What follows belongs to an exercise in optimizing a design on an open flow for small area; a production flow would make more cautious choices.
At most, simulation tests tie the RTL to the original design; equivalence was not proved.
Not every run is shown, and edits may drop behaviour that the tests do not exercise.
No functional check of the RTL was part of run 3.

--- flow/design.v: outline only ---
// module Sumador: 7 lines
// module Filtro_low1: 810 lines
// module Filtro_low2: 993 lines
// module Filtro_mid1: 1277 lines
// module Filtro_mid2: 687 lines
// module Filtro_hi1: 1612 lines
// module Filtro_hi2: 1428 lines
// module Paso_Banda: 15 lines
module Paso_Banda (
  input  wire signed [20:0] u,
  input  wire clk, rst, EN,
  output wire signed [20:0] y1, y2, y3
);
  // ...
==> flow/run.sh <==
#!/bin/bash
# synth_recipe.tcl (not shown) runs the flow's synth.tcl, then flattens the netlist and writes it again
# the make line also repeats each setting of config.mk as NAME=value (left out here)
make -C /OpenROAD-flow-scripts/flow DESIGN_CONFIG=/design/flow/config.mk WORK_HOME=/design/flow/orfs CLKGATE_MAP_FILE= SYNTH_SCRIPT=/design/flow/synth_recipe.tcl finish
==> flow/config.mk <==
export PLATFORM = sky130hd
export DESIGN_NAME = Paso_Banda
export DESIGN_NICKNAME = Paso_Banda
export VERILOG_FILES = /design/flow/design.v
export SDC_FILE = /design/flow/constraint.sdc
export NUM_CORES = 4
export LEC_CHECK = 0
export CAP_MARGIN = 20
export CORE_MARGIN = 2
export CORE_UTILIZATION = 40
export SLEW_MARGIN = 20
export SYNTH_HIERARCHICAL = 1
==> flow/constraint.sdc <==
create_clock -name core_clock -period 25.0 [get_ports {clk}]
set_input_delay 5.0000 -clock core_clock [delete_from_list [all_inputs] [get_ports {clk}]]
set_output_delay 5.0000 -clock core_clock [all_outputs]
set_load 0.01 [all_outputs]
==> run_1/wire_density.png <==
22 x 22 tiles, from dark purple (low) to yellow (high), scaled to the fullest tile. Values are wire area over tile area, all layers added.
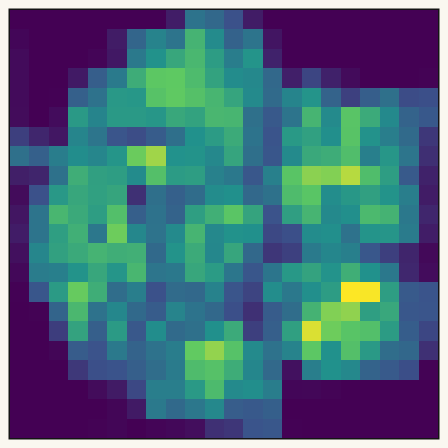
nearly empty tiles	22%
fullest tile	0.49
emptiest ninth of the die	south-west
tiles over half the peak	29%
wire per inst: 22.35 um
Total GRT Usage: 21.41%
routed via count: 47591

==> run_1/final_worst_path.png <==
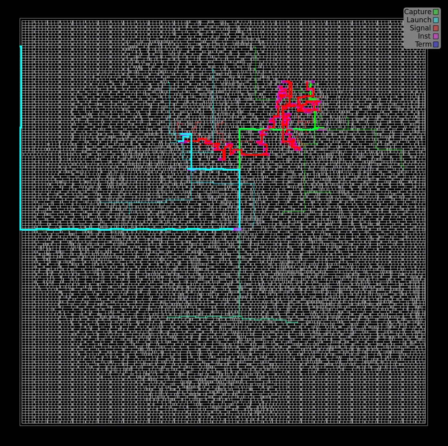
min Tclk post-route: 20.31 ns
Final WS setup: 4.693 ns

==> run_1/port_nets.png <==
Drawn at 1 px/um.
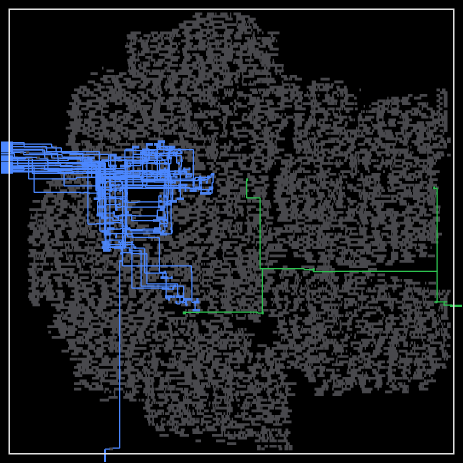
color	port	direction	edge	end cells	buffers	wire
green	`rst`	input	east	6	2	553 um
blue	`u`	input	20 west, 1 south	212	31	7130 um

==> results.cfg, run 1 <==
[cts]
clkLatencyLatePin_ns = 0.69
cts-hold-fix-buffers = 0
cts_root_buffer = clkbuf_16
numCtsBuffers = 52
cts_resized = 0
cts_sinks = 366
htreeDepth = 2
path_clk_slew_ns = 0.06
clock_path_buffers = 3
cts_tree = built

[layout]
drive_gt1_share_pct = 6.230
area_delta_synth_final_pct = 7.458
inverters = 1130
fin_nets = 9104
sh_seq_area_pct = 11.05
multi_input_cells = 4663
nFillCells = 17881
num_antenna_cells = 2
buf_share_pct = 2.220
fin_util_pct = 43.16
seq_cells = 366
clockBufferCount = 66
n_all_buffers = 214
regArea_um2 = 9159
stdcell_count = 8997
multi_input_area_share_pct = 75.53
fin_area_um2 = 82860

[yosys]
syn_inst = 6398
yosysWarnings = 12
synth-async-reset-ratio_pct = 100.0
synth-compound-area-share_pct = 6.588
synth_area_leaders = fa_1, dfrtp_1, ha_1, inv_1, o21ai_0
synth_ff_type = dfrtp_1
synth_nets = 9075
avgSynthCellArea_um2 = 12.05
synth_area_um2 = 77110
synth-edff-count = 0
synth_mux_area_share_pct = 2.447
ys_seq_elements = 366
synth_fa_ha_area_share_pct = 66.03
yosys.cell_types.count = 101
synth_top_family_by_area = adder cells
yosysTopAreaCellShare_pct = 56.91
synth_simple_gate_area_share_pct = 5.882

[die]
core.rowCount = 161
core_area_um2 = 192000
die_y_um = 443.1
n_tap_cell = 2526
start_util_pct = 40.17
num_io_pins = 87
die-area_um2 = 196300
fp.dieW_um = 443.1

[route]
first_pass_iters = 6
vias_per_cell = 5.290
antenna_left = 0
drt_wl_total_um = 201100
drc = 0
drt-initial-drc-count = 3525

[sta]
skew_ns = 0.03891
grt_setup_unrepaired = false
slew_headroom_pct = 23.80
timing.final.crit_share_pct = 81.23
slew_viol_final = 0
final_hold_viol_count = 0
worstMarginPinSlew_ns = 1.143
clock.fmax_mhz = 49.24
finalSetupTns_ns = 0
timing.hold.ws_ns = 0.5061
setup_viol_count_final = 0

[placement]
placed_area_um2 = 80970
gp_congestion = 0.8953
dp.cells = 8897
place_hpwl_um = 161500
portBuffers = 86
post-place-ws_ns = 4.547

[critical_path]
critPathKind = register to register
ff2ff_path_depth = 61
critPathSlowestCell = dfrtp_1
worstPathArrival_ns = 20.90
crit_family = adder cells
cp_data_required_time_ns = 25.60
critical_path_cell_count = 61
crit_buf_inv = 4
end_kind = register
critPathMaxFanout = 20
slowest_delay_ns = 0.81

[global_routing]
first_global_vias = 53897
grt_overflow = 0
grt_max_degree = 173
grt_antenna_before_repair = 6
grt_pass1_wl_um = 323000

[run]
cap_viol_max_count = 0

[outcome]
status = finished clean

[worst_hold_path]
worst_hold_path_type = register to register
min_delay_path_depth = 1
## run 1: placed cells by master (no fill, tap or decap), drive strengths merged, types with 10 or more instances in the layout
cell           instances
maj3                 125
mux2i                 37
a32o                  36
a21oi                129
a311oi                20
nand2                309
xnor2                 11
fa                  2192
nand3                 50
nand4                 14
buf                  129
o221ai                12
a211oi                10
ha                   461
o211ai                37
a32oi                 27
nor4                  25
nor3                  86
o22ai                 61
a31oi                 37
inv                 1134
a221oi                24
clkbuf                66
o21a                  27
and2                 119
nor2b                 45
clkdlybuf4s50         85
dfrtp                366
clkinv                14
o21ai                265
o311a                 10
and3                  10
mux2                 134
nor2                 187
nand2b                45
## run 1: cell usage after synthesis, drive strengths merged, types with 61 or more instances
master and number:
a21oi 129, and2 119, buf 77, clkbuf 162
dfrtp 366, fa 2192, ha 461, inv 1129
maj3 125, mux2 134, nand2 309, nor2 187
nor3 86, o21ai 265, o22ai 61
## run 1: layer usage
layer / track usage (%) / part of all wire (%) / vias up
li1: - / - / 20301
met1: 29.99 / 43 / 25621
met2: 34.49 / 48 / 1357
met3: 3.900 / 5.7 / 302
met4: 5.463 / 2.8 / 10
met5: 0 / 0.035 / -
--- run 2: outline of the changes from run 1 ---
flow/design.v: 6829 -> 5916 lines; modules unchanged: 2
  Filtro_low1: edited, 810 -> 812 lines
  Filtro_low2: edited, 993 -> 993 lines
  Filtro_mid1: edited, 1277 -> 963 lines
  Filtro_mid2: edited, 687 -> 689 lines
  Filtro_hi1: edited, 1612 -> 1236 lines
  Filtro_hi2: edited, 1428 -> 1201 lines
==> run_2/final_worst_path.png <==
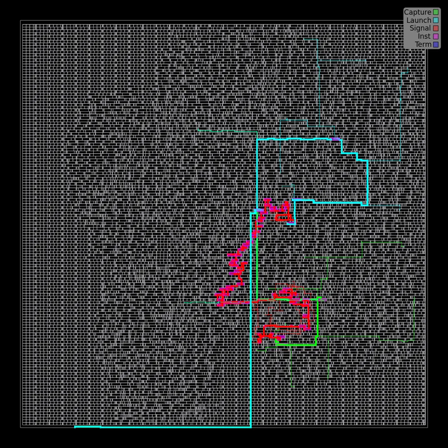
min Tclk post-route: 23.02 ns
final core occ: 43.35%
Final WS setup: 1.981 ns

==> run_2/port_nets.png <==
Drawn at 1 px/um.
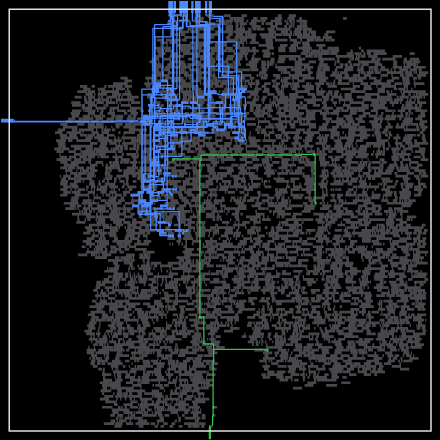
color	port	direction	edge	end cells	buffers	wire
blue	`u`	input	19 north, 2 west	193	23	5430 um
green	`rst`	input	south	6	2	545 um

==> run 2 against run 1 <==
Still clean on timing, DRC and antenna. Non-clock buffer count decreased by 64. Clock skew fell by 0.019 ns. Wire length is 11% lower. Count of clock-buffer cells in the layout is 7 higher. Critical path type unchanged. Largest cell class unchanged.
==> results.cfg, run 2 <==
[yosys]
synth_fa_ha_area_share_pct = 59.35
synthTopCellsByCount = fa_1, inv_1, ha_1
yosysWarnings = 12
synth_area_leaders = fa_1, dfrtp_1, ha_1, inv_1, o21ai_0
yosys.cell_types.count = 108
synth_nets = 8403
avgSynthCellArea_um2 = 11.21
yosysTopAreaCellShare_pct = 48.10
synth-async-reset-ratio_pct = 100.0
synth-edff-count = 0
synth_most_common_cell = fa_1
synth-compound-area-share_pct = 7.555
synth_mux_area_share_pct = 2.360
ys_seq_elements = 426
synth_ff_type = dfrtp_1
synth_top_family_by_area = adder cells
synth_area_um2 = 69340
synth_simple_gate_area_share_pct = 6.860
syn_inst = 6188

[layout]
mostFrequentLayoutCell = fa_1
layout_common_cells = fa_1, inv_1, ha_1
fin_nets = 8358
area_delta_synth_final_pct = 7.484
drive_gt1_share_pct = 6.058

[worst_hold_path]
worst_hold_path_type = register to register
min_delay_path_depth = 1

[placement]
portBuffers = 86
post-place-ws_ns = 2.208
place_hpwl_um = 145700
gp_congestion = 0.9234

[cts]
cts_tree = built
htreeDepth = 2
cts_sinks = 426
cts_resized = 0
numCtsBuffers = 56
path_clk_slew_ns = 0.06
clkLatencyLatePin_ns = 0.67
clock_path_buffers = 3
cts-hold-fix-buffers = 0
cts_root_buffer = clkbuf_16

[route]
first_pass_iters = 5
wl_per_cell_um = 21.01
drt_wl_total_um = 178600
drt-initial-drc-count = 3049
drc = 0
antenna_left = 0
vias = 44705
vias_per_cell = 5.258

[critical_path]
end_kind = register
cp_data_required_time_ns = 25.60
critPathSlowestCell = fa_1
ff2ff_path_depth = 64
slowest_delay_ns = 0.65
critical_path_cell_count = 64
critPathMaxFanout = 20
crit_family = adder cells
crit_buf_inv = 6
critPathKind = register to register

[global_routing]
grt_overflow = 0
grt_max_degree = 193
first_global_vias = 49842
grtUsageTotal_pct = 21.26
grt_pass1_wl_um = 292000
grt_antenna_before_repair = 3

[sta]
timing.final.crit_share_pct = 92.08
final_hold_viol_count = 0
finalSetupTns_ns = 0
setup_viol_count_final = 0
slew_headroom_pct = 28.18
slew_viol_final = 0
grt_setup_unrepaired = false
skew_ns = 0.01988
worstMarginPinSlew_ns = 1.069
clock.fmax_mhz = 43.44

[die]
start_util_pct = 40.33
num_io_pins = 87
die_y_um = 420.4
die-area_um2 = 176700
core_area_um2 = 171900
fp.dieW_um = 420.4
core.rowCount = 152

[outcome]
status = finished clean

[run]
cap_viol_max_count = 0
[run 2: final cells by class]
| cell class | count | area (um2) |
|---|---|---|
| multi-input combinational | 4307 | 53040 |
| sequential | 426 | 10660 |
| tap | 2310 | 2890 |
| clock inverter | 32 | 486.7 |
| antenna | 3 | 7.507 |
| timing repair buffer | 150 | 1371 |
| inverter | 1202 | 4516 |
| clock buffer | 73 | 1565 |
| fill | 16271 | 97390 |
[run 2: per-stage QoR]
stage          area, um2  util [%]  hold slack [ns]  std cells
2_1_floorplan      69340         -           0.4875       6188
5_1_grt            74530     43.35           0.5467       8501
3_3_place_gp       72450     42.14           0.5063       8393
4_1_cts            74520     43.34           0.5217       8500
6_report           74530     43.35           0.5185       8503
3_5_place_dp       72470     42.15           0.5053       8395
[run 2: layer usage]
| layer | part of all wire, % | GRT usage (%) | vias to the layer above |
|---|---|---|---|
| li1 | - | - | 19569 |
| met1 | 43 | 29.21 | 23678 |
| met2 | 50 | 35.94 | 1209 |
| met3 | 4.8 | 2.341 | 249 |
| met4 | 2.6 | 5.431 | 0 |
| met5 | 0 | 0 | - |
==> run_2/wire_density.png <==
Drawn at 1 px/um. 21 x 21 tiles, from dark purple (low) to yellow (high), scaled to the fullest tile. Values are wire area over tile area, all layers added.
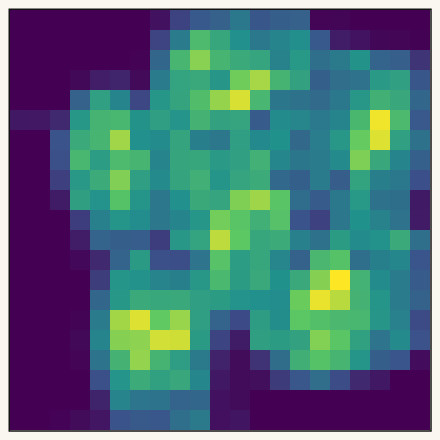

==> run 3: a larger rewrite; changed files in full <==
==> flow/design.v <==
`timescale 1ns / 1ps
module Reg_n# (parameter size=19)
	(
		input wire [size-1:0] In,
		input wire rst, clk, EN,
		output wire [size-1:0] Out
    );
reg [size-1:0] Reg;
always @(posedge clk or posedge rst)
begin
	if (rst) begin      
		Reg <= {size{1'b0}};
	end
	else if (EN) begin     
		Reg <= In;
	end
end
assign Out=Reg;
endmodule
`timescale 1ns / 1ps
module Sumador #(parameter size=21, parameter sign=1, parameter pf=15, parameter mag=5)
	(
		input wire signed [size-1:0] A,B,
		output wire signed [size-1:0] D  
    );
reg signed [size-1:0] R;
always @ *
begin
	R=A+B;
	if(A[size-1]==1'b0 && B[size-1]==1'b0 && R[size-1]==1'b1) begin
		R={{sign{1'b0}},{(size-1){1'b1}}}; end
	else if (A[size-1]==1'b1 && B[size-1]==1'b1 && R[size-1]==1'b0) begin
		R={{sign{1'b1}},{(size-1){1'b0}}}; end
end
assign D=R;
endmodule
`timescale 1ns / 1ps
module Multiplicacion #(parameter size=21, parameter sign=1, parameter pf=15, parameter mag=5)
	(
		input wire signed [size-1:0] A, B,
		output wire signed [size-1:0] Multi  
    );
reg signed[size*2-1:0] Multg;
always @ *
begin
	Multg=A*B;
	if (A=={size{1'b0}} | B=={size{1'b0}})
		Multg={(size*2){1'b0}};
	else
	begin
		if(A[size-1]==B[size-1]) 
		begin
			if(|Multg[size*2-1:size*2-1-sign*2-mag+1])
				Multg[size*2-sign*2-mag:pf]={1'b0,{(size-1){1'b1}}};
		end
		else 
		begin
			if(~&Multg[size*2-1:size*2-1-sign*2-mag+1])
				Multg[size*2-sign*2-mag:pf]={1'b1,{(size-1){1'b0}}};
		end
	end
end
assign Multi=Multg[size*2-sign*2-mag:pf];
endmodule
`timescale 1ns / 1ps
module Filtro #(parameter size=19, parameter sign=1, parameter pf=14, parameter mag=4)
	(
		input wire signed [size-1:0] u, a1, a2, b0, b1, b2,
		input clk, rst, EN,
		output wire signed [size-1:0] y
    );
wire signed [size-1:0] ma1, ma2, mb0, mb1, mb2, yk, fk, sa1, sb1, fk1, fk2;
Sumador #(size,sign,pf,mag)
	Sumador_uk(
    .A(u), 
    .B(sa1),
    .D(fk)
    );
Sumador #(size,sign,pf,mag)
	Sumador_a1(
    .A(ma1), 
    .B(ma2),
    .D(sa1)
    );
Sumador #(size,sign,pf,mag)
	Sumador_b0(
    .A(mb0), 
    .B(sb1), 
    .D(yk)
    );
Sumador #(size,sign,pf,mag)
	Sumador_b1(
    .A(mb1), 
    .B(mb2), 
    .D(sb1)
    );
Multiplicacion #(size,sign,pf,mag) 
	Multiplicacion_a1(
    .A(a1), 
    .B(fk1), 
    .Multi(ma1)
    );
Multiplicacion #(size,sign,pf,mag) 
	Multiplicacion_a2(
    .A(a2), 
    .B(fk2), 
    .Multi(ma2)
    );
Multiplicacion #(size,sign,pf,mag) 
	Multiplicacion_b0(
    .A(b0), 
    .B(fk), 
    .Multi(mb0)
    );
Multiplicacion #(size,sign,pf,mag) 
	Multiplicacion_b1(
    .A(b1), 
    .B(fk1), 
    .Multi(mb1)
    );
Multiplicacion #(size,sign,pf,mag) 
	Multiplicacion_b2(
    .A(b2), 
    .B(fk2), 
    .Multi(mb2)
    );
Reg_n # (size)
	Reg_fk1(
    .In(fk), 
    .rst(rst), 
    .clk(clk), 
    .EN(EN), 
    .Out(fk1)
    );
Reg_n # (size)
	Reg_fk2(
    .In(fk1), 
    .rst(rst), 
    .clk(clk), 
    .EN(EN), 
    .Out(fk2)
    );
Reg_n # (size)
	Reg_yk(
    .In(yk), 
    .rst(rst), 
    .clk(clk), 
    .EN(EN), 
    .Out(y)
    );
endmodule
`timescale 1ns / 1ps
module Paso_Banda #(parameter size=21, parameter sign=1, parameter pf=15, parameter mag=5)
	(
		input wire signed [size-1:0] u,
		input wire clk, rst, EN,
		output wire signed [size-1:0] y1,y2,y3
    );
wire signed [size-1:0] cy1;
wire signed [size-1:0] cy2;
wire signed [size-1:0] cy3;
localparam [size-1:0]
			a1_b1=21'h00FAE1,  
			a2_b1=21'hFF850E,  
			b0_b1=21'h000007,  
			b1_b1=21'h00000D,  
			b2_b1=21'h000007,  
			a1_a1=21'h00FF7D,  
			a2_a1=21'hFF8083,  
			b0_a1=21'h007fBE,  
			b1_a1=21'hFF00FF,  
			b2_a1=21'h007FBE,  
		   a1_b2=21'h00847B,   
			a2_b2=21'hFFD0EC,   
			b0_b2=21'h000AA5,   
			b1_b2=21'h001549,   
			b2_b2=21'h000AA5,   
			a1_a2=21'h00FAE1,   
			a2_a2=21'hFF850E,   
			b0_a2=21'h008000,   
			b1_a2=21'hFF0000,   
			b2_a2=21'h008000,   
			a1_b3=21'hFF345A,   
			a2_b3=21'hFFAB4D,   
			b0_b3=21'h006817,   
			b1_b3=21'h00D021,   
			b2_b3=21'h006817,   
			a1_a3=21'h00847B,   
			a2_a3=21'hFFD0EC,   
			b0_a3=21'h004CE4,   
			b1_a3=21'hFF6646,   
			b2_a3=21'h004CE4;   
Filtro #(size, sign, pf, mag)
	BPaso_Bajo (
    .u(u), 
    .a1(a1_b1), 
    .a2(a2_b1), 
    .b0(b0_b1), 
    .b1(b1_b1), 
    .b2(b2_b1), 
    .clk(clk), 
    .rst(rst), 
    .EN(EN), 
    .y(cy1)
    );
Filtro #(size, sign, pf, mag)
	BPaso_Alto (
    .u(cy1), 
    .a1(a1_a1), 
    .a2(a2_a1), 
    .b0(b0_a1), 
    .b1(b1_a1), 
    .b2(b2_a1), 
    .clk(clk), 
    .rst(rst), 
    .EN(EN), 
    .y(y1)
    );
Filtro #(size, sign, pf, mag)
	MPaso_Bajo (
    .u(u), 
    .a1(a1_b2), 
    .a2(a2_b2), 
    .b0(b0_b2), 
    .b1(b1_b2), 
    .b2(b2_b2), 
    .clk(clk), 
    .rst(rst), 
    .EN(EN), 
    .y(cy2)
    );
Filtro #(size, sign, pf, mag)
	MPaso_Alto (
    .u(cy2), 
    .a1(a1_a2), 
    .a2(a2_a2), 
    .b0(b0_a2), 
    .b1(b1_a2), 
    .b2(b2_a2), 
    .clk(clk), 
    .rst(rst), 
    .EN(EN), 
    .y(y2)
    );
Filtro #(size, sign, pf, mag)
	APaso_Bajo (
    .u(u), 
    .a1(a1_b3), 
    .a2(a2_b3), 
    .b0(b0_b3), 
    .b1(b1_b3), 
    .b2(b2_b3), 
    .clk(clk), 
    .rst(rst), 
    .EN(EN), 
    .y(cy3)
    );
Filtro #(size, sign, pf, mag)
	APaso_Alto (
    .u(cy3), 
    .a1(a1_a3), 
    .a2(a2_a3), 
    .b0(b0_a3), 
    .b1(b1_a3), 
    .b2(b2_a3), 
    .clk(clk), 
    .rst(rst), 
    .EN(EN), 
    .y(y3)
    );
endmodule
==> flow/config.mk <==
export PLATFORM = sky130hd
export DESIGN_NAME = Paso_Banda
export DESIGN_NICKNAME = Paso_Banda
export VERILOG_FILES = /design/flow/design.v
export SDC_FILE = /design/flow/constraint.sdc
export NUM_CORES = 4
export LEC_CHECK = 0
export CAP_MARGIN = 20
export CORE_MARGIN = 2
export CORE_UTILIZATION = 40
export SLEW_MARGIN = 20
==> run_3/wire_density.png <==
Drawn at 0.5 px/um. 33 x 33 tiles, from dark purple (low) to yellow (high), scaled to the fullest tile. Values are wire area over tile area, all layers added.
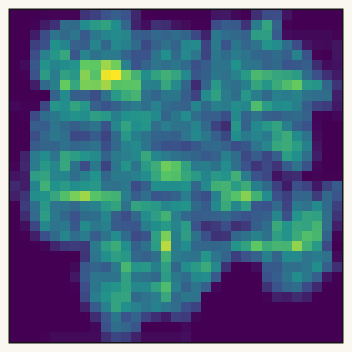
mean over tiles	0.16
emptiest ninth of the die	south-west
fullest tile	0.56
nearly empty tiles	22%
densest ninth of the die	center
tiles over half the peak	17%
wire per inst: 18.30 um
Total GRT Usage: 21.32%

==> run_3/final_worst_path.png <==
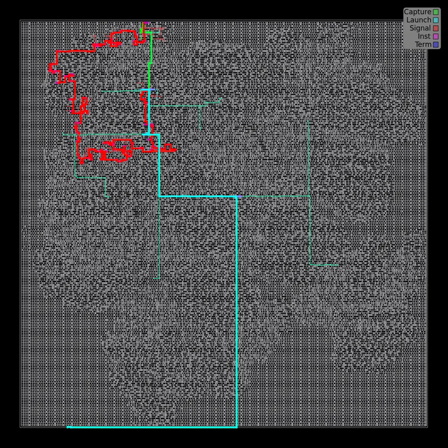
min Tclk post-route: 23.72 ns
setup TNS: 0 ns

==> run 3 against run 2 <==
Synthesized cell count grew to 3.1 times the previous value. Wire length grew to 2.6 times the previous value. Fmax is 3.0% lower. Critical path depth is 31 higher. Non-clock buffer count is 132 higher. Worst setup slack worse by 0.70 ns. Highest routed layer is now met5.
==> results.cfg, run 3 <==
[outcome]
status = finished clean

[cts]
cts_sinks = 378
htreeDepth = 2
clock_path_buffers = 3
clkLatencyLatePin_ns = 0.80
path_clk_slew_ns = 0.06
cts_root_buffer = clkbuf_16
cts-hold-fix-buffers = 0
numCtsBuffers = 58
cts_tree = built

[die]
core.rowCount = 242
n_tap_cell = 5734
die_y_um = 663.9
num_io_pins = 87
core_area_um2 = 434200
fp.dieW_um = 663.9
die-area_um2 = 440800
start_util_pct = 40.12

[sta]
slew_headroom_pct = 24.13
worstMarginPinSlew_ns = 1.126
fin_ws_ns = 1.281
slew_viol_final = 0
final_hold_viol_count = 0
clock.fmax_mhz = 42.16
timing.final.crit_share_pct = 94.88
setup_viol_count_final = 0
skew_ns = 0.05093

[yosys]
synth_ff_type = dfrtp_1
ys_seq_area_share_pct = 5.430
yosys.cell_types.count = 104
yosysWarnings = 13
avgSynthCellArea_um2 = 8.942
synth_most_common_cell = inv_1
synth_area_leader_cell = fa_1
synth_area_leaders = fa_1, ha_1, inv_1, dfrtp_1, xnor2_1
synth-async-reset-ratio_pct = 100.0
synth-edff-count = 0
synthTopCellsByCount = inv_1, ha_1, fa_1
yosysTopAreaCellShare_pct = 30.10
ys_seq_elements = 378
syn_inst = 19483
synth_area_um2 = 174200
synth_nets = 25916

[layout]
inverters = 4881
sh_seq_area_pct = 5.140
regArea_um2 = 9518
num_antenna_cells = 4
area_delta_synth_final_pct = 6.287
largest_class = multi-input combinational cells
buf_share_pct = 1.285
nFillCells = 43266
clockBufferCount = 68
fin_nets = 25916
mostFrequentLayoutCell = inv_1
layout_common_cells = inv_1, ha_1, fa_1
multi_input_area_um2 = 145600
n_all_buffers = 282
clock_area_share_pct = 1.163
drive_gt1_share_pct = 2.939
seq_cells = 378
multi_input_cells = 13882
multi_input_area_share_pct = 78.63
fin_util_pct = 42.64

[global_routing]
grt_overflow = 0
grt_max_degree = 148
first_global_vias = 133749
grtUsageMet3_pct = 2.202
met2_usage_pct = 35.04
grt_pass1_wl_um = 748600
grt_busiest_layer = met2
grt_use_met1_pct = 30.49
grt_antenna_before_repair = 7

[critical_path]
end_kind = register
critPathKind = register to register
startpoint_type = register
rrSetupSlack_ns = 1.28
ff2ff_path_depth = 95
slowest_delay_ns = 0.63
cp_data_required_time_ns = 25.64
critPathSlowestCell = fa_1
worst_path_most_repeated_cell = fa_1
critPathMaxFanout = 20
worstPathArrival_ns = 24.36

[run]
cap_viol_max_count = 0

[placement]
place_hpwl_um = 402800
gp_congestion = 0.9525
post-place-ws_ns = -0.1888
portBuffers = 86

[route]
drc = 0
wl_met2_um = 211800
vias = 128228
met1_length_um = 219700
dr_wl_met3_um = 21600
first_pass_iters = 6
drt-initial-drc-count = 7316
top_layer = met5
vias_per_cell = 5.074
drt_wl_total_um = 462400
antenna_left = 0

[worst_hold_path]
worst_hold_path_type = register to register
min_delay_path_depth = 2
[run 3: changes by cell type after synthesis, sizes merged, moves of 671 or more]
cell,delta
inv,+3675
nor2,+671
fa,+953
a21oi,+1123
ha,+3265
xnor2,+712
[run 3: critical path, delay by kind of cell (launching register included)]
family	cells	cell delay (ns)
AOI/OAI and AO/OA	50	10.47
adders and majority gates	20	8.53
and+or+nand+nor	14	2.36
buffers and inverters	9	1.44
DFF	1	0.46
xor gates and xnor gates	2	0.28
[run 3: metrics by stage]
step                      hold WS [ns]  cells  cell area [um2]
after floorplan                 0.4952  19483           174200
after global placement          0.5077  25139           182400
after detailed placement        0.5110  25139           182400
after CTS                       0.5241  25248           184600
after global routing            0.5431  25267           185200
final                           0.5205  25270           185200
[run 3: logic make-up after synthesis]
kind of cell,synth area share (%)
AO/OA/AOI/OAI,12.36
AND/OR/NAND/NOR,7.502
flip-flops,5.430
XOR/XNOR,5.781
buffers and inverters,11.28
multiplexers,0.3052
adder cells (fa/ha/maj),57.34
[run 3: repair_timing]
action | CTS | global route
endpoints found under the setup margin | 47 | 95
resized for setup | 8 | 125
gates cloned | 0 | 3
buffers inserted | 0 | 15
pin swaps | 0 | 7
==> run_3/port_nets.png <==
Drawn at 1 px/um.
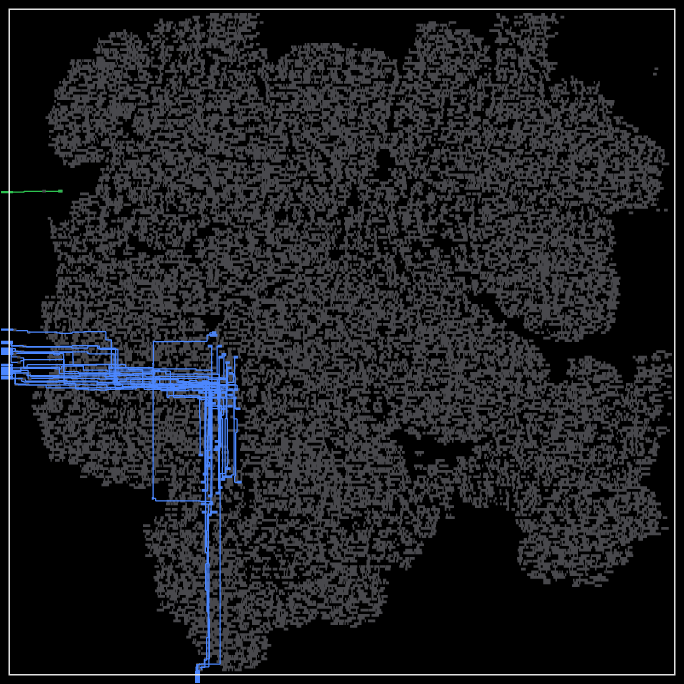

## Run 4: large edit since run 3, in outline
flow/design.v: 271 -> 5302 lines; modules unchanged: 0
  Sumador: edited, 16 -> 7 lines
  Filtro_low1: new, 683 lines
  Filtro_low2: new, 819 lines
  Filtro_mid1: new, 906 lines
  Filtro_mid2: new, 653 lines
  Filtro_hi1: new, 1087 lines
  Filtro_hi2: new, 1132 lines
  Paso_Banda: edited, 119 -> 15 lines
  removed: Reg_n, Multiplicacion, Filtro
==> module Sumador as of run 4 <==
module Sumador (
  input  wire a, b, c,
  output wire s, co
);
  assign s = a ^ b ^ c;
  assign co = (a & b) | (a & c) | (b & c);
endmodule
==> module Paso_Banda as of run 4 <==
module Paso_Banda (
  input  wire signed [20:0] u,
  input  wire clk, rst, EN,
  output wire signed [20:0] y1, y2, y3
);
  wire [10:0] c_low;
  Filtro_low1 s_low1 (.clk(clk), .rst(rst), .EN(EN), .x(u), .y(c_low));
  Filtro_low2 s_low2 (.clk(clk), .rst(rst), .EN(EN), .x(c_low), .y(y1));
  wire [19:0] c_mid;
  Filtro_mid1 s_mid1 (.clk(clk), .rst(rst), .EN(EN), .x(u), .y(c_mid));
  Filtro_mid2 s_mid2 (.clk(clk), .rst(rst), .EN(EN), .x(c_mid), .y(y2));
  wire [20:0] c_hi;
  Filtro_hi1 s_hi1 (.clk(clk), .rst(rst), .EN(EN), .x(u), .y(c_hi));
  Filtro_hi2 s_hi2 (.clk(clk), .rst(rst), .EN(EN), .x(c_hi), .y(y3));
endmodule
--- a/flow/config.mk
+++ b/flow/config.mk
@@ -10,2 +10,3 @@
 export CORE_UTILIZATION = 40
 export SLEW_MARGIN = 20
+export SYNTH_HIERARCHICAL = 1
==> run_4/port_nets.png <==
Drawn at 1 px/um.
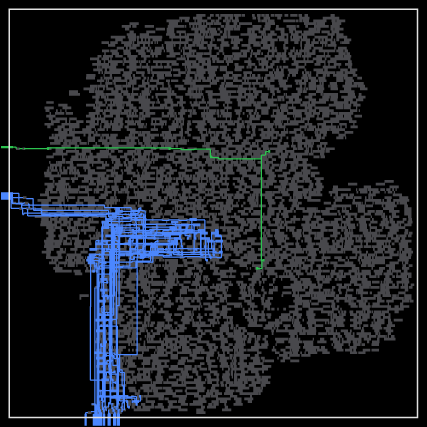
color	port	direction	edge	end cells	buffers	wire
green	`rst`	input	west	6	2	392 um
blue	`u`	input	16 south, 5 west	193	39	6470 um
port bufs: 86
Boundary Pins: 87

==> run_4/final_worst_path.png <==
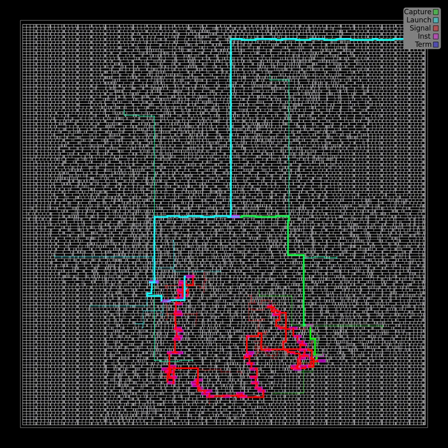
Cell Count, Final, Fillers Out: 7639
min Tclk post-route: 23.85 ns
final core occ: 43.65%
Final WS setup: 1.153 ns

==> run 4 against run 3 <==
Worst setup slack lost 0.13 ns. Non-clock buffer count down 110. Cell count fell by 70%. Area after synthesis fell by 63%. Synthesized cell count shrank 72%. Critical path depth decreased by 33. Wire length down 63%. Highest routed layer is now met4.
==> results.cfg, run 4 <==
[yosys]
synth-async-reset-ratio_pct = 100.0
synth_simple_gate_area_share_pct = 7.628
synth_area_um2 = 64850
avgSynthCellArea_um2 = 11.89
synthTopCellsByCount = fa_1, inv_1, dfrtp_1
yosysWarnings = 12
synth_top_family_by_area = adder cells
ys_seq_elements = 454
syn_inst = 5456
ys_seq_area_share_pct = 17.52
yosysTopAreaCellShare_pct = 50.81
synth_fa_ha_area_share_pct = 56.01
synth_mux_area_share_pct = 4.582
synth_ff_type = dfrtp_1
yosys.cell_types.count = 107
synth-xor-area-share_pct = 0.2431

[global_routing]
grt_overflow = 0
grt_max_degree = 115
first_global_vias = 45851
grt_pass1_wl_um = 273600
grtUsageTotal_pct = 21.52
grt_antenna_before_repair = 1

[critical_path]
end_kind = register
rrSetupSlack_ns = 1.15
critPathMaxFanout = 20
ff2ff_path_depth = 62
worstPathArrival_ns = 24.39
critPathSlowestCell = fa_1

[route]
vias_per_cell = 5.403
vias = 41272
first_pass_iters = 5
drt-initial-drc-count = 3203
drt_wl_total_um = 169200
wl_per_cell_um = 22.15
drc = 0

[sta]
skew_ns = 0.02737
clock.fmax_mhz = 41.93
slew_headroom_pct = 32.16
timing.final.crit_share_pct = 95.39
slew_viol_final = 0
timing.hold.ws_ns = 0.5153
finalSetupTns_ns = 0

[die]
core.rowCount = 147
core_area_um2 = 160800
die_y_um = 406.7
fp.dieW_um = 406.7
start_util_pct = 40.34

[layout]
mostFrequentLayoutCell = fa_1
fin_nets = 7298
area_delta_synth_final_pct = 8.203
fin_area_um2 = 70170
drive_gt1_share_pct = 9.036
multi_input_area_um2 = 49390
regArea_um2 = 11360
nFillCells = 14966

[cts]
numCtsBuffers = 66
cts_root_buffer = clkbuf_16
cts_sinks = 454
clkLatencyLatePin_ns = 0.69
path_clk_slew_ns = 0.06
cts_resized = 0
post_cts_buffers = 0
cts-hold-fix-buffers = 0
clock_path_buffers = 3

[placement]
gp_congestion = 0.9051
post-place-ws_ns = 1.396
place_hpwl_um = 135800

[run]
cap_viol_max_count = 0

[outcome]
status = finished clean
run 4: cell count changes after synthesis, sizes merged, moves of 716 or more:
| cell | previous run | this run |
|---|---|---|
| xnor2 | 728 | 12 |
| inv | 4877 | 771 |
| a21oi | 1226 | 160 |
| fa | 2619 | 1646 |
| ha | 3790 | 197 |
| nor2 | 901 | 155 |
run 4: metal layers:
metal	routed length, um	vias up	global-route usage [%]
li1	-	17659	-
met1	73770	22276	30.12
met2	82540	1110	34.91
met3	7985	227	2.882
met4	4871	0	6.693
met5	0	-	0
run 4: layout make-up:
type,count,share of cell area (%)
antenna,1,0.003566
clock buffer,90,2.653
clock inverter,25,0.5973
inverter,775,4.163
multi-input combinational,3962,70.39
sequential,454,16.19
tap,2160,3.851
timing repair buffer,172,2.154
run 4: per-stage QoR:
step	cells
floorplan	5456
global placement	7523
detailed placement	7523
CTS	7638
global route	7639
finish	7639
run 4: critical path: cells and delay by family, from the launching register on:
kind / cells / cell delay, ns
adder cells (fa/ha/maj): 50 / 20.36
AND/OR/NAND/NOR: 4 / 1.30
AO/OA/AOI/OAI: 3 / 0.66
flip-flops: 1 / 0.62
buffers and inverters: 5 / 0.74
==> run_4/wire_density.png <==
Drawn at 1 px/um. 20 x 20 tiles, from dark purple (low) to yellow (high), scaled to the fullest tile. Values are wire area over tile area, all layers added.
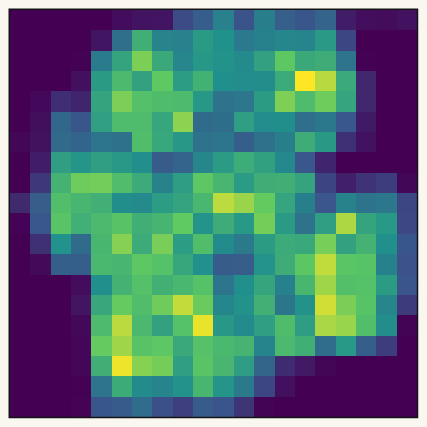

--- run 5: outline of the changes from run 4 ---
flow/design.v: 5302 -> 5273 lines; modules unchanged: 2
  Filtro_low1: edited, 683 -> 682 lines
  Filtro_low2: edited, 819 -> 797 lines
  Filtro_mid1: edited, 906 -> 884 lines
  Filtro_mid2: edited, 653 -> 632 lines
  Filtro_hi1: edited, 1087 -> 1109 lines
  Filtro_hi2: edited, 1132 -> 1147 lines
--- a/flow/config.mk
+++ b/flow/config.mk
@@ -9,4 +9,7 @@
 export CORE_MARGIN = 2
 export CORE_UTILIZATION = 40
+export CTS_BUF_LIST = sky130_fd_sc_hd__clkbuf_8
+export CTS_CLUSTER_DIAMETER = 60
+export CTS_CLUSTER_SIZE = 20
 export SLEW_MARGIN = 20
 export SYNTH_HIERARCHICAL = 1
==> run_5/wire_density.png <==
Drawn at 1 px/um. 20 x 20 tiles, from dark purple (low) to yellow (high), scaled to the fullest tile. Values are wire area over tile area, all layers added.
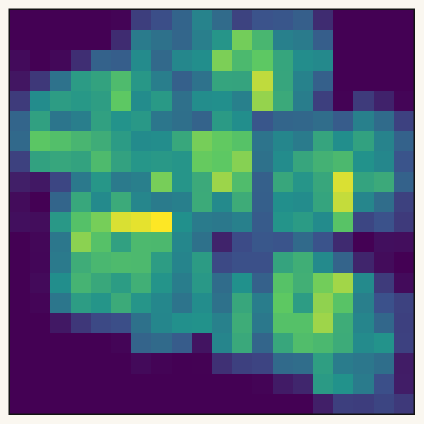
nearly empty tiles	21%
mean over tiles	0.16
fullest tile	0.44

==> run_5/final_worst_path.png <==
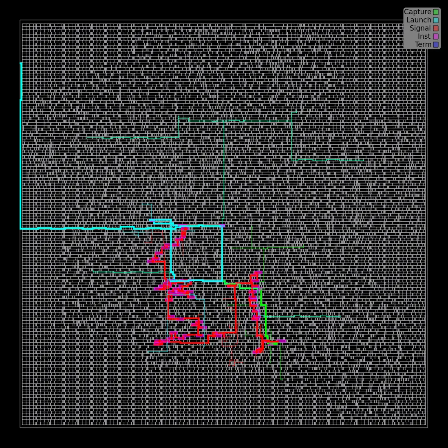
min Tclk post-route: 23.94 ns
Cell Count, Final, Fillers Out: 7499
final core occ: 43.34%
Final WS setup: 1.061 ns

==> run 5 against run 4 <==
Still clean. Hold slack improved by 0.0069 ns. First-iteration DRC count decreased by 14%. Global-route usage decreased by 0.69 points. Critical path depth increased by 4. Count of clock-buffer cells in the layout decreased by 10. Clock skew increased by 0.053 ns. Non-clock buffer count decreased by 2. Cell count decreased by 1.8%. Fmax decreased by 0.38%. Synthesized cell count decreased by 1.9%. Final area decreased by 2.1%. Critical path type unchanged.
==> results.cfg, run 5 <==
[global_routing]
first_global_vias = 44636
grt_pass1_wl_um = 262500
grt_busiest_layer = met2
grt_overflow = 0
grt_use_met1_pct = 30.71
grtUsageTotal_pct = 20.82
met2_usage_pct = 32.59
grt_antenna_before_repair = 3
grtUsageMet3_pct = 3.236
grt_max_degree = 90

[sta]
timing.hold.ws_ns = 0.5221
clock.fmax_mhz = 41.77
skew_ns = 0.08000
slew_headroom_pct = 33.34
timing.final.crit_share_pct = 95.76
slew_viol_final = 0
finalSetupTns_ns = 0

[critical_path]
cp_data_required_time_ns = 25.66
end_kind = register
worst_path_most_repeated_cell = fa_1
crit_buf_inv = 7
rrSetupSlack_ns = 1.06
critPathMaxFanout = 19
ff2ff_path_depth = 66
worstPathArrival_ns = 24.60
critical_path_cell_count = 66
crit_family = adder cells
critPathSlowestCell = dfrtp_1

[layout]
nFillCells = 14736
area_delta_synth_final_pct = 7.603
fin_area_um2 = 68730
drive_gt1_share_pct = 9.382
layout_common_cells = fa_1, inv_1, nand2_1
fin_nets = 7236
mostFrequentLayoutCell = fa_1

[cts]
htreeDepth = 3
clock_path_buffers = 3
numCtsBuffers = 76
cts-hold-fix-buffers = 0
path_clk_slew_ns = 0.08
cts_resized = 0
cts_root_buffer = clkbuf_8
clkLatencyLatePin_ns = 0.86
post_cts_buffers = 0
cts_sinks = 454

[placement]
dp.cells = 7357
place_hpwl_um = 128400
gp_congestion = 0.8953
portBuffers = 86
post-place-ws_ns = 1.054

[outcome]
status = finished clean

[route]
vias_per_cell = 5.318
vias = 39881
dr_wl_met3_um = 8174
wl_met2_um = 75520
met1_length_um = 73860
top_layer = met5
drt_wl_total_um = 160900
first_pass_iters = 7
wl_per_cell_um = 21.46
drc = 0
drt-initial-drc-count = 2763

[yosys]
synth_ff_type = dfrtp_1
synthTopCellsByCount = fa_1, inv_1, nand2_1
ys_seq_elements = 454
avgSynthCellArea_um2 = 11.93
syn_inst = 5353
yosysTopAreaCellShare_pct = 51.56
yosys.cell_types.count = 100
synth_area_um2 = 63870
yosysWarnings = 12
ys_seq_area_share_pct = 17.79
synth-async-reset-ratio_pct = 100.0

[die]
core_area_um2 = 158600
start_util_pct = 40.28
num_io_pins = 87
die_y_um = 403.6
fp.dieW_um = 403.6
core.rowCount = 146

[run]
cap_viol_max_count = 0
## run 5: changes by cell type in the layout (fill, tap and decap cells not counted), moves of 18 or more
cell | before | now
and2_1 | 71 | 25
and3_1 | 115 | 13
clkbuf_16 | 66 | 0
clkbuf_8 | 12 | 80
inv_1 | 762 | 732
nand2_1 | 286 | 532
nand3_1 | 45 | 27
nor2_1 | 144 | 167
nor3_1 | 176 | 36
o211ai_1 | 33 | 56
o21a_1 | 35 | 54
## run 5: area by class of cell
| cell class | instances | area (um2) | share of cell area (%) |
|---|---|---|---|
| Multi-Input combinational cell | 3925 | 48650 | 70.79 |
| Clock buffer | 80 | 1101 | 1.602 |
| Timing Repair Buffer | 170 | 1496 | 2.177 |
| Clock inverter | 60 | 752.0 | 1.094 |
| Sequential cell | 454 | 11360 | 16.53 |
| Tap cell | 2072 | 2592 | 3.772 |
| Inverter | 736 | 2768 | 4.027 |
| Antenna cell | 2 | 5.005 | 0.007282 |
## run 5: cell families after synthesis
family / share of synthesized area [%]
buffers and inverters: 6.118
muxes: 4.357
and+or+nand+nor: 6.496
adders and majority gates: 57.06
AOI/OAI and AO/OA: 7.877
xor gates and xnor gates: 0.3017
DFF: 17.79
==> run_5/port_nets.png <==
Drawn at 1 px/um.
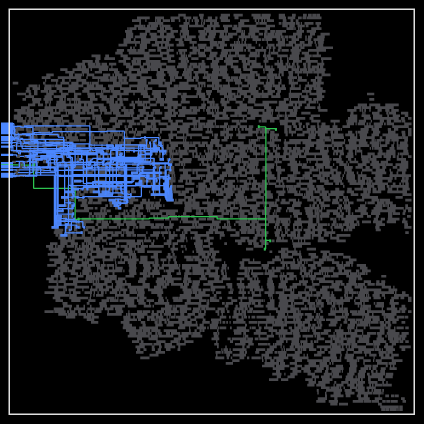

==> run 6, diff against run 5 <==
--- a/flow/config.mk
+++ b/flow/config.mk
@@ -8,8 +8,5 @@
 export CAP_MARGIN = 20
 export CORE_MARGIN = 2
 export CORE_UTILIZATION = 40
-export CTS_BUF_LIST = sky130_fd_sc_hd__clkbuf_8
-export CTS_CLUSTER_DIAMETER = 60
-export CTS_CLUSTER_SIZE = 20
 export SLEW_MARGIN = 20
 export SYNTH_HIERARCHICAL = 1
==> run_6/port_nets.png <==
Drawn at 1 px/um.
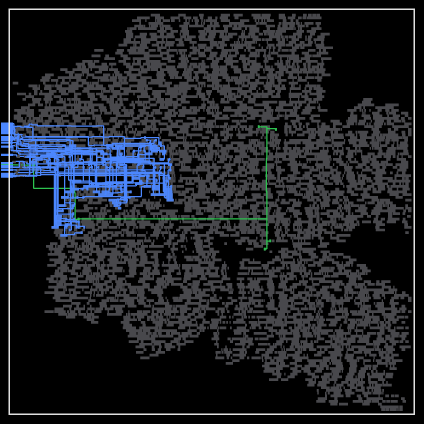
color	port	direction	edge	end cells	buffers	wire
green	`rst`	input	west	6	2	453 um
blue	`u`	input	west	192	36	5230 um

==> run_6/final_worst_path.png <==
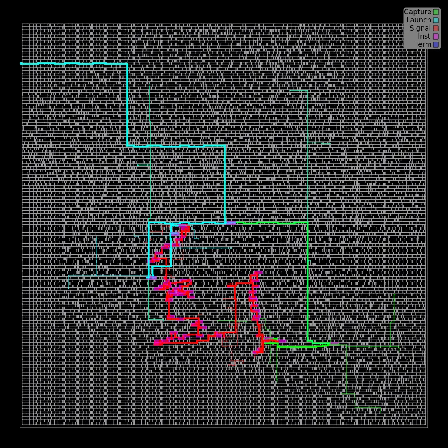
Cell Count, Final, Fillers Out: 7480
final core occ: 43.69%

==> run 6 against run 5 <==
Still clean on timing, DRC and antenna. Sequential cell count unchanged. Hold slack worse by 0.0068 ns. Core utilization increased by 0.35 points. Global-route usage is essentially flat. Synthesized cell count is the same. Worst setup slack better by 0.039 ns. Critical path depth stayed put. Wire length grew 0.30%. Count of clock-buffer cells in the layout is 8 higher.
==> results.cfg, run 6 <==
[die]
start_util_pct = 40.28
core_area_um2 = 158600
core.rowCount = 146
num_io_pins = 87
die_y_um = 403.6
fp.dieW_um = 403.6

[yosys]
synth_area_leaders = fa_1, dfrtp_1, inv_1, ha_1, mux2_2
synth_ff_type = dfrtp_1
yosysTopAreaCellShare_pct = 51.56
synth_area_um2 = 63870
ys_seq_elements = 454
synth-async-reset-ratio_pct = 100.0
syn_inst = 5353
yosysWarnings = 12
synth_most_common_cell = fa_1
ys_seq_area_share_pct = 17.79
yosys.cell_types.count = 100
synth_nets = 7226
synthTopCellsByCount = fa_1, inv_1, nand2_1
avgSynthCellArea_um2 = 11.93

[sta]
timing.hold.ws_ns = 0.5153
finalSetupTns_ns = 0
skew_ns = 0.03379
clock.fmax_mhz = 41.84
fin_ws_ns = 1.100
timing.final.crit_share_pct = 95.60
fin_crit_ns = 23.90
slew_viol_final = 0
slew_headroom_pct = 32.22

[placement]
dp.cells = 7357
place_hpwl_um = 128400
gp_congestion = 0.8953
post-place-ws_ns = 1.054
portBuffers = 86

[global_routing]
grtUsageMet3_pct = 3.066
first_global_vias = 44679
grt_use_met1_pct = 30.81
grt_busiest_layer = met2
grt_pass1_wl_um = 263100
met2_usage_pct = 32.50
grt_overflow = 0
grt_max_degree = 90
grt_antenna_before_repair = 0
grtUsageTotal_pct = 20.85

[critical_path]
rrSetupSlack_ns = 1.10
slowest_delay_ns = 0.78
worstPathArrival_ns = 24.46
startpoint_type = register
worst_path_most_repeated_cell = fa_1
critPathMaxFanout = 19
ff2ff_path_depth = 66
cp_data_required_time_ns = 25.56
critPathSlowestCell = dfrtp_1
end_kind = register

[layout]
nFillCells = 14652
drive_gt1_share_pct = 9.025
area_delta_synth_final_pct = 8.469
mostFrequentLayoutCell = fa_1
layout_common_cells = fa_1, inv_1, nand2_1
fin_area_um2 = 69280
fin_nets = 7228

[route]
drc = 0
wl_per_cell_um = 21.58
vias_per_cell = 5.333
first_pass_iters = 8
met1_length_um = 73500
vias = 39893
top_layer = met4
drt_wl_total_um = 161400
dr_wl_met3_um = 8911
drt-initial-drc-count = 2698
wl_met2_um = 75540

[cts]
post_cts_buffers = 0
path_clk_slew_ns = 0.06
cts-hold-fix-buffers = 0
clock_path_buffers = 3
numCtsBuffers = 68
cts_resized = 0
clkLatencyLatePin_ns = 0.68
cts_root_buffer = clkbuf_16
cts_sinks = 454
htreeDepth = 3

[run]
cap_viol_max_count = 0

[outcome]
status = finished clean

[worst_hold_path]
worst_hold_path_type = register to register
-- run 6: cell counts after synthesis --
No cell type changed its count.
-- run 6: kinds of logic after synthesis --
kind of cell	Yosys count	share of synthesized area, %
AO/OA/AOI/OAI	773	7.877
AND/OR/NAND/NOR	936	6.496
flip-flops	454	17.79
XOR/XNOR	22	0.3017
adder cells (fa/ha/maj)	1944	57.06
multiplexers	250	4.357
buffers and inverters	974	6.118
-- run 6: worst max-delay path: cells and delay by family, from the launching register on --
kind | cells | cell delay [ns]
flops | 1 | 0.78
fa+ha+maj | 50 | 19.94
simple gates | 2 | 0.68
compound gates | 7 | 1.60
buf+inv | 7 | 0.77
-- run 6: cell type report --
cell class | count | area, um2 | share of cell area, %
inverters | 736 | 2768 | 3.995
multi-input cells | 3925 | 48650 | 70.22
clock inverters | 34 | 490.5 | 0.7080
flip-flops and latches | 454 | 11360 | 16.40
well taps | 2072 | 2592 | 3.742
repair buffers | 170 | 1496 | 2.160
clock buffers | 88 | 1918 | 2.769
diodes | 1 | 2.502 | 0.003612
==> run_6/wire_density.png <==
Drawn at 1 px/um. 20 x 20 tiles, from dark purple (low) to yellow (high), scaled to the fullest tile. Values are wire area over tile area, all layers added.
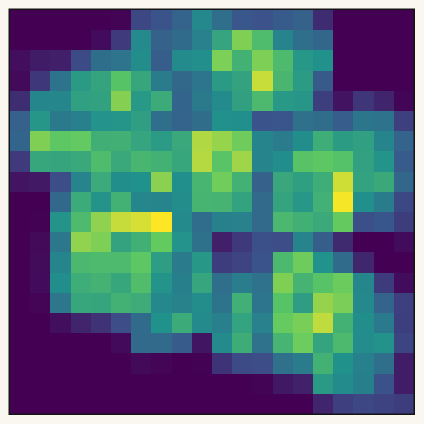

==> run 7, diff against run 6 <==
--- a/flow/config.mk
+++ b/flow/config.mk
@@ -8,5 +8,8 @@
 export CAP_MARGIN = 20
 export CORE_MARGIN = 2
 export CORE_UTILIZATION = 40
+export CTS_BUF_LIST = sky130_fd_sc_hd__clkbuf_4
+export CTS_CLUSTER_DIAMETER = 45
+export CTS_CLUSTER_SIZE = 12
 export SLEW_MARGIN = 20
 export SYNTH_HIERARCHICAL = 1
==> run_7/wire_density.png <==
Drawn at 1 px/um. 20 x 20 tiles, from dark purple (low) to yellow (high), scaled to the fullest tile. Values are wire area over tile area, all layers added.
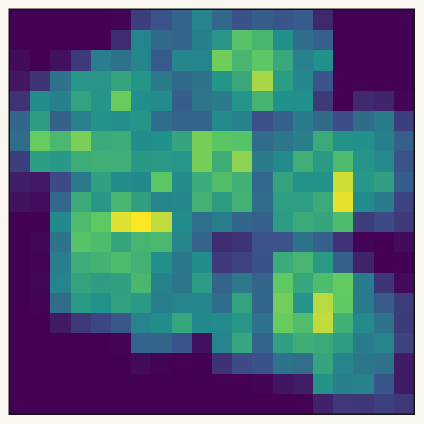
emptiest ninth of the die	south-west
mean over tiles	0.16
nearly empty tiles	22%
fullest tile	0.45

==> run 7 against run 6 <==
Fmax up 0.27%. Sequential share of layout area up 0.11 points. Die area unchanged. Largest cell class unchanged. Highest routed layer is now met5.
==> results.cfg, run 7 <==
[outcome]
status = finished clean

[layout]
multi_input_area_um2 = 48650
fin_area_um2 = 68810
area_delta_synth_final_pct = 7.736
seq_cells = 454
regArea_um2 = 11360
inverters = 736
largest_class = multi-input combinational cells
n_all_buffers = 171
multi_input_cells = 3925
sh_seq_area_pct = 16.51
clock_area_share_pct = 2.791
mostFrequentLayoutCell = fa_1
nFillCells = 14771
fin_nets = 7262
layout_common_cells = fa_1, inv_1, nand2_1
num_antenna_cells = 7
drive_gt1_share_pct = 10.19
buf_share_pct = 2.186
clockBufferCount = 105
multi_input_area_share_pct = 70.70

[sta]
skew_ns = 0.1027
slew_viol_final = 0
clock.fmax_mhz = 41.95
slew_headroom_pct = 33.57
timing.final.crit_share_pct = 95.34
final_hold_viol_count = 0
finalSetupTns_ns = 0
worstMarginPinSlew_ns = 0.9964
setup_viol_count_final = 0
timing.hold.ws_ns = 0.5262

[global_routing]
grt_overflow = 0
grtUsageTotal_pct = 20.84
grt_busiest_layer = met2
grt_use_met1_pct = 30.59
grt_antenna_before_repair = 7
grt_pass1_wl_um = 263100
grt_max_degree = 90
met2_usage_pct = 32.43
grtUsageMet3_pct = 3.264
first_global_vias = 44940

[route]
antenna_left = 0
wl_met2_um = 75160
drc = 0
wl_per_cell_um = 21.34
top_layer = met5
drt-initial-drc-count = 2621
first_pass_iters = 5
dr_wl_met3_um = 8949
vias_per_cell = 5.306
drt_wl_total_um = 161300
met1_length_um = 73160
vias = 40096

[yosys]
synth_area_leaders = fa_1, dfrtp_1, inv_1, ha_1, mux2_2
synth-edff-count = 0
synth_ff_type = dfrtp_1
ys_seq_elements = 454
avgSynthCellArea_um2 = 11.93
synth_area_leader_cell = fa_1
yosysTopAreaCellShare_pct = 51.56
synth_most_common_cell = fa_1
syn_inst = 5353
synth_nets = 7226
yosys.cell_types.count = 100
synthTopCellsByCount = fa_1, inv_1, nand2_1
synth_area_um2 = 63870
synth-async-reset-ratio_pct = 100.0
yosysWarnings = 12
ys_seq_area_share_pct = 17.79

[placement]
dp.cells = 7357
portBuffers = 86
gp_congestion = 0.8953
place_hpwl_um = 128400
placed_area_um2 = 66850
post-place-ws_ns = 1.054

[cts]
htreeDepth = 3
cts_sinks = 454
cts-hold-fix-buffers = 0
cts_root_buffer = clkbuf_4
path_clk_slew_ns = 0.10
cts_resized = 0
clock_path_buffers = 3
numCtsBuffers = 101
cts_tree = built
clkLatencyLatePin_ns = 1.12
post_cts_buffers = 0

[die]
num_io_pins = 87
n_tap_cell = 2072
core.rowCount = 146
die-area_um2 = 162900
die_y_um = 403.6
core_area_um2 = 158600
start_util_pct = 40.28
fp.dieW_um = 403.6

[critical_path]
startpoint_type = register
slowest_delay_ns = 0.79
worstPathArrival_ns = 24.80
rrSetupSlack_ns = 1.16
critPathSlowestCell = dfrtp_1
worst_path_most_repeated_cell = fa_1
ff2ff_path_depth = 67
end_kind = register
critPathMaxFanout = 19
crit_buf_inv = 7
crit_family = adder cells
critical_path_cell_count = 67
cp_data_required_time_ns = 25.96

[worst_hold_path]
worst_hold_path_type = register to register
min_delay_path_depth = 1

[run]
cap_viol_max_count = 0
==> run_7/final_worst_path.png <==
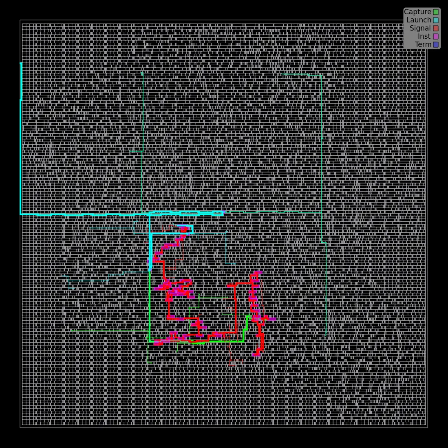
Final WS setup: 1.164 ns
Cell Count, Final, Fillers Out: 7557
min Tclk post-route: 23.84 ns
final core occ: 43.40%

## run 7: cell types whose count changed in the layout (fill, tap and decap cells not counted), moves of 4 or more
cell and delta:
bufinv_16 +13, diode_2 +6, clkinv_2 -4, clkbuf_4 +105
clkinv_1 +7, clkinvlp_4 +15, clkinv_4 +11, clkbuf_8 -12
inv_6 +15, clkbuf_1 -7, clkbuf_16 -69
## run 7: worst reg2reg max path, delay by kind of cell (launching register included)
| kind | cells | cell delay [ns] |
|---|---|---|
| AND/OR/NAND/NOR | 4 | 1.09 |
| AO/OA/AOI/OAI | 6 | 1.13 |
| buffers and inverters | 7 | 0.78 |
| flip-flops | 1 | 0.79 |
| adder cells (fa/ha/maj) | 50 | 19.97 |
## run 7: kinds of logic (layout without fill, tap and decap cells)
| group | Yosys count | after routing | synth area share (%) |
|---|---|---|---|
| flip-flops | 454 | 454 | 17.79 |
| multiplexers | 250 | 250 | 4.357 |
| AND/OR/NAND/NOR | 936 | 936 | 6.496 |
| other | 0 | 7 | 0 |
| adder cells (fa/ha/maj) | 1944 | 1944 | 57.06 |
| AO/OA/AOI/OAI | 773 | 773 | 7.877 |
| buffers and inverters | 974 | 1099 | 6.118 |
| XOR/XNOR | 22 | 22 | 0.3017 |
==> run_7/port_nets.png <==
Drawn at 1 px/um.
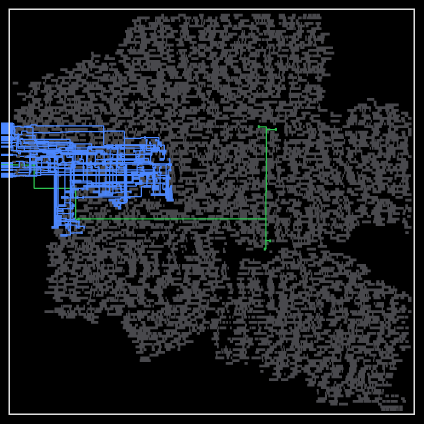

==> run 8, diff against run 7 <==
--- a/flow/config.mk
+++ b/flow/config.mk
@@ -8,8 +8,8 @@
 export CAP_MARGIN = 20
 export CORE_MARGIN = 2
 export CORE_UTILIZATION = 40
-export CTS_BUF_LIST = sky130_fd_sc_hd__clkbuf_4
-export CTS_CLUSTER_DIAMETER = 45
-export CTS_CLUSTER_SIZE = 12
+export CTS_BUF_LIST = sky130_fd_sc_hd__clkbuf_8
+export CTS_CLUSTER_DIAMETER = 70
+export CTS_CLUSTER_SIZE = 24
 export SLEW_MARGIN = 20
 export SYNTH_HIERARCHICAL = 1
==> run_8/port_nets.png <==
Drawn at 1 px/um.
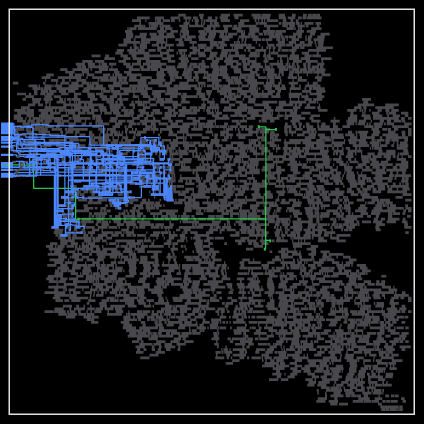
color	port	direction	edge	end cells	buffers	wire
green	`rst`	input	west	6	2	452 um
blue	`u`	input	west	192	36	5220 um

==> run 8 against run 7 <==
Register-to-register slack worse by 0.08 ns. Count of clock-buffer cells in the layout is 32 lower. Sequential share of layout area is 0.078 points higher. Synthesized cell count stayed put. Clock skew is 0.048 ns lower. Worst setup slack worse by 0.083 ns. Critical path depth is 2 lower. Critical path type unchanged. Critical endpoint is now s_hi2.f1[14]. Largest cell class unchanged. Highest routed layer unchanged.
==> results.cfg, run 8 <==
[route]
antenna_left = 0
drt-initial-drc-count = 2583
first_pass_iters = 6
drc = 0
vias_per_cell = 5.327

[cts]
path_clk_slew_ns = 0.08
clock_path_buffers = 3
cts_sinks = 454
numCtsBuffers = 70
cts-hold-fix-buffers = 0
cts_tree = built
htreeDepth = 3
post_cts_buffers = 0
cts_resized = 0
cts_root_buffer = clkbuf_8
clkLatencyLatePin_ns = 0.81

[die]
num_io_pins = 87
core.rowCount = 146
die_y_um = 403.6
fp.dieW_um = 403.6
core_area_um2 = 158600
start_util_pct = 40.28
die-area_um2 = 162900

[sta]
final_hold_viol_count = 0
fin_ws_ns = 1.081
grt_setup_unrepaired = false
setup_viol_count_final = 0
worstMarginPinSlew_ns = 1.002
timing.hold.ws_ns = 0.5217
slew_headroom_pct = 33.18
fin_crit_ns = 23.92
timing.final.crit_share_pct = 95.68
clock.fmax_mhz = 41.81
skew_ns = 0.05438
slew_viol_final = 0
finalSetupTns_ns = 0

[yosys]
syn_inst = 5353
ys_seq_area_share_pct = 17.79
yosysWarnings = 12
synth_area_um2 = 63870
synth-async-reset-ratio_pct = 100.0
synth_nets = 7226
synth-compound-area-share_pct = 7.877
synth_area_leaders = fa_1, dfrtp_1, inv_1, ha_1, mux2_2
avgSynthCellArea_um2 = 11.93
synth_top_family_by_area = adder cells
synth_fa_ha_area_share_pct = 57.06
ys_seq_elements = 454
synth-xor-area-share_pct = 0.3017
yosys.cell_types.count = 100
synth_mux_area_share_pct = 4.357
synth_ff_type = dfrtp_1
synthTopCellsByCount = fa_1, inv_1, nand2_1
synth_area_leader_cell = fa_1
yosysTopAreaCellShare_pct = 51.56
synth_simple_gate_area_share_pct = 6.496
synth-edff-count = 0
synth_most_common_cell = fa_1

[global_routing]
grt_busiest_layer = met2
met2_usage_pct = 32.46
grt_antenna_before_repair = 3
grt_use_met1_pct = 30.71
grt_overflow = 0
grtUsageMet3_pct = 3.070
first_global_vias = 44681
grt_pass1_wl_um = 262600
grt_max_degree = 90

[layout]
nFillCells = 14765
layout_common_cells = fa_1, inv_1, nand2_1
drive_gt1_share_pct = 9.197
multi_input_area_um2 = 48650
stdcell_count = 7489
regArea_um2 = 11360
fin_nets = 7231
mostFrequentLayoutCell = fa_1
area_delta_synth_final_pct = 7.231
fin_area_um2 = 68490

[placement]
portBuffers = 86
place_hpwl_um = 128400
dp.cells = 7357
post-place-ws_ns = 1.054
placed_area_um2 = 66850
gp_congestion = 0.8953

[critical_path]
rrSetupSlack_ns = 1.08
startpoint_type = register
ff2ff_path_depth = 65
slowest_delay_ns = 0.75
critPathSlowestCell = dfrtp_1
crit_family = adder cells
worst_path_most_repeated_cell = fa_1
worstPathArrival_ns = 24.58
critPathKind = register to register
critPathMaxFanout = 19
crit_buf_inv = 7
end_kind = register
critical_path_cell_count = 65
cp_data_required_time_ns = 25.66

[run]
cap_viol_max_count = 0

[outcome]
status = finished clean

[worst_hold_path]
worst_hold_path_type = register to register
min_delay_path_depth = 1
==> run_8/wire_density.png <==
Drawn at 1 px/um. 20 x 20 tiles, from dark purple (low) to yellow (high), scaled to the fullest tile. Values are wire area over tile area, all layers added.
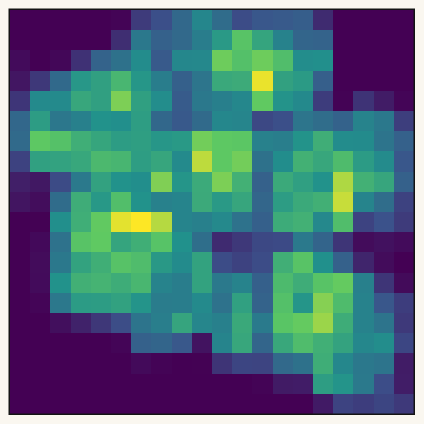
fullest tile	0.44
tiles over half the peak	33%
mean over tiles	0.16
emptiest ninth of the die	south-west
nearly empty tiles	21%
wire per inst: 21.48 um
Total GRT Usage: 20.82%
routed wire length: 160900 um
routed via count: 39897

## run 8: stage by stage
stage          util, %
2_1_floorplan        -
3_3_place_gp     42.15
3_5_place_dp     42.16
4_1_cts          43.17
5_1_grt          43.19
6_report         43.19
## run 8: layout make-up
class / count / share of cell area, %
inverter: 736 / 4.041
sequential: 454 / 16.59
timing repair buffer: 171 / 2.196
antenna: 2 / 0.007308
clock buffer: 73 / 1.467
multi-input combinational: 3925 / 71.03
tap: 2072 / 3.785
clock inverter: 56 / 0.8842
## run 8: cell families (layout without fill, tap and decap cells)
family / Yosys count / count (layout)
compound gates: 773 / 773
xor+xnor: 22 / 22
fa+ha+maj: 1944 / 1944
buf+inv: 974 / 1036
flops: 454 / 454
mux: 250 / 250
other cells: 0 / 2
simple gates: 936 / 936
## run 8: per-layer routing
layer	share of wire, %	vias up
met5	0.0081	-
met4	2.2	2
met3	5.2	190
met2	47	1055
met1	46	21479
li1	-	17171
==> run_8/final_worst_path.png <==
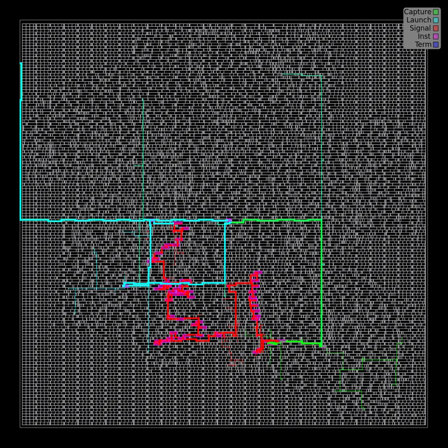

==> run 9, diff against run 8 <==
--- a/flow/config.mk
+++ b/flow/config.mk
@@ -5,11 +5,11 @@
 export SDC_FILE = /design/flow/constraint.sdc
 export NUM_CORES = 4
 export LEC_CHECK = 0
-export CAP_MARGIN = 20
+export CAP_MARGIN = 5
 export CORE_MARGIN = 2
 export CORE_UTILIZATION = 40
 export CTS_BUF_LIST = sky130_fd_sc_hd__clkbuf_8
 export CTS_CLUSTER_DIAMETER = 70
 export CTS_CLUSTER_SIZE = 24
-export SLEW_MARGIN = 20
+export SLEW_MARGIN = 5
 export SYNTH_HIERARCHICAL = 1
==> run_9/final_worst_path.png <==
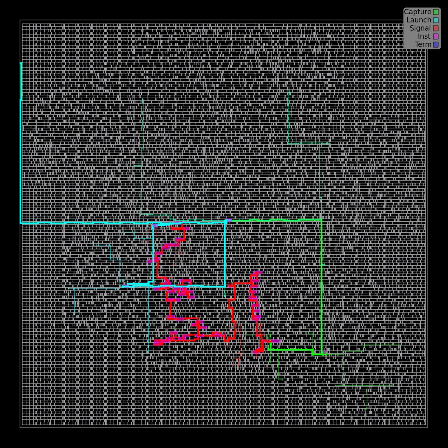
min Tclk post-route: 23.86 ns
Final WS setup: 1.140 ns

==> run 9 against run 8 <==
Critical path type unchanged. Via count is essentially flat. Global-route usage is essentially flat. Worst setup slack better by 0.059 ns. Clock skew about the same. Hold slack about the same. Count of clock-buffer cells in the layout rose by 1. Non-clock buffer count is the same. Highest routed layer unchanged. Area after synthesis stayed put.
==> results.cfg, run 9 <==
[outcome]
status = finished clean

[die]
die_y_um = 403.6
fp.dieW_um = 403.6
start_util_pct = 40.28
core_area_um2 = 158600
die-area_um2 = 162900
num_io_pins = 87
core.rowCount = 146

[critical_path]
end_kind = register
ff2ff_path_depth = 65
critPathMaxFanout = 19
rrSetupSlack_ns = 1.14
worst_path_most_repeated_cell = fa_1
slowest_delay_ns = 0.75
critPathSlowestCell = dfrtp_1
worstPathArrival_ns = 24.52
critPathKind = register to register
cp_data_required_time_ns = 25.66
startpoint_type = register

[yosys]
synth_area_um2 = 63870
synth_area_leaders = fa_1, dfrtp_1, inv_1, ha_1, mux2_2
ys_seq_elements = 454
synth_nets = 7226
yosys.cell_types.count = 100
synth_simple_gate_area_share_pct = 6.496
yosysTopAreaCellShare_pct = 51.56
synth-async-reset-ratio_pct = 100.0
synth_area_leader_cell = fa_1
synth-xor-area-share_pct = 0.3017
ys_seq_area_share_pct = 17.79
synth_most_common_cell = fa_1
yosysWarnings = 12
synth-edff-count = 0
synth-compound-area-share_pct = 7.877
synth_top_family_by_area = adder cells
synth_fa_ha_area_share_pct = 57.06
synth_mux_area_share_pct = 4.357
synth_ff_type = dfrtp_1
avgSynthCellArea_um2 = 11.93
synthTopCellsByCount = fa_1, inv_1, nand2_1
syn_inst = 5353

[global_routing]
grtUsageTotal_pct = 20.81
grt_busiest_layer = met2
grt_antenna_before_repair = 2
grtUsageMet3_pct = 3.070
grt_max_degree = 90
met2_usage_pct = 32.40
grt_overflow = 0
grt_pass1_wl_um = 262700
grt_use_met1_pct = 30.76
first_global_vias = 44634

[layout]
multi_input_area_um2 = 48630
fin_nets = 7230
stdcell_count = 7486
layout_common_cells = fa_1, inv_1, nand2_1
area_delta_synth_final_pct = 7.174
mostFrequentLayoutCell = fa_1
fin_area_um2 = 68450
fin_util_pct = 43.17
drive_gt1_share_pct = 9.072
regArea_um2 = 11360
nFillCells = 14765

[sta]
worstMarginPinSlew_ns = 1.205
final_hold_viol_count = 0
timing.final.crit_share_pct = 95.44
finalSetupTns_ns = 0
slew_headroom_pct = 19.65
setup_viol_count_final = 0
grt_setup_unrepaired = false
slew_viol_final = 0
timing.hold.ws_ns = 0.5221
clock.fmax_mhz = 41.91
skew_ns = 0.05481

[cts]
post_cts_buffers = 0
htreeDepth = 3
clkLatencyLatePin_ns = 0.81
clock_path_buffers = 3
numCtsBuffers = 69
cts_tree = built
cts_resized = 0
cts-hold-fix-buffers = 0
cts_sinks = 454
cts_root_buffer = clkbuf_8
path_clk_slew_ns = 0.08

[route]
first_pass_iters = 6
vias_per_cell = 5.334
antenna_left = 0
drc = 0
vias = 39933
drt_wl_total_um = 161200
wl_per_cell_um = 21.53
drt-initial-drc-count = 2857

[placement]
post-place-ws_ns = 1.097
gp_congestion = 0.8953
place_hpwl_um = 128400
dp.cells = 7357
portBuffers = 86
placed_area_um2 = 66840

[run]
cap_viol_max_count = 0

[worst_hold_path]
min_delay_path_depth = 1
worst_hold_path_type = register to register
==> run_9/port_nets.png <==
Drawn at 1 px/um.
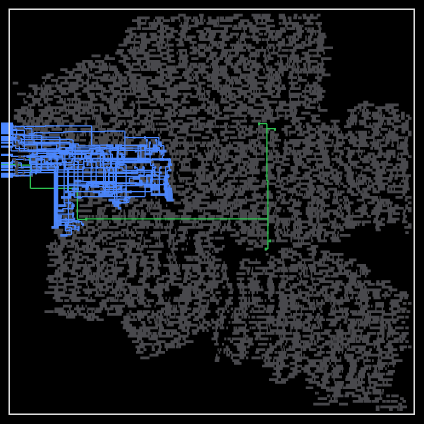
color	port	direction	edge	end cells	buffers	wire
green	`rst`	input	west	6	2	460 um
blue	`u`	input	west	192	36	5260 um

## run 9: cell counts after synthesis
No cell type changed its count.
## run 9: worst max-delay path, delay by kind of cell, from the launching register on
kind	cells	cell delay, ns
AO/OA/AOI/OAI	7	1.60
adder cells (fa/ha/maj)	49	19.80
buffers and inverters	7	0.89
flip-flops	1	0.75
AND/OR/NAND/NOR	2	0.67
## run 9: final cells by class
cell class / instances / share of cell area, %
multi-input cells: 3925 / 71.04
flip-flops and latches: 454 / 16.60
inverters: 736 / 4.043
well taps: 2072 / 3.787
repair buffers: 171 / 2.197
clock buffers: 74 / 1.488
clock inverters: 52 / 0.8372
diodes: 2 / 0.007311
## run 9: layer usage
layer	share of wire (%)	wire, um
met3	5.6	8952
met5	0.0081	13
met4	2.2	3578
met1	46	73430
met2	47	75190
## run 9: cell families after synthesis
family / after synthesis
fa+ha+maj: 1944
buf+inv: 974
simple gates: 936
compound gates: 773
flops: 454
mux: 250
xor+xnor: 22
==> run_9/wire_density.png <==
Drawn at 1 px/um. 20 x 20 tiles, from dark purple (low) to yellow (high), scaled to the fullest tile. Values are wire area over tile area, all layers added.
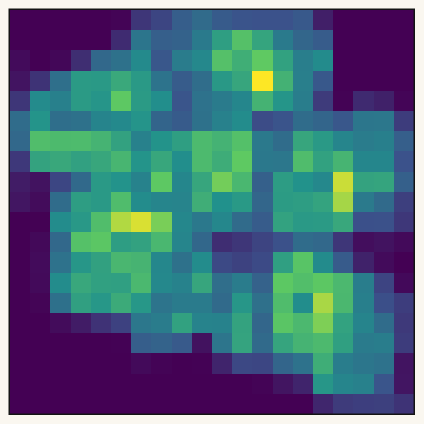

## Run 10: large edit since run 9, in outline
flow/design.v: 5273 -> 5175 lines; modules unchanged: 2
  Filtro_low1: edited, 682 -> 684 lines
  Filtro_low2: edited, 797 -> 799 lines
  Filtro_mid1: edited, 884 -> 886 lines
  Filtro_mid2: edited, 632 -> 634 lines
  Filtro_hi1: edited, 1109 -> 1007 lines
  Filtro_hi2: edited, 1147 -> 1143 lines
--- a/flow/config.mk
+++ b/flow/config.mk
@@ -6,5 +6,5 @@
 export NUM_CORES = 4
 export LEC_CHECK = 0
-export CAP_MARGIN = 5
+export CAP_MARGIN = 20
 export CORE_MARGIN = 2
 export CORE_UTILIZATION = 40
@@ -12,4 +12,4 @@
 export CTS_CLUSTER_DIAMETER = 70
 export CTS_CLUSTER_SIZE = 24
-export SLEW_MARGIN = 5
+export SLEW_MARGIN = 20
 export SYNTH_HIERARCHICAL = 1
==> run_10/wire_density.png <==
Drawn at 1 px/um. 20 x 20 tiles, from dark purple (low) to yellow (high), scaled to the fullest tile. Values are wire area over tile area, all layers added.
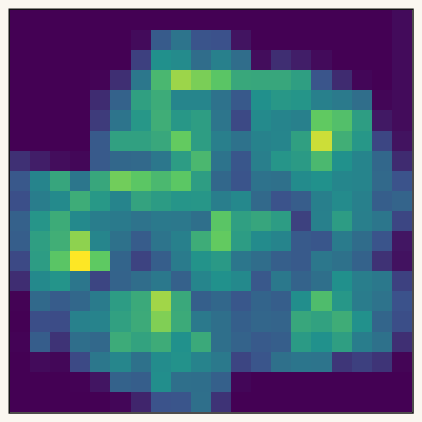
nearly empty tiles	24%
mean over tiles	0.15
fullest tile	0.50
densest ninth of the die	center
emptiest ninth of the die	north-west
tiles over half the peak	22%

==> run 10 against run 9 <==
Still clean on timing, DRC and antenna. Clock skew down 0.0040 ns. Sequential share of layout area grew 0.11 points. Fmax decreased by 0.43%. Via count decreased by 0.35%. Register-to-register slack lost 0.10 ns. Worst setup slack got worse by 0.10 ns. Critical path type unchanged.
==> results.cfg, run 10 <==
[yosys]
synth-compound-area-share_pct = 7.868
synth_most_common_cell = fa_1
synth_area_leaders = fa_1, dfrtp_1, inv_1, ha_1, mux2_2
ys_seq_elements = 454
synthTopCellsByCount = fa_1, inv_1, nand2_1
yosysTopAreaCellShare_pct = 51.34
yosysWarnings = 12
synth-xor-area-share_pct = 0.2485
syn_inst = 5416
synth-async-reset-ratio_pct = 100.0
synth_area_leader_cell = fa_1
synth_mux_area_share_pct = 4.134
synth_top_family_by_area = adder cells
avgSynthCellArea_um2 = 11.71
synth_nets = 7263
yosys.cell_types.count = 98
synth_area_um2 = 63440
synth_fa_ha_area_share_pct = 56.73
ys_seq_area_share_pct = 17.91
synth_ff_type = dfrtp_1
synth_simple_gate_area_share_pct = 7.124
synth-edff-count = 0

[sta]
finalSetupTns_ns = 0
grt_setup_unrepaired = false
setup_viol_count_final = 0
slew_headroom_pct = 32.16
final_hold_viol_count = 0
clock.fmax_mhz = 41.73
skew_ns = 0.05078
slew_viol_final = 0
worstMarginPinSlew_ns = 1.018
timing.final.crit_share_pct = 95.85
fin_crit_ns = 23.96

[route]
vias_per_cell = 5.282
dr_wl_met3_um = 7576
vias = 39795
drc = 0
drt_wl_total_um = 159200
met1_length_um = 71840
drt-initial-drc-count = 2632
first_pass_iters = 7
top_layer = met4
antenna_left = 0
wl_met2_um = 76040
wl_per_cell_um = 21.13

[critical_path]
rrSetupSlack_ns = 1.04
startpoint_type = register
critical_path_cell_count = 64
critPathKind = register to register
end_kind = register
cp_data_required_time_ns = 25.68
crit_buf_inv = 3
critPathMaxFanout = 20
ff2ff_path_depth = 64
crit_family = adder cells
slowest_delay_ns = 0.70
worst_path_most_repeated_cell = fa_1
worstPathArrival_ns = 24.64
critPathSlowestCell = fa_2

[global_routing]
met2_usage_pct = 32.91
grtUsageTotal_pct = 20.72
grt_max_degree = 98
grt_antenna_before_repair = 2
grt_busiest_layer = met2
grt_overflow = 0
first_global_vias = 44575
grt_pass1_wl_um = 261200
grt_use_met1_pct = 30.21
grtUsageMet3_pct = 2.981

[die]
core.rowCount = 146
start_util_pct = 40.15
die-area_um2 = 161800
core_area_um2 = 158000
die_y_um = 402.2
num_io_pins = 87
fp.dieW_um = 402.2

[cts]
cts-hold-fix-buffers = 0
htreeDepth = 3
clock_path_buffers = 3
numCtsBuffers = 67
cts_resized = 0
clkLatencyLatePin_ns = 0.81
cts_sinks = 454
post_cts_buffers = 0
path_clk_slew_ns = 0.09
cts_tree = built
cts_root_buffer = clkbuf_8

[layout]
drive_gt1_share_pct = 8.594
fin_util_pct = 43.03
nFillCells = 14826
area_delta_synth_final_pct = 7.179
layout_common_cells = fa_1, inv_1, nand2_1
fin_nets = 7253
mostFrequentLayoutCell = fa_1
regArea_um2 = 11360
multi_input_area_um2 = 48340

[placement]
portBuffers = 86
place_hpwl_um = 127400
gp_congestion = 0.9053

[run]
cap_viol_max_count = 0

[outcome]
status = finished clean

[worst_hold_path]
min_delay_path_depth = 1
worst_hold_path_type = register to register
==> run_10/port_nets.png <==
Drawn at 1 px/um.
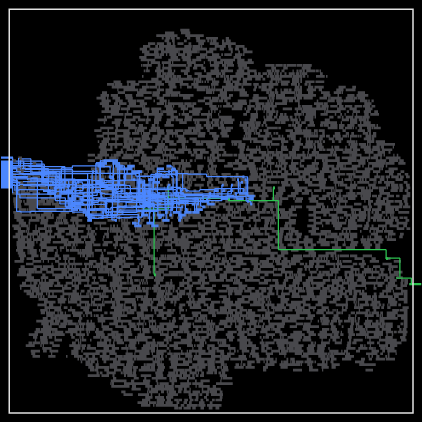
color	port	direction	edge	end cells	buffers	wire
green	`rst`	input	east	6	1	467 um
blue	`u`	input	west	194	28	5870 um

[run 10: cell types whose count changed after synthesis, moves of 21 or more]
| cell | change |
|---|---|
| inv_1 | -34 |
| mux2_2 | -24 |
| nand2b_1 | +21 |
| a32oi_1 | -76 |
| a211oi_1 | +35 |
| nor2_1 | +61 |
| a21oi_1 | +79 |
[run 10: per-stage QoR]
step	area (um2)	hold WS [ns]	worst slack [ns]	cells
final	67990	0.5209	1.038	7534
after global routing	67990	0.5395	0.06125	7534
after CTS	67960	0.5280	0.9359	7529
after detailed placement	66480	0.5074	0.9635	7409
after global placement	66480	0.4965	1.316	7409
after floorplan	63440	0.4875	2.597	5416
[run 10: area by class of cell]
cell class	instances	share of cell area (%)
antenna	5	0.01840
multi-input combinational	4002	71.10
tap	2072	3.813
timing repair buffer	180	2.311
clock inverter	48	0.7103
clock buffer	72	1.457
inverter	701	3.877
sequential	454	16.71
==> run_10/final_worst_path.png <==
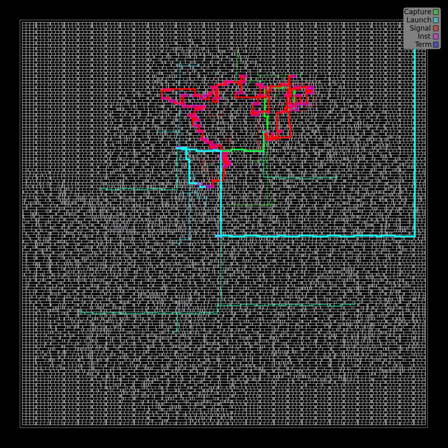

==> run 11, diff against run 10 <==
--- a/flow/design.v
+++ b/flow/design.v
@@ -8,6 +8,7 @@
 module Filtro_low1 (
   input  wire clk, rst, EN,
   input  wire [20:0] x,
+  input  wire [20:0] xm,
   output wire [10:0] y
 );
   reg [20:0] f1;
@@ -447,13 +448,6 @@
   Sumador u_low1_n428 (.a(low1_n427), .b(x[20]), .c(low1_n372), .s(low1_n428), .co(low1_n429));
   wire [22:0] R0 = {low1_n429, ~low1_n428, low1_n425, low1_n423, low1_n421, low1_n419, low1_n417, low1_n414, low1_n412, low1_n409, low1_n406, low1_n403, low1_n400, low1_n397, low1_n394, low1_n391, low1_n388, low1_n385, low1_n383, low1_n381, low1_n379, low1_n377, low1_n374};
   wire [20:0] xs = x;
-  wire [20:0] xz;
-  assign xz[0] = 1'b1;
-  genvar gi;
-  generate for (gi = 1; gi < 21; gi = gi + 1) begin : dz
-    assign xz[gi] = xz[gi-1] & ~xs[gi-1];
-  end endgenerate
-  wire [20:0] xm = {xz[20], xs[19:0] ^ xz[19:0]};
   wire So = (~S[21] & (|S[20:20]));
   wire Su = (S[21] & ~(&S[20:20]));
   wire [20:0] fk = (So & xs[20]) ? xm : (Su & ~xs[20]) ? {1'b1, xs[19:0]} : (~R0[22] & (|R0[21:20])) ? 21'h0FFFFF : (R0[22] & ~(&R0[21:20])) ? 21'h100000 : R0[20:0];
@@ -1491,6 +1485,7 @@
 module Filtro_mid1 (
   input  wire clk, rst, EN,
   input  wire [20:0] x,
+  input  wire [20:0] xm,
   output wire [19:0] y
 );
   reg [20:0] f1;
@@ -1900,13 +1895,6 @@
   Sumador u_mid1_n398 (.a(mid1_n397), .b(mid1_n346), .c(mid1_n396), .s(mid1_n398), .co(mid1_n399));
   wire [22:0] R0 = {mid1_n399, ~mid1_n398, ~mid1_n395, mid1_n393, mid1_n390, mid1_n388, mid1_n386, mid1_n383, mid1_n380, mid1_n378, mid1_n376, mid1_n374, mid1_n372, mid1_n370, mid1_n368, mid1_n365, mid1_n362, mid1_n360, mid1_n358, mid1_n356, mid1_n354, mid1_n352, mid1_n349};
   wire [20:0] xs = x;
-  wire [20:0] xz;
-  assign xz[0] = 1'b1;
-  genvar gi;
-  generate for (gi = 1; gi < 21; gi = gi + 1) begin : dz
-    assign xz[gi] = xz[gi-1] & ~xs[gi-1];
-  end endgenerate
-  wire [20:0] xm = {xz[20], xs[19:0] ^ xz[19:0]};
   wire So = (~S[21] & (|S[20:20]));
   wire Su = (S[21] & ~(&S[20:20]));
   wire [20:0] fk = (So & xs[20]) ? xm : (Su & ~xs[20]) ? {1'b1, xs[19:0]} : (~R0[22] & (|R0[21:20])) ? 21'h0FFFFF : (R0[22] & ~(&R0[21:20])) ? 21'h100000 : R0[20:0];
@@ -3011,6 +2999,7 @@
 module Filtro_hi1 (
   input  wire clk, rst, EN,
   input  wire [20:0] x,
+  input  wire [20:0] xm,
   output wire [20:0] y
 );
   reg [20:0] f1;
@@ -3443,13 +3432,6 @@
   Sumador u_hi1_n421 (.a(hi1_n363), .b(hi1_n419), .c(hi1_n420), .s(hi1_n421), .co(hi1_n422));
   wire [22:0] R0 = {~hi1_n422, hi1_n421, hi1_n418, hi1_n416, hi1_n413, hi1_n410, hi1_n407, hi1_n404, hi1_n402, hi1_n400, hi1_n398, hi1_n396, hi1_n393, hi1_n391, hi1_n389, hi1_n386, hi1_n383, hi1_n380, hi1_n377, hi1_n374, hi1_n371, hi1_n368, hi1_n365};
   wire [20:0] xs = x;
-  wire [20:0] xz;
-  assign xz[0] = 1'b1;
-  genvar gi;
-  generate for (gi = 1; gi < 21; gi = gi + 1) begin : dz
-    assign xz[gi] = xz[gi-1] & ~xs[gi-1];
-  end endgenerate
-  wire [20:0] xm = {xz[20], xs[19:0] ^ xz[19:0]};
   wire So = (~S[21] & (|S[20:20]));
   wire Su = (S[21] & ~(&S[20:20]));
   wire [20:0] fk = (So & xs[20]) ? xm : (Su & ~xs[20]) ? {1'b1, xs[19:0]} : (~R0[22] & (|R0[21:20])) ? 21'h0FFFFF : (R0[22] & ~(&R0[21:20])) ? 21'h100000 : R0[20:0];
@@ -5163,13 +5145,20 @@
   input  wire clk, rst, EN,
   output wire signed [20:0] y1, y2, y3
 );
+  wire [20:0] uz;
+  assign uz[0] = 1'b1;
+  genvar gi;
+  generate for (gi = 1; gi < 21; gi = gi + 1) begin : dz
+    assign uz[gi] = uz[gi-1] & ~u[gi-1];
+  end endgenerate
+  wire [20:0] um = {uz[20], u[19:0] ^ uz[19:0]};
   wire [10:0] c_low;
-  Filtro_low1 s_low1 (.clk(clk), .rst(rst), .EN(EN), .x(u), .y(c_low));
+  Filtro_low1 s_low1 (.clk(clk), .rst(rst), .EN(EN), .x(u), .xm(um), .y(c_low));
   Filtro_low2 s_low2 (.clk(clk), .rst(rst), .EN(EN), .x(c_low), .y(y1));
   wire [19:0] c_mid;
-  Filtro_mid1 s_mid1 (.clk(clk), .rst(rst), .EN(EN), .x(u), .y(c_mid));
+  Filtro_mid1 s_mid1 (.clk(clk), .rst(rst), .EN(EN), .x(u), .xm(um), .y(c_mid));
   Filtro_mid2 s_mid2 (.clk(clk), .rst(rst), .EN(EN), .x(c_mid), .y(y2));
   wire [20:0] c_hi;
-  Filtro_hi1 s_hi1 (.clk(clk), .rst(rst), .EN(EN), .x(u), .y(c_hi));
+  Filtro_hi1 s_hi1 (.clk(clk), .rst(rst), .EN(EN), .x(u), .xm(um), .y(c_hi));
   Filtro_hi2 s_hi2 (.clk(clk), .rst(rst), .EN(EN), .x(c_hi), .y(y3));
 endmodule
--- a/flow/config.mk
+++ b/flow/config.mk
@@ -7,9 +7,9 @@
 export LEC_CHECK = 0
 export CAP_MARGIN = 20
 export CORE_MARGIN = 2
-export CORE_UTILIZATION = 40
+export CORE_UTILIZATION = 55
 export CTS_BUF_LIST = sky130_fd_sc_hd__clkbuf_8
-export CTS_CLUSTER_DIAMETER = 70
-export CTS_CLUSTER_SIZE = 24
+export CTS_CLUSTER_DIAMETER = 60
+export CTS_CLUSTER_SIZE = 20
 export SLEW_MARGIN = 20
 export SYNTH_HIERARCHICAL = 1
==> run_11/final_worst_path.png <==
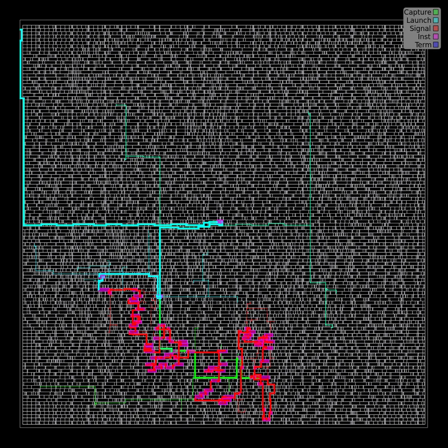
Final WS setup: 1.011 ns
Cell Count, Final, Fillers Out: 6845
final core occ: 59.04%
min Tclk post-route: 23.99 ns

==> run 11 against run 10 <==
Core utilization is 16 points higher. Global-route usage is 8.6 points higher. Critical path depth is 4 higher. Cell count is 9.1% lower. Non-clock buffer count is 9 higher.
==> results.cfg, run 11 <==
[outcome]
status = finished clean

[cts]
cts_sinks = 454
post_cts_buffers = 0
clkLatencyLatePin_ns = 0.75
numCtsBuffers = 69
cts-hold-fix-buffers = 0
htreeDepth = 3
cts_root_buffer = clkbuf_8
cts_resized = 0
path_clk_slew_ns = 0.09
clock_path_buffers = 3
cts_tree = built

[critical_path]
worstPathArrival_ns = 24.59
critPathKind = register to register
critPathSlowestCell = fa_2
rrSetupSlack_ns = 1.01
worst_path_most_repeated_cell = fa_1
end_kind = register
ff2ff_path_depth = 68
crit_buf_inv = 4
slowest_delay_ns = 0.65
crit_family = adder cells
cp_data_required_time_ns = 25.61
critical_path_cell_count = 68
startpoint_type = register
critPathMaxFanout = 20

[sta]
final_hold_viol_count = 0
setup_viol_count_final = 0
timing.hold.ws_ns = 0.5269
slew_headroom_pct = 24.91
clock.fmax_mhz = 41.69
timing.final.crit_share_pct = 95.96
skew_ns = 0.06789
slew_viol_final = 0
worstMarginPinSlew_ns = 1.124
grt_setup_unrepaired = false
finalSetupTns_ns = 0

[yosys]
synth_area_um2 = 62700
ys_seq_elements = 454
synth_simple_gate_area_share_pct = 6.632
synth-xor-area-share_pct = 0.2515
synthTopCellsByCount = fa_1, inv_1, nand2_1
synth-compound-area-share_pct = 8.617
avgSynthCellArea_um2 = 11.86
synth_area_leader_cell = fa_1
synth_nets = 7095
yosysTopAreaCellShare_pct = 51.95
synth_area_leaders = fa_1, dfrtp_1, inv_1, ha_1, mux2_2
ys_seq_area_share_pct = 18.12
synth_ff_type = dfrtp_1
yosys.cell_types.count = 104
synth_top_family_by_area = adder cells
synth_mux_area_share_pct = 3.700
synth-async-reset-ratio_pct = 100.0
syn_inst = 5286
synth_fa_ha_area_share_pct = 56.57
yosysWarnings = 12
synth_most_common_cell = fa_1
synth-edff-count = 0

[die]
core_area_um2 = 112800
num_io_pins = 87
start_util_pct = 55.58
die_y_um = 341.6
fp.dieW_um = 341.6
core.rowCount = 123
die-area_um2 = 116700

[placement]
dp.cells = 6718
post-place-ws_ns = 0.8591
portBuffers = 86
place_hpwl_um = 126300
gp_congestion = 0.9193
placed_area_um2 = 65040

[global_routing]
grt_pass1_wl_um = 259900
grt_use_met1_pct = 43.03
grt_busiest_layer = met2
first_global_vias = 43617
grt_max_degree = 194
grt_antenna_before_repair = 1
grtUsageMet3_pct = 4.278
grt_overflow = 0
met2_usage_pct = 46.52
grtUsageTotal_pct = 29.28

[route]
vias = 39318
first_pass_iters = 6
drt-initial-drc-count = 2797
vias_per_cell = 5.744
drc = 0
wl_per_cell_um = 23.32
antenna_left = 0
drt_wl_total_um = 159600

[layout]
fin_nets = 7098
layout_common_cells = fa_1, inv_1, nand2_1
drive_gt1_share_pct = 9.076
fin_area_um2 = 66610
mostFrequentLayoutCell = fa_1
area_delta_synth_final_pct = 6.234

[run]
cap_viol_max_count = 0

[worst_hold_path]
min_delay_path_depth = 2
worst_hold_path_type = register to register
==> run_11/port_nets.png <==
Drawn at 1.5 px/um.
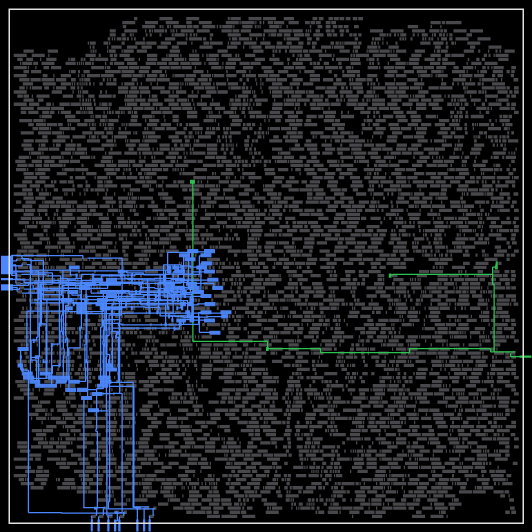
color	port	direction	edge	end cells	buffers	wire
green	`rst`	input	east	6	1	476 um
blue	`u`	input	13 west, 8 south	151	31	5210 um

==> run 11: cell type report <==
type | count | area, um2
well taps | 1500 | 1877
fillers | 9397 | 46200
flip-flops and latches | 454 | 11360
repair buffers | 189 | 1668
clock inverters | 51 | 505.5
inverters | 694 | 2610
multi-input cells | 3881 | 47550
clock buffers | 75 | 1032
diodes | 1 | 2.502
==> run 11: layer usage <==
metal	wire [um]	part of all wire, %
met1	70050	44
met2	76830	48
met3	9018	5.6
met4	3738	2.3
met5	0	0
==> run 11: cell families (layout without fill, tap and decap cells) <==
family          Yosys count  in the layout
fa+ha+maj              1876           1876
buf+inv                 951           1009
simple gates            913            913
compound gates          864            864
flops                   454            454
mux                     210            210
xor+xnor                 18             18
other cells               0              1
==> run_11/drive_strength.png <==
Drawn at 1.5 px/um.
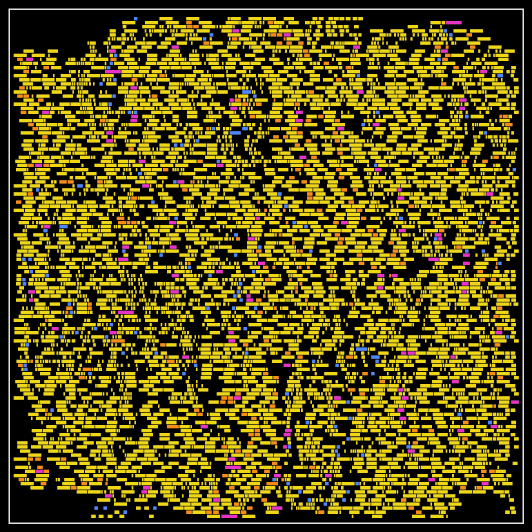

==> run 12, diff against run 11 <==
--- a/flow/config.mk
+++ b/flow/config.mk
@@ -7,9 +7,9 @@
 export LEC_CHECK = 0
 export CAP_MARGIN = 20
 export CORE_MARGIN = 2
-export CORE_UTILIZATION = 55
+export CORE_UTILIZATION = 65
 export CTS_BUF_LIST = sky130_fd_sc_hd__clkbuf_8
-export CTS_CLUSTER_DIAMETER = 60
-export CTS_CLUSTER_SIZE = 20
+export CTS_CLUSTER_DIAMETER = 50
+export CTS_CLUSTER_SIZE = 18
 export SLEW_MARGIN = 20
 export SYNTH_HIERARCHICAL = 1
==> run_12/drive_strength.png <==
Drawn at 1.5 px/um.
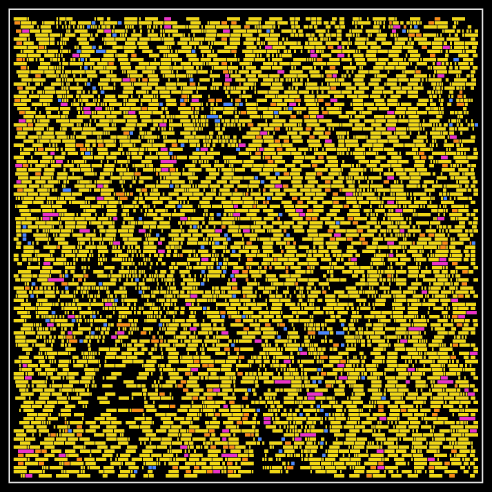
color	size	cells	share
magenta	drive 6 and up	138	2.6%
yellow	drive 1 or less	4855	90%
blue	drive 3 to 4	117	2.2%
orange	drive 2	255	4.8%

==> run_12/final_worst_path.png <==
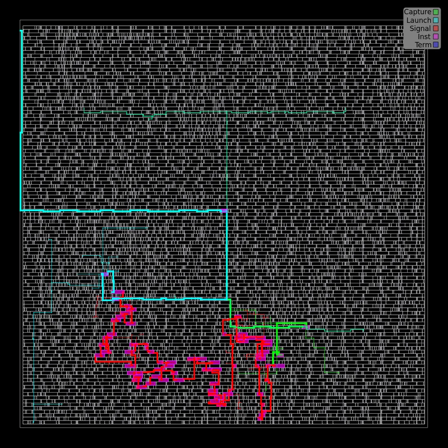
final core occ: 70.08%
Final WS setup: 0.9269 ns
min Tclk post-route: 24.07 ns

==> run 12 against run 11 <==
Critical path depth fell by 1. Fmax decreased by 0.35%. Still clean on timing, DRC and antenna. Critical path type unchanged. Non-clock buffer count decreased by 11. Largest cell class unchanged. Area after synthesis unchanged. First-iteration DRC count increased by 12%. Synthesized cell count unchanged. Critical endpoint is now s_hi2.f1[15].
==> results.cfg, run 12 <==
[cts]
cts_root_buffer = clkbuf_8
clock_path_buffers = 3
numCtsBuffers = 85
cts_tree = built
cts_sinks = 454

[die]
num_io_pins = 87
start_util_pct = 65.79
die-area_um2 = 98960
core_area_um2 = 95290
fp.dieW_um = 314.6

[layout]
drive_gt1_share_pct = 9.506
area_delta_synth_final_pct = 6.514
nFillCells = 7064
mostFrequentLayoutCell = fa_1
layout_common_cells = fa_1, inv_1, nand2_1
stdcell_count = 6632

[critical_path]
startpoint_type = register
worst_path_most_repeated_cell = fa_1
ff2ff_path_depth = 67
slowest_delay_ns = 0.64
cp_data_required_time_ns = 25.56
end_kind = register
crit_buf_inv = 3
critPathSlowestCell = fa_2
rrSetupSlack_ns = 0.93
crit_family = adder cells

[route]
drc = 0
vias = 39792
drt-initial-drc-count = 3133
wl_per_cell_um = 23.84
wl_met2_um = 75940
drt_wl_total_um = 158100
first_pass_iters = 6

[global_routing]
grt_pass1_wl_um = 256200
grt_use_met1_pct = 49.70
grt_busiest_layer = met2
first_global_vias = 43919
grtUsageMet3_pct = 6.350
grtUsageTotal_pct = 34.31
grt_max_degree = 211

[placement]
place_hpwl_um = 124400
gp_congestion = 0.9368

[sta]
final_hold_viol_count = 0
timing.hold.ws_ns = 0.5195
timing.final.crit_share_pct = 96.29
worstMarginPinSlew_ns = 1.069
grt_setup_unrepaired = false
skew_ns = 0.04898
clock.fmax_mhz = 41.54
finalSetupTns_ns = 0

[yosys]
synthTopCellsByCount = fa_1, inv_1, nand2_1
synth_area_leader_cell = fa_1
syn_inst = 5286
ys_seq_area_share_pct = 18.12
synth-async-reset-ratio_pct = 100.0
synth_area_um2 = 62700
synth_ff_type = dfrtp_1
yosysWarnings = 12
avgSynthCellArea_um2 = 11.86
synth_area_leaders = fa_1, dfrtp_1, inv_1, ha_1, mux2_2
synth_nets = 7095
synth_most_common_cell = fa_1

[worst_hold_path]
min_delay_path_depth = 1
worst_hold_path_type = register to register

[outcome]
status = finished clean
[run 12: cells by family (layout without fill, tap and decap cells)]
logic type,after synthesis,count (layout),synth area share [%]
other,0,2,0
adder cells (fa/ha/maj),1876,1876,56.57
AND/OR/NAND/NOR,913,913,6.632
multiplexers,210,210,3.700
flip-flops,454,454,18.12
buffers and inverters,951,1030,6.113
AO/OA/AOI/OAI,864,864,8.617
XOR/XNOR,18,18,0.2514
[run 12: area by class of cell]
cell class / instances / area, um2 / share of cell area, %
diodes: 2 / 5.005 / 0.007494
clock inverters: 65 / 809.5 / 1.212
clock buffers: 93 / 1280 / 1.917
repair buffers: 178 / 1577 / 2.361
flip-flops and latches: 454 / 11360 / 17.01
multi-input cells: 3881 / 47550 / 71.21
inverters: 694 / 2610 / 3.908
well taps: 1265 / 1583 / 2.370
[run 12: what timing repair did]
action,4_1_cts,5_1_grt
resized for setup,0,3
hold buffers,0,0
setup endpoints to repair,0,21
[run 12: stage by stage]
stage	util, %	instance area (um2)	setup slack, ns
after floorplan	-	62700	2.439
after global placement	67.85	64660	1.078
after detailed placement	67.85	64660	0.8197
after CTS	70.04	66750	0.7017
after global routing	70.08	66780	0.04612
final	70.08	66780	0.9269
==> run_12/gate_families.png <==
Drawn at 1.5 px/um.
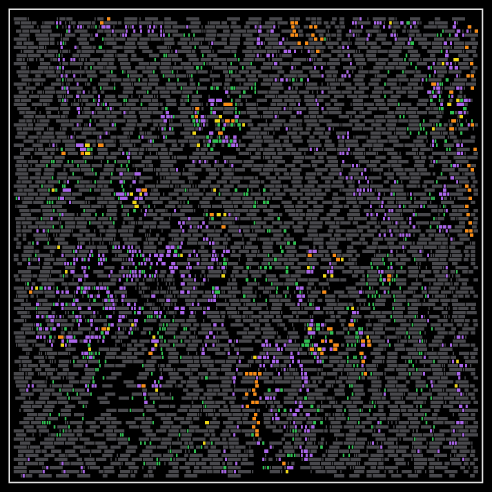

==> run 13, diff against run 12 <==
--- a/flow/config.mk
+++ b/flow/config.mk
@@ -7,9 +7,9 @@
 export LEC_CHECK = 0
 export CAP_MARGIN = 20
 export CORE_MARGIN = 2
-export CORE_UTILIZATION = 65
+export CORE_UTILIZATION = 60
 export CTS_BUF_LIST = sky130_fd_sc_hd__clkbuf_8
-export CTS_CLUSTER_DIAMETER = 50
-export CTS_CLUSTER_SIZE = 18
+export CTS_CLUSTER_DIAMETER = 70
+export CTS_CLUSTER_SIZE = 24
 export SLEW_MARGIN = 20
 export SYNTH_HIERARCHICAL = 1
==> run_13/gate_families.png <==
Drawn at 1.5 px/um.
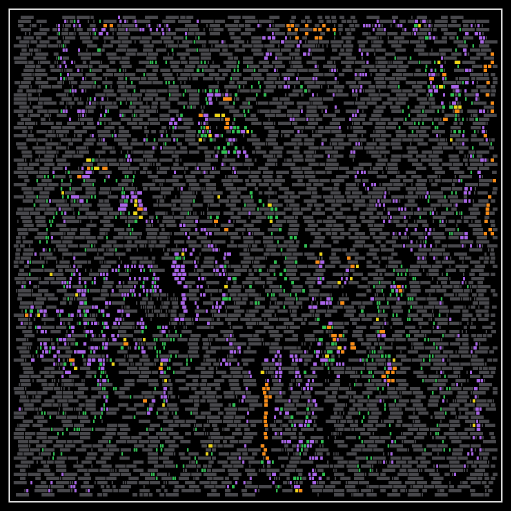
color	family	cells	most used	where
green	NAND gates	585	nand2_1	spread over the die
purple	inverting AOI/OAI gates	768	a21oi_1	spread over the die
yellow	AND and OR gates	48	and2_1	spread over the die
orange	AND-OR and OR-AND gates	96	o21a_1	spread over the die

==> run_13/drive_strength.png <==
Drawn at 1.5 px/um.
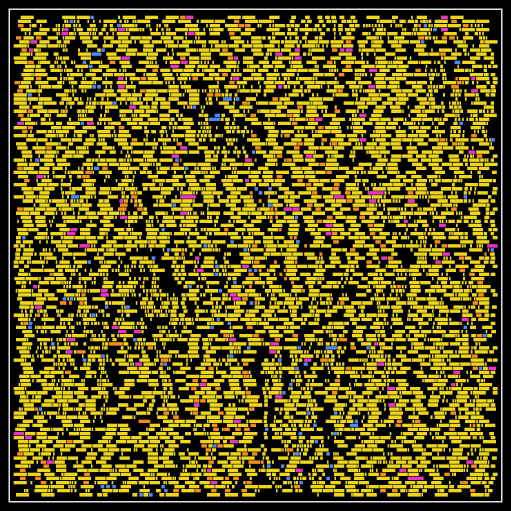
color	size	cells	share
blue	drive 3 to 4	108	2.0%
orange	drive 2	252	4.7%
magenta	drive 6 and up	101	1.9%
yellow	drive 1 or less	4854	91%

==> run 13 against run 12 <==
Still clean. Non-clock buffer count increased by 2. Register-to-register slack gained 0.07 ns. Sequential cell count is the same. Wire length up 0.75%. Global-route usage fell by 2.6 points. Area after synthesis is the same. Hold slack improved by 0.0045 ns. Core utilization fell by 6.2 points. Critical endpoint unchanged.
==> results.cfg, run 13 <==
[outcome]
status = finished clean

[cts]
cts_root_buffer = clkbuf_8
cts_tree = built
clock_path_buffers = 3
cts_sinks = 454
path_clk_slew_ns = 0.11
cts-hold-fix-buffers = 0
post_cts_buffers = 0
cts_resized = 0
numCtsBuffers = 56

[yosys]
syn_inst = 5286
synth_top_family_by_area = adder cells
synth_area_um2 = 62700
synth-xor-area-share_pct = 0.2515
synth_fa_ha_area_share_pct = 56.57
synth-edff-count = 0
synth_most_common_cell = fa_1
synth-async-reset-ratio_pct = 100.0
yosysTopAreaCellShare_pct = 51.95
ys_seq_area_share_pct = 18.12
synth_mux_area_share_pct = 3.700
synth-compound-area-share_pct = 8.617
synthTopCellsByCount = fa_1, inv_1, nand2_1
synth_simple_gate_area_share_pct = 6.632
yosysWarnings = 12
synth_ff_type = dfrtp_1
synth_nets = 7095
avgSynthCellArea_um2 = 11.86
synth_area_leaders = fa_1, dfrtp_1, inv_1, ha_1, mux2_2
synth_area_leader_cell = fa_1

[sta]
fin_ws_ns = 0.9984
timing.final.crit_share_pct = 96.01
skew_ns = 0.06540
fin_crit_ns = 24.00
slew_headroom_pct = 29.92
final_hold_viol_count = 0
grt_setup_unrepaired = false
clock.fmax_mhz = 41.66
worstMarginPinSlew_ns = 1.051
timing.hold.ws_ns = 0.5241
finalSetupTns_ns = 0

[critical_path]
cp_data_required_time_ns = 25.68
crit_buf_inv = 4
startpoint_type = register
ff2ff_path_depth = 68
critPathMaxFanout = 20
slowest_delay_ns = 0.64
critPathSlowestCell = fa_2
crit_family = adder cells
end_kind = register
critPathKind = register to register
rrSetupSlack_ns = 1.0
worst_path_most_repeated_cell = fa_1

[placement]
portBuffers = 86
place_hpwl_um = 125700
gp_congestion = 0.9343
post-place-ws_ns = 0.8115
placed_area_um2 = 64830

[layout]
area_delta_synth_final_pct = 5.674
multi_input_area_um2 = 47560
nFillCells = 8342
drive_gt1_share_pct = 8.674
regArea_um2 = 11360
fin_area_um2 = 66250
layout_common_cells = fa_1, inv_1, nand2_1
mostFrequentLayoutCell = fa_1
fin_util_pct = 63.92
stdcell_count = 6697

[route]
drt-initial-drc-count = 3083
vias = 39292
antenna_left = 0
drt_wl_total_um = 159300
first_pass_iters = 7
drc = 0
wl_per_cell_um = 23.78

[worst_hold_path]
min_delay_path_depth = 1
worst_hold_path_type = register to register

[global_routing]
grt_antenna_before_repair = 3
first_global_vias = 43078
grt_pass1_wl_um = 255900
grtUsageTotal_pct = 31.66
grt_max_degree = 199

[die]
core_area_um2 = 103600
num_io_pins = 87
die-area_um2 = 107100
start_util_pct = 60.49
fp.dieW_um = 327.3
core.rowCount = 118

[run]
cap_viol_max_count = 0
run 13: cell families after synthesis:
logic type | after synthesis
XOR/XNOR | 18
buffers and inverters | 951
AO/OA/AOI/OAI | 864
flip-flops | 454
AND/OR/NAND/NOR | 913
multiplexers | 210
adder cells (fa/ha/maj) | 1876
run 13: final cells by class:
| class | instances | area share (%) |
|---|---|---|
| repair buffers | 180 | 2.415 |
| clock inverters | 45 | 0.8347 |
| multi-input cells | 3881 | 71.78 |
| clock buffers | 61 | 1.267 |
| inverters | 694 | 3.939 |
| well taps | 1380 | 2.606 |
| diodes | 2 | 0.007554 |
| flip-flops and latches | 454 | 17.15 |
run 13: routing by layer:
layer	routed length [um]	up-vias	GRT usage, %	share of wire [%]
li1	-	16911	-	-
met1	68560	20848	46.23	43
met2	75380	1234	49.49	47
met3	9880	299	5.583	6.2
met4	5434	0	9.464	3.4
met5	0	-	0	0
==> run_13/port_nets.png <==
Drawn at 1.5 px/um.
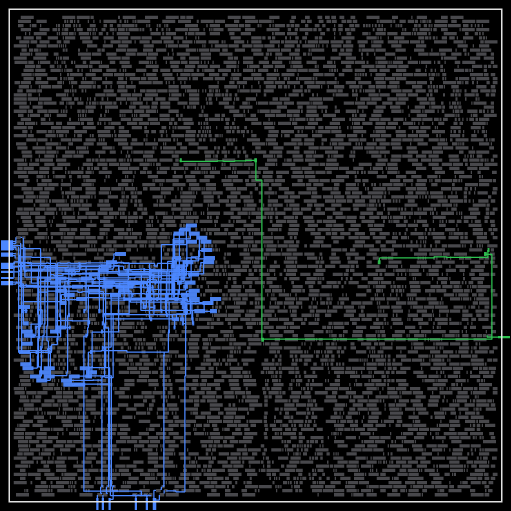

==> run 14, diff against run 13 <==
--- a/flow/config.mk
+++ b/flow/config.mk
@@ -7,7 +7,7 @@
 export LEC_CHECK = 0
 export CAP_MARGIN = 20
 export CORE_MARGIN = 2
-export CORE_UTILIZATION = 60
+export CORE_UTILIZATION = 40
 export CTS_BUF_LIST = sky130_fd_sc_hd__clkbuf_8
 export CTS_CLUSTER_DIAMETER = 70
 export CTS_CLUSTER_SIZE = 24
==> run_14/port_nets.png <==
Drawn at 1 px/um.
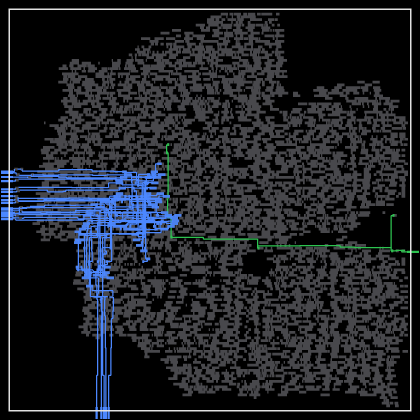
color	port	direction	edge	end cells	buffers	wire
green	`rst`	input	east	6	2	393 um
blue	`u`	input	16 west, 5 south	151	25	5090 um

==> run 14 against run 13 <==
First-iteration DRC count decreased by 12%. Worst setup slack better by 0.0084 ns. Synthesized cell count did not move. Global-route usage decreased by 11 points. Register-to-register slack hardly changed. Fmax hardly changed. Count of clock-buffer cells in the layout increased by 2. Critical path depth fell by 2. Highest routed layer unchanged. Sequential cell count unchanged. Core utilization is 21 points lower. Largest cell class unchanged.
==> results.cfg, run 14 <==
[outcome]
status = finished clean

[cts]
cts_sinks = 454
path_clk_slew_ns = 0.08
clock_path_buffers = 3
cts_tree = built
cts_root_buffer = clkbuf_8
post_cts_buffers = 0
cts_resized = 0
clkLatencyLatePin_ns = 0.81
htreeDepth = 2
cts-hold-fix-buffers = 0
numCtsBuffers = 60

[yosys]
synth_area_leader_cell = fa_1
yosysWarnings = 12
synth_area_leaders = fa_1, dfrtp_1, inv_1, ha_1, mux2_2
synth-compound-area-share_pct = 8.617
synth_ff_type = dfrtp_1
synth-async-reset-ratio_pct = 100.0
ys_seq_elements = 454
synth_top_family_by_area = adder cells
ys_seq_area_share_pct = 18.12
synth_simple_gate_area_share_pct = 6.632
synth_area_um2 = 62700
yosysTopAreaCellShare_pct = 51.95
synth_mux_area_share_pct = 3.700
avgSynthCellArea_um2 = 11.86
synth_nets = 7095
synth_most_common_cell = fa_1
syn_inst = 5286
yosys.cell_types.count = 104
synth-xor-area-share_pct = 0.2515
synthTopCellsByCount = fa_1, inv_1, nand2_1
synth-edff-count = 0
synth_fa_ha_area_share_pct = 56.57

[critical_path]
critPathMaxFanout = 20
rrSetupSlack_ns = 1.01
critPathKind = register to register
ff2ff_path_depth = 66
worst_path_most_repeated_cell = fa_1
cp_data_required_time_ns = 25.70
slowest_delay_ns = 0.66
worstPathArrival_ns = 24.69
critPathSlowestCell = fa_2
end_kind = register
startpoint_type = register

[sta]
skew_ns = 0.03268
fin_crit_ns = 23.99
slew_viol_final = 0
final_hold_viol_count = 0
timing.final.crit_share_pct = 95.97
finalSetupTns_ns = 0
slew_headroom_pct = 30.91
worstMarginPinSlew_ns = 1.036
grt_setup_unrepaired = false
clock.fmax_mhz = 41.68
setup_viol_count_final = 0
timing.hold.ws_ns = 0.5227

[layout]
nFillCells = 14679
fin_nets = 7079
mostFrequentLayoutCell = fa_1
layout_common_cells = fa_1, inv_1, nand2_1
drive_gt1_share_pct = 8.833
area_delta_synth_final_pct = 7.138

[global_routing]
met2_usage_pct = 33.46
grt_pass1_wl_um = 257700
grt_max_degree = 104
grt_overflow = 0
grt_use_met1_pct = 30.49
grtUsageTotal_pct = 20.89
grtUsageMet3_pct = 2.625
first_global_vias = 43444
grt_antenna_before_repair = 2
grt_busiest_layer = met2

[route]
drc = 0
vias = 39138
antenna_left = 0
drt_wl_total_um = 157900
wl_per_cell_um = 21.40
drt-initial-drc-count = 2709
first_pass_iters = 5
vias_per_cell = 5.303

[die]
fp.dieW_um = 399.9
core_area_um2 = 156000
die_y_um = 399.9
start_util_pct = 40.18
num_io_pins = 87
core.rowCount = 145
die-area_um2 = 159900

[placement]
gp_congestion = 0.9163
portBuffers = 86
place_hpwl_um = 126600

[worst_hold_path]
min_delay_path_depth = 1
worst_hold_path_type = register to register

[run]
cap_viol_max_count = 0
==> run_14/final_worst_path.png <==
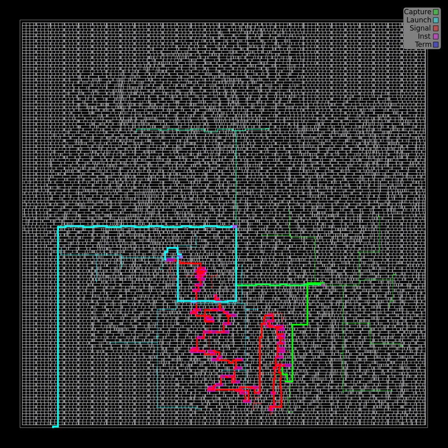
Cell Count, Final, Fillers Out: 7380
final core occ: 43.05%

[run 14: cell counts after synthesis]
No cell type changed its count.
[run 14: per-layer routing]
layer,vias up,part of all wire [%]
met5,-,0
met4,0,2.4
met3,211,5.2
met2,1091,48
met1,20907,45
li1,16929,-
[run 14: per-stage QoR]
stage	instances	setup slack, ns	instance area (um2)	util (%)
detailed placement	7266	0.7847	65650	42.08
global placement	7266	1.066	65640	42.07
CTS	7379	0.7137	67140	43.03
finish	7380	1.007	67170	43.05
global route	7380	0.04342	67170	43.05
floorplan	5286	2.439	62700	-
[run 14: cell type report]
cell class,count,area (um2),area share [%]
Inverter,694,2610,3.886
Sequential cell,454,11360,16.91
Antenna cell,1,2.502,0.003725
Multi-Input combinational cell,3881,47570,70.82
Tap cell,2058,2575,3.833
Clock inverter,50,620.6,0.9239
Clock buffer,63,867.1,1.291
Timing Repair Buffer,179,1568,2.334
[run 14: critical path: cells and delay by family (launching register included)]
family | cells | cell delay (ns)
buffers and inverters | 2 | 0.36
AO/OA/AOI/OAI | 7 | 1.03
AND/OR/NAND/NOR | 6 | 1.17
adder cells (fa/ha/maj) | 51 | 20.71
flip-flops | 1 | 0.58
==> run_14/wire_density.png <==
Drawn at 1 px/um. 40 x 40 tiles, from dark purple (low) to yellow (high), scaled to the fullest tile. Values are wire area over tile area, all layers added.
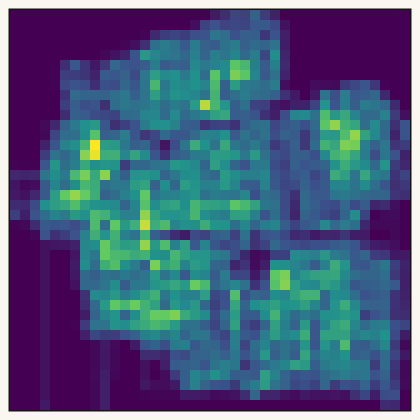

==> run 15, diff against run 14 <==
==> flow/flow/run.sh (new file) <==
#!/bin/bash
# The standard layout (standard.sh: ORFS synthesis through finish), with
# one change: the input and output port buffers that global placement adds
# use the smallest buffer cell (buf_1) instead of the default delay buffer.
# make's full output goes to standard.log; ORFS keeps each step's log under
# orfs/logs/.
set -euo pipefail
export BUFFER_PORTS_ARGS="-buffer_cell sky130_fd_sc_hd__buf_1"
bash standard.sh > standard.log 2>&1
==> flow/standard.sh (new file) <==
#!/bin/bash
# synth_recipe.tcl (not shown) runs the flow's synth.tcl, then flattens the netlist and writes it again
# the make line also repeats each setting of config.mk as NAME=value (left out here)
make -C /OpenROAD-flow-scripts/flow DESIGN_CONFIG=/design/flow/config.mk WORK_HOME=/design/flow/orfs CLKGATE_MAP_FILE= SYNTH_SCRIPT=/design/flow/synth_recipe.tcl "${@:-finish}"
--- a/flow/config.mk
+++ b/flow/config.mk
@@ -9,7 +9,7 @@
 export CORE_MARGIN = 2
 export CORE_UTILIZATION = 40
 export CTS_BUF_LIST = sky130_fd_sc_hd__clkbuf_8
-export CTS_CLUSTER_DIAMETER = 70
-export CTS_CLUSTER_SIZE = 24
+export CTS_CLUSTER_DIAMETER = 64
+export CTS_CLUSTER_SIZE = 22
 export SLEW_MARGIN = 20
 export SYNTH_HIERARCHICAL = 1
removed: flow/run.sh
==> run_15/wire_density.png <==
Drawn at 1 px/um. 40 x 40 tiles, from dark purple (low) to yellow (high), scaled to the fullest tile. Values are wire area over tile area, all layers added.
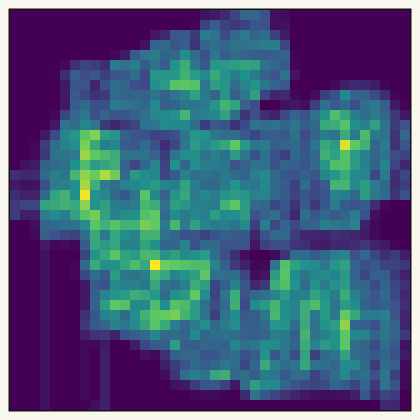
nearly empty tiles	25%
emptiest ninth of the die	south-west
tiles over half the peak	16%
routed wire length: 157600 um
Total GRT Usage: 20.83%

==> run 15 against run 14 <==
First-iteration DRC count is 6.5% lower. Cell count is 0.27% higher. Fmax is 0.25% higher. Core utilization is 0.26 points lower. Critical endpoint is now s_hi2.f1[16]. Sequential cell count stayed put. Final area is 0.61% lower. Worst setup slack better by 0.060 ns. Non-clock buffer count is 5 higher. Die area stayed put. Clock skew is 0.024 ns higher. Via count is 0.18% higher.
==> results.cfg, run 15 <==
[yosys]
ys_seq_area_share_pct = 18.12
synth_area_leaders = fa_1, dfrtp_1, inv_1, ha_1, mux2_2
synth_mux_area_share_pct = 3.700
syn_inst = 5286
synth-edff-count = 0
synth_area_leader_cell = fa_1
ys_seq_elements = 454
synth-compound-area-share_pct = 8.617
yosys.cell_types.count = 104
synth_area_um2 = 62700
synth_nets = 7095
synth_top_family_by_area = adder cells
synth-async-reset-ratio_pct = 100.0
synth_simple_gate_area_share_pct = 6.632
synth_most_common_cell = fa_1
synth-xor-area-share_pct = 0.2515
synth_fa_ha_area_share_pct = 56.57
avgSynthCellArea_um2 = 11.86
synthTopCellsByCount = fa_1, inv_1, nand2_1
yosysTopAreaCellShare_pct = 51.95
yosysWarnings = 12
synth_ff_type = dfrtp_1

[critical_path]
slowest_delay_ns = 0.79
worst_path_most_repeated_cell = fa_1
crit_buf_inv = 2
ff2ff_path_depth = 63
cp_data_required_time_ns = 25.66
critical_path_cell_count = 63
critPathMaxFanout = 20
crit_family = adder cells
end_kind = register
rrSetupSlack_ns = 1.07
startpoint_type = register
worstPathArrival_ns = 24.59
critPathSlowestCell = fa_1
critPathKind = register to register

[sta]
clock.fmax_mhz = 41.78
worstMarginPinSlew_ns = 1.048
setup_viol_count_final = 0
skew_ns = 0.05674
grt_setup_unrepaired = false
finalSetupTns_ns = 0
fin_crit_ns = 23.93
fin_ws_ns = 1.067
timing.hold.ws_ns = 0.5260
slew_headroom_pct = 30.14
timing.final.crit_share_pct = 95.73
final_hold_viol_count = 0
slew_viol_final = 0

[route]
wl_per_cell_um = 21.29
vias = 39207
antenna_left = 0
drc = 0
vias_per_cell = 5.298
drt-initial-drc-count = 2534
first_pass_iters = 6

[cts]
clock_path_buffers = 3
path_clk_slew_ns = 0.09
post_cts_buffers = 0
numCtsBuffers = 70
cts_tree = built
htreeDepth = 3
cts_root_buffer = clkbuf_8
cts-hold-fix-buffers = 0
clkLatencyLatePin_ns = 0.82
cts_sinks = 454
cts_resized = 0

[layout]
fin_nets = 7094
layout_common_cells = fa_1, inv_1, nand2_1
drive_gt1_share_pct = 9.009
fin_area_um2 = 66760
mostFrequentLayoutCell = fa_1
nFillCells = 14589
fin_util_pct = 42.79
stdcell_count = 7400
area_delta_synth_final_pct = 6.480

[global_routing]
grt_overflow = 0
grt_max_degree = 98
first_global_vias = 43309
grt_pass1_wl_um = 256500
grt_antenna_before_repair = 8

[die]
num_io_pins = 87
fp.dieW_um = 399.9
start_util_pct = 40.18
core.rowCount = 145
core_area_um2 = 156000
die_y_um = 399.9
die-area_um2 = 159900

[placement]
dp.cells = 7271
placed_area_um2 = 65150
gp_congestion = 0.9098
post-place-ws_ns = 0.8960
place_hpwl_um = 125600
portBuffers = 86

[worst_hold_path]
min_delay_path_depth = 1
worst_hold_path_type = register to register

[outcome]
status = finished clean

[run]
cap_viol_max_count = 0
==> run_15/port_nets.png <==
Drawn at 1 px/um.
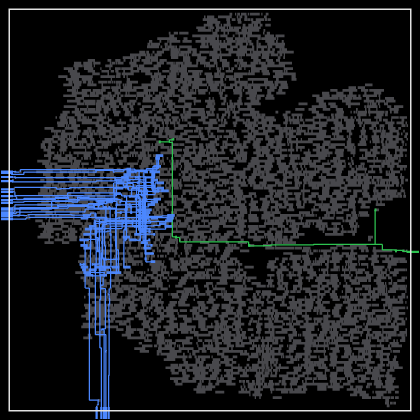
color	port	direction	edge	end cells	buffers	wire
green	`rst`	input	east	6	2	406 um
blue	`u`	input	16 west, 5 south	151	29	5150 um

==> run 15: cell count changes in the layout (fill, tap and decap cells not counted), sizes merged <==
cell,change
inv,+8
diode,+2
clkinvlp,-3
clkinv,+1
clkdlybuf4s50,-85
clkbuf,+9
bufinv,-1
buf,+89
==> run 15: metal layers <==
metal / global-route usage, % / vias up / share of wire, %
met5: 0 / - / 0.026
met4: 5.190 / 6 / 2.6
met3: 3.498 / 226 / 5.5
met2: 33.12 / 1094 / 48
met1: 29.86 / 20942 / 44
li1: - / 16939 / -
==> run 15: cell type report <==
| cell class | instances | area, um2 | area share, % |
|---|---|---|---|
| Inverter | 694 | 2610 | 3.910 |
| Timing Repair Buffer | 184 | 1066 | 1.597 |
| Clock inverter | 55 | 603.1 | 0.9034 |
| Tap cell | 2058 | 2575 | 3.857 |
| Multi-Input combinational cell | 3881 | 47560 | 71.24 |
| Clock buffer | 71 | 977.2 | 1.464 |
| Sequential cell | 454 | 11360 | 17.02 |
| Antenna cell | 3 | 7.507 | 0.01125 |

[re-timing with driven ports]
The flow's constraints put no driver on any port. The routed layouts listed below were extracted and timed again, unchanged, in two steps.
Step 1 (the two cells are an assumption about what drives the block):
set clk [get_ports {clk}]
set_driving_cell -lib_cell sky130_fd_sc_hd__clkbuf_16 $clk
set_driving_cell -lib_cell sky130_fd_sc_hd__buf_2 [delete_from_list [all_inputs] $clk]
Step 2 adds t to the input delays and takes it off the output delays; t is the mean of the earliest and latest rising clock arrival at the registers after step 1. Input paths then give back, and output paths get back, about the clock's delay inside the block.
a / b / c = ideal ports / drivers / drivers and shift; a / b = the first two.
run	t, ns	setup WS [ns]	clock arrival spread, ns	slew at the worst register clock pin (ns)	worst slew at a driven data input, ns
run 1	0.752	4.693 / 4.693 / 4.693	0.039 / 0.039	0.06 / 0.06	0.09
run 2	0.746	1.981 / 1.981 / 1.981	0.029 / 0.029	0.07 / 0.07	0.16
run 3	0.881	1.281 / 1.281 / 1.281	0.057 / 0.057	0.08 / 0.08	0.05
run 4	0.754	1.153 / 1.153 / 1.153	0.033 / 0.033	0.06 / 0.06	0.09
run 5	0.870	1.061 / 1.061 / 1.061	0.125 / 0.125	0.09 / 0.09	0.05
run 6	0.742	1.100 / 1.100 / 1.100	0.034 / 0.034	0.06 / 0.06	0.05
run 7	1.159	1.164 / 1.164 / 1.164	0.138 / 0.137	0.11 / 0.11	0.05
run 8	0.860	1.081 / 1.081 / 1.081	0.064 / 0.064	0.10 / 0.10	0.05
run 9	0.860	1.140 / 1.140 / 1.140	0.064 / 0.064	0.12 / 0.12	0.05
run 10	0.871	1.038 / 1.038 / 1.038	0.051 / 0.051	0.11 / 0.11	0.05
run 11	0.793	1.011 / 1.011 / 1.011	0.070 / 0.070	0.10 / 0.10	0.06
run 12	0.802	0.927 / 0.927 / 0.927	0.061 / 0.060	0.08 / 0.08	0.05
run 13	0.866	0.998 / 0.998 / 0.998	0.068 / 0.068	0.11 / 0.11	0.05
run 14	0.865	1.007 / 1.007 / 1.007	0.041 / 0.041	0.12 / 0.12	0.10
run 15	0.871	1.067 / 1.067 / 1.067	0.060 / 0.060	0.10 / 0.10	0.10
After both steps setup and hold are still met in every run listed.
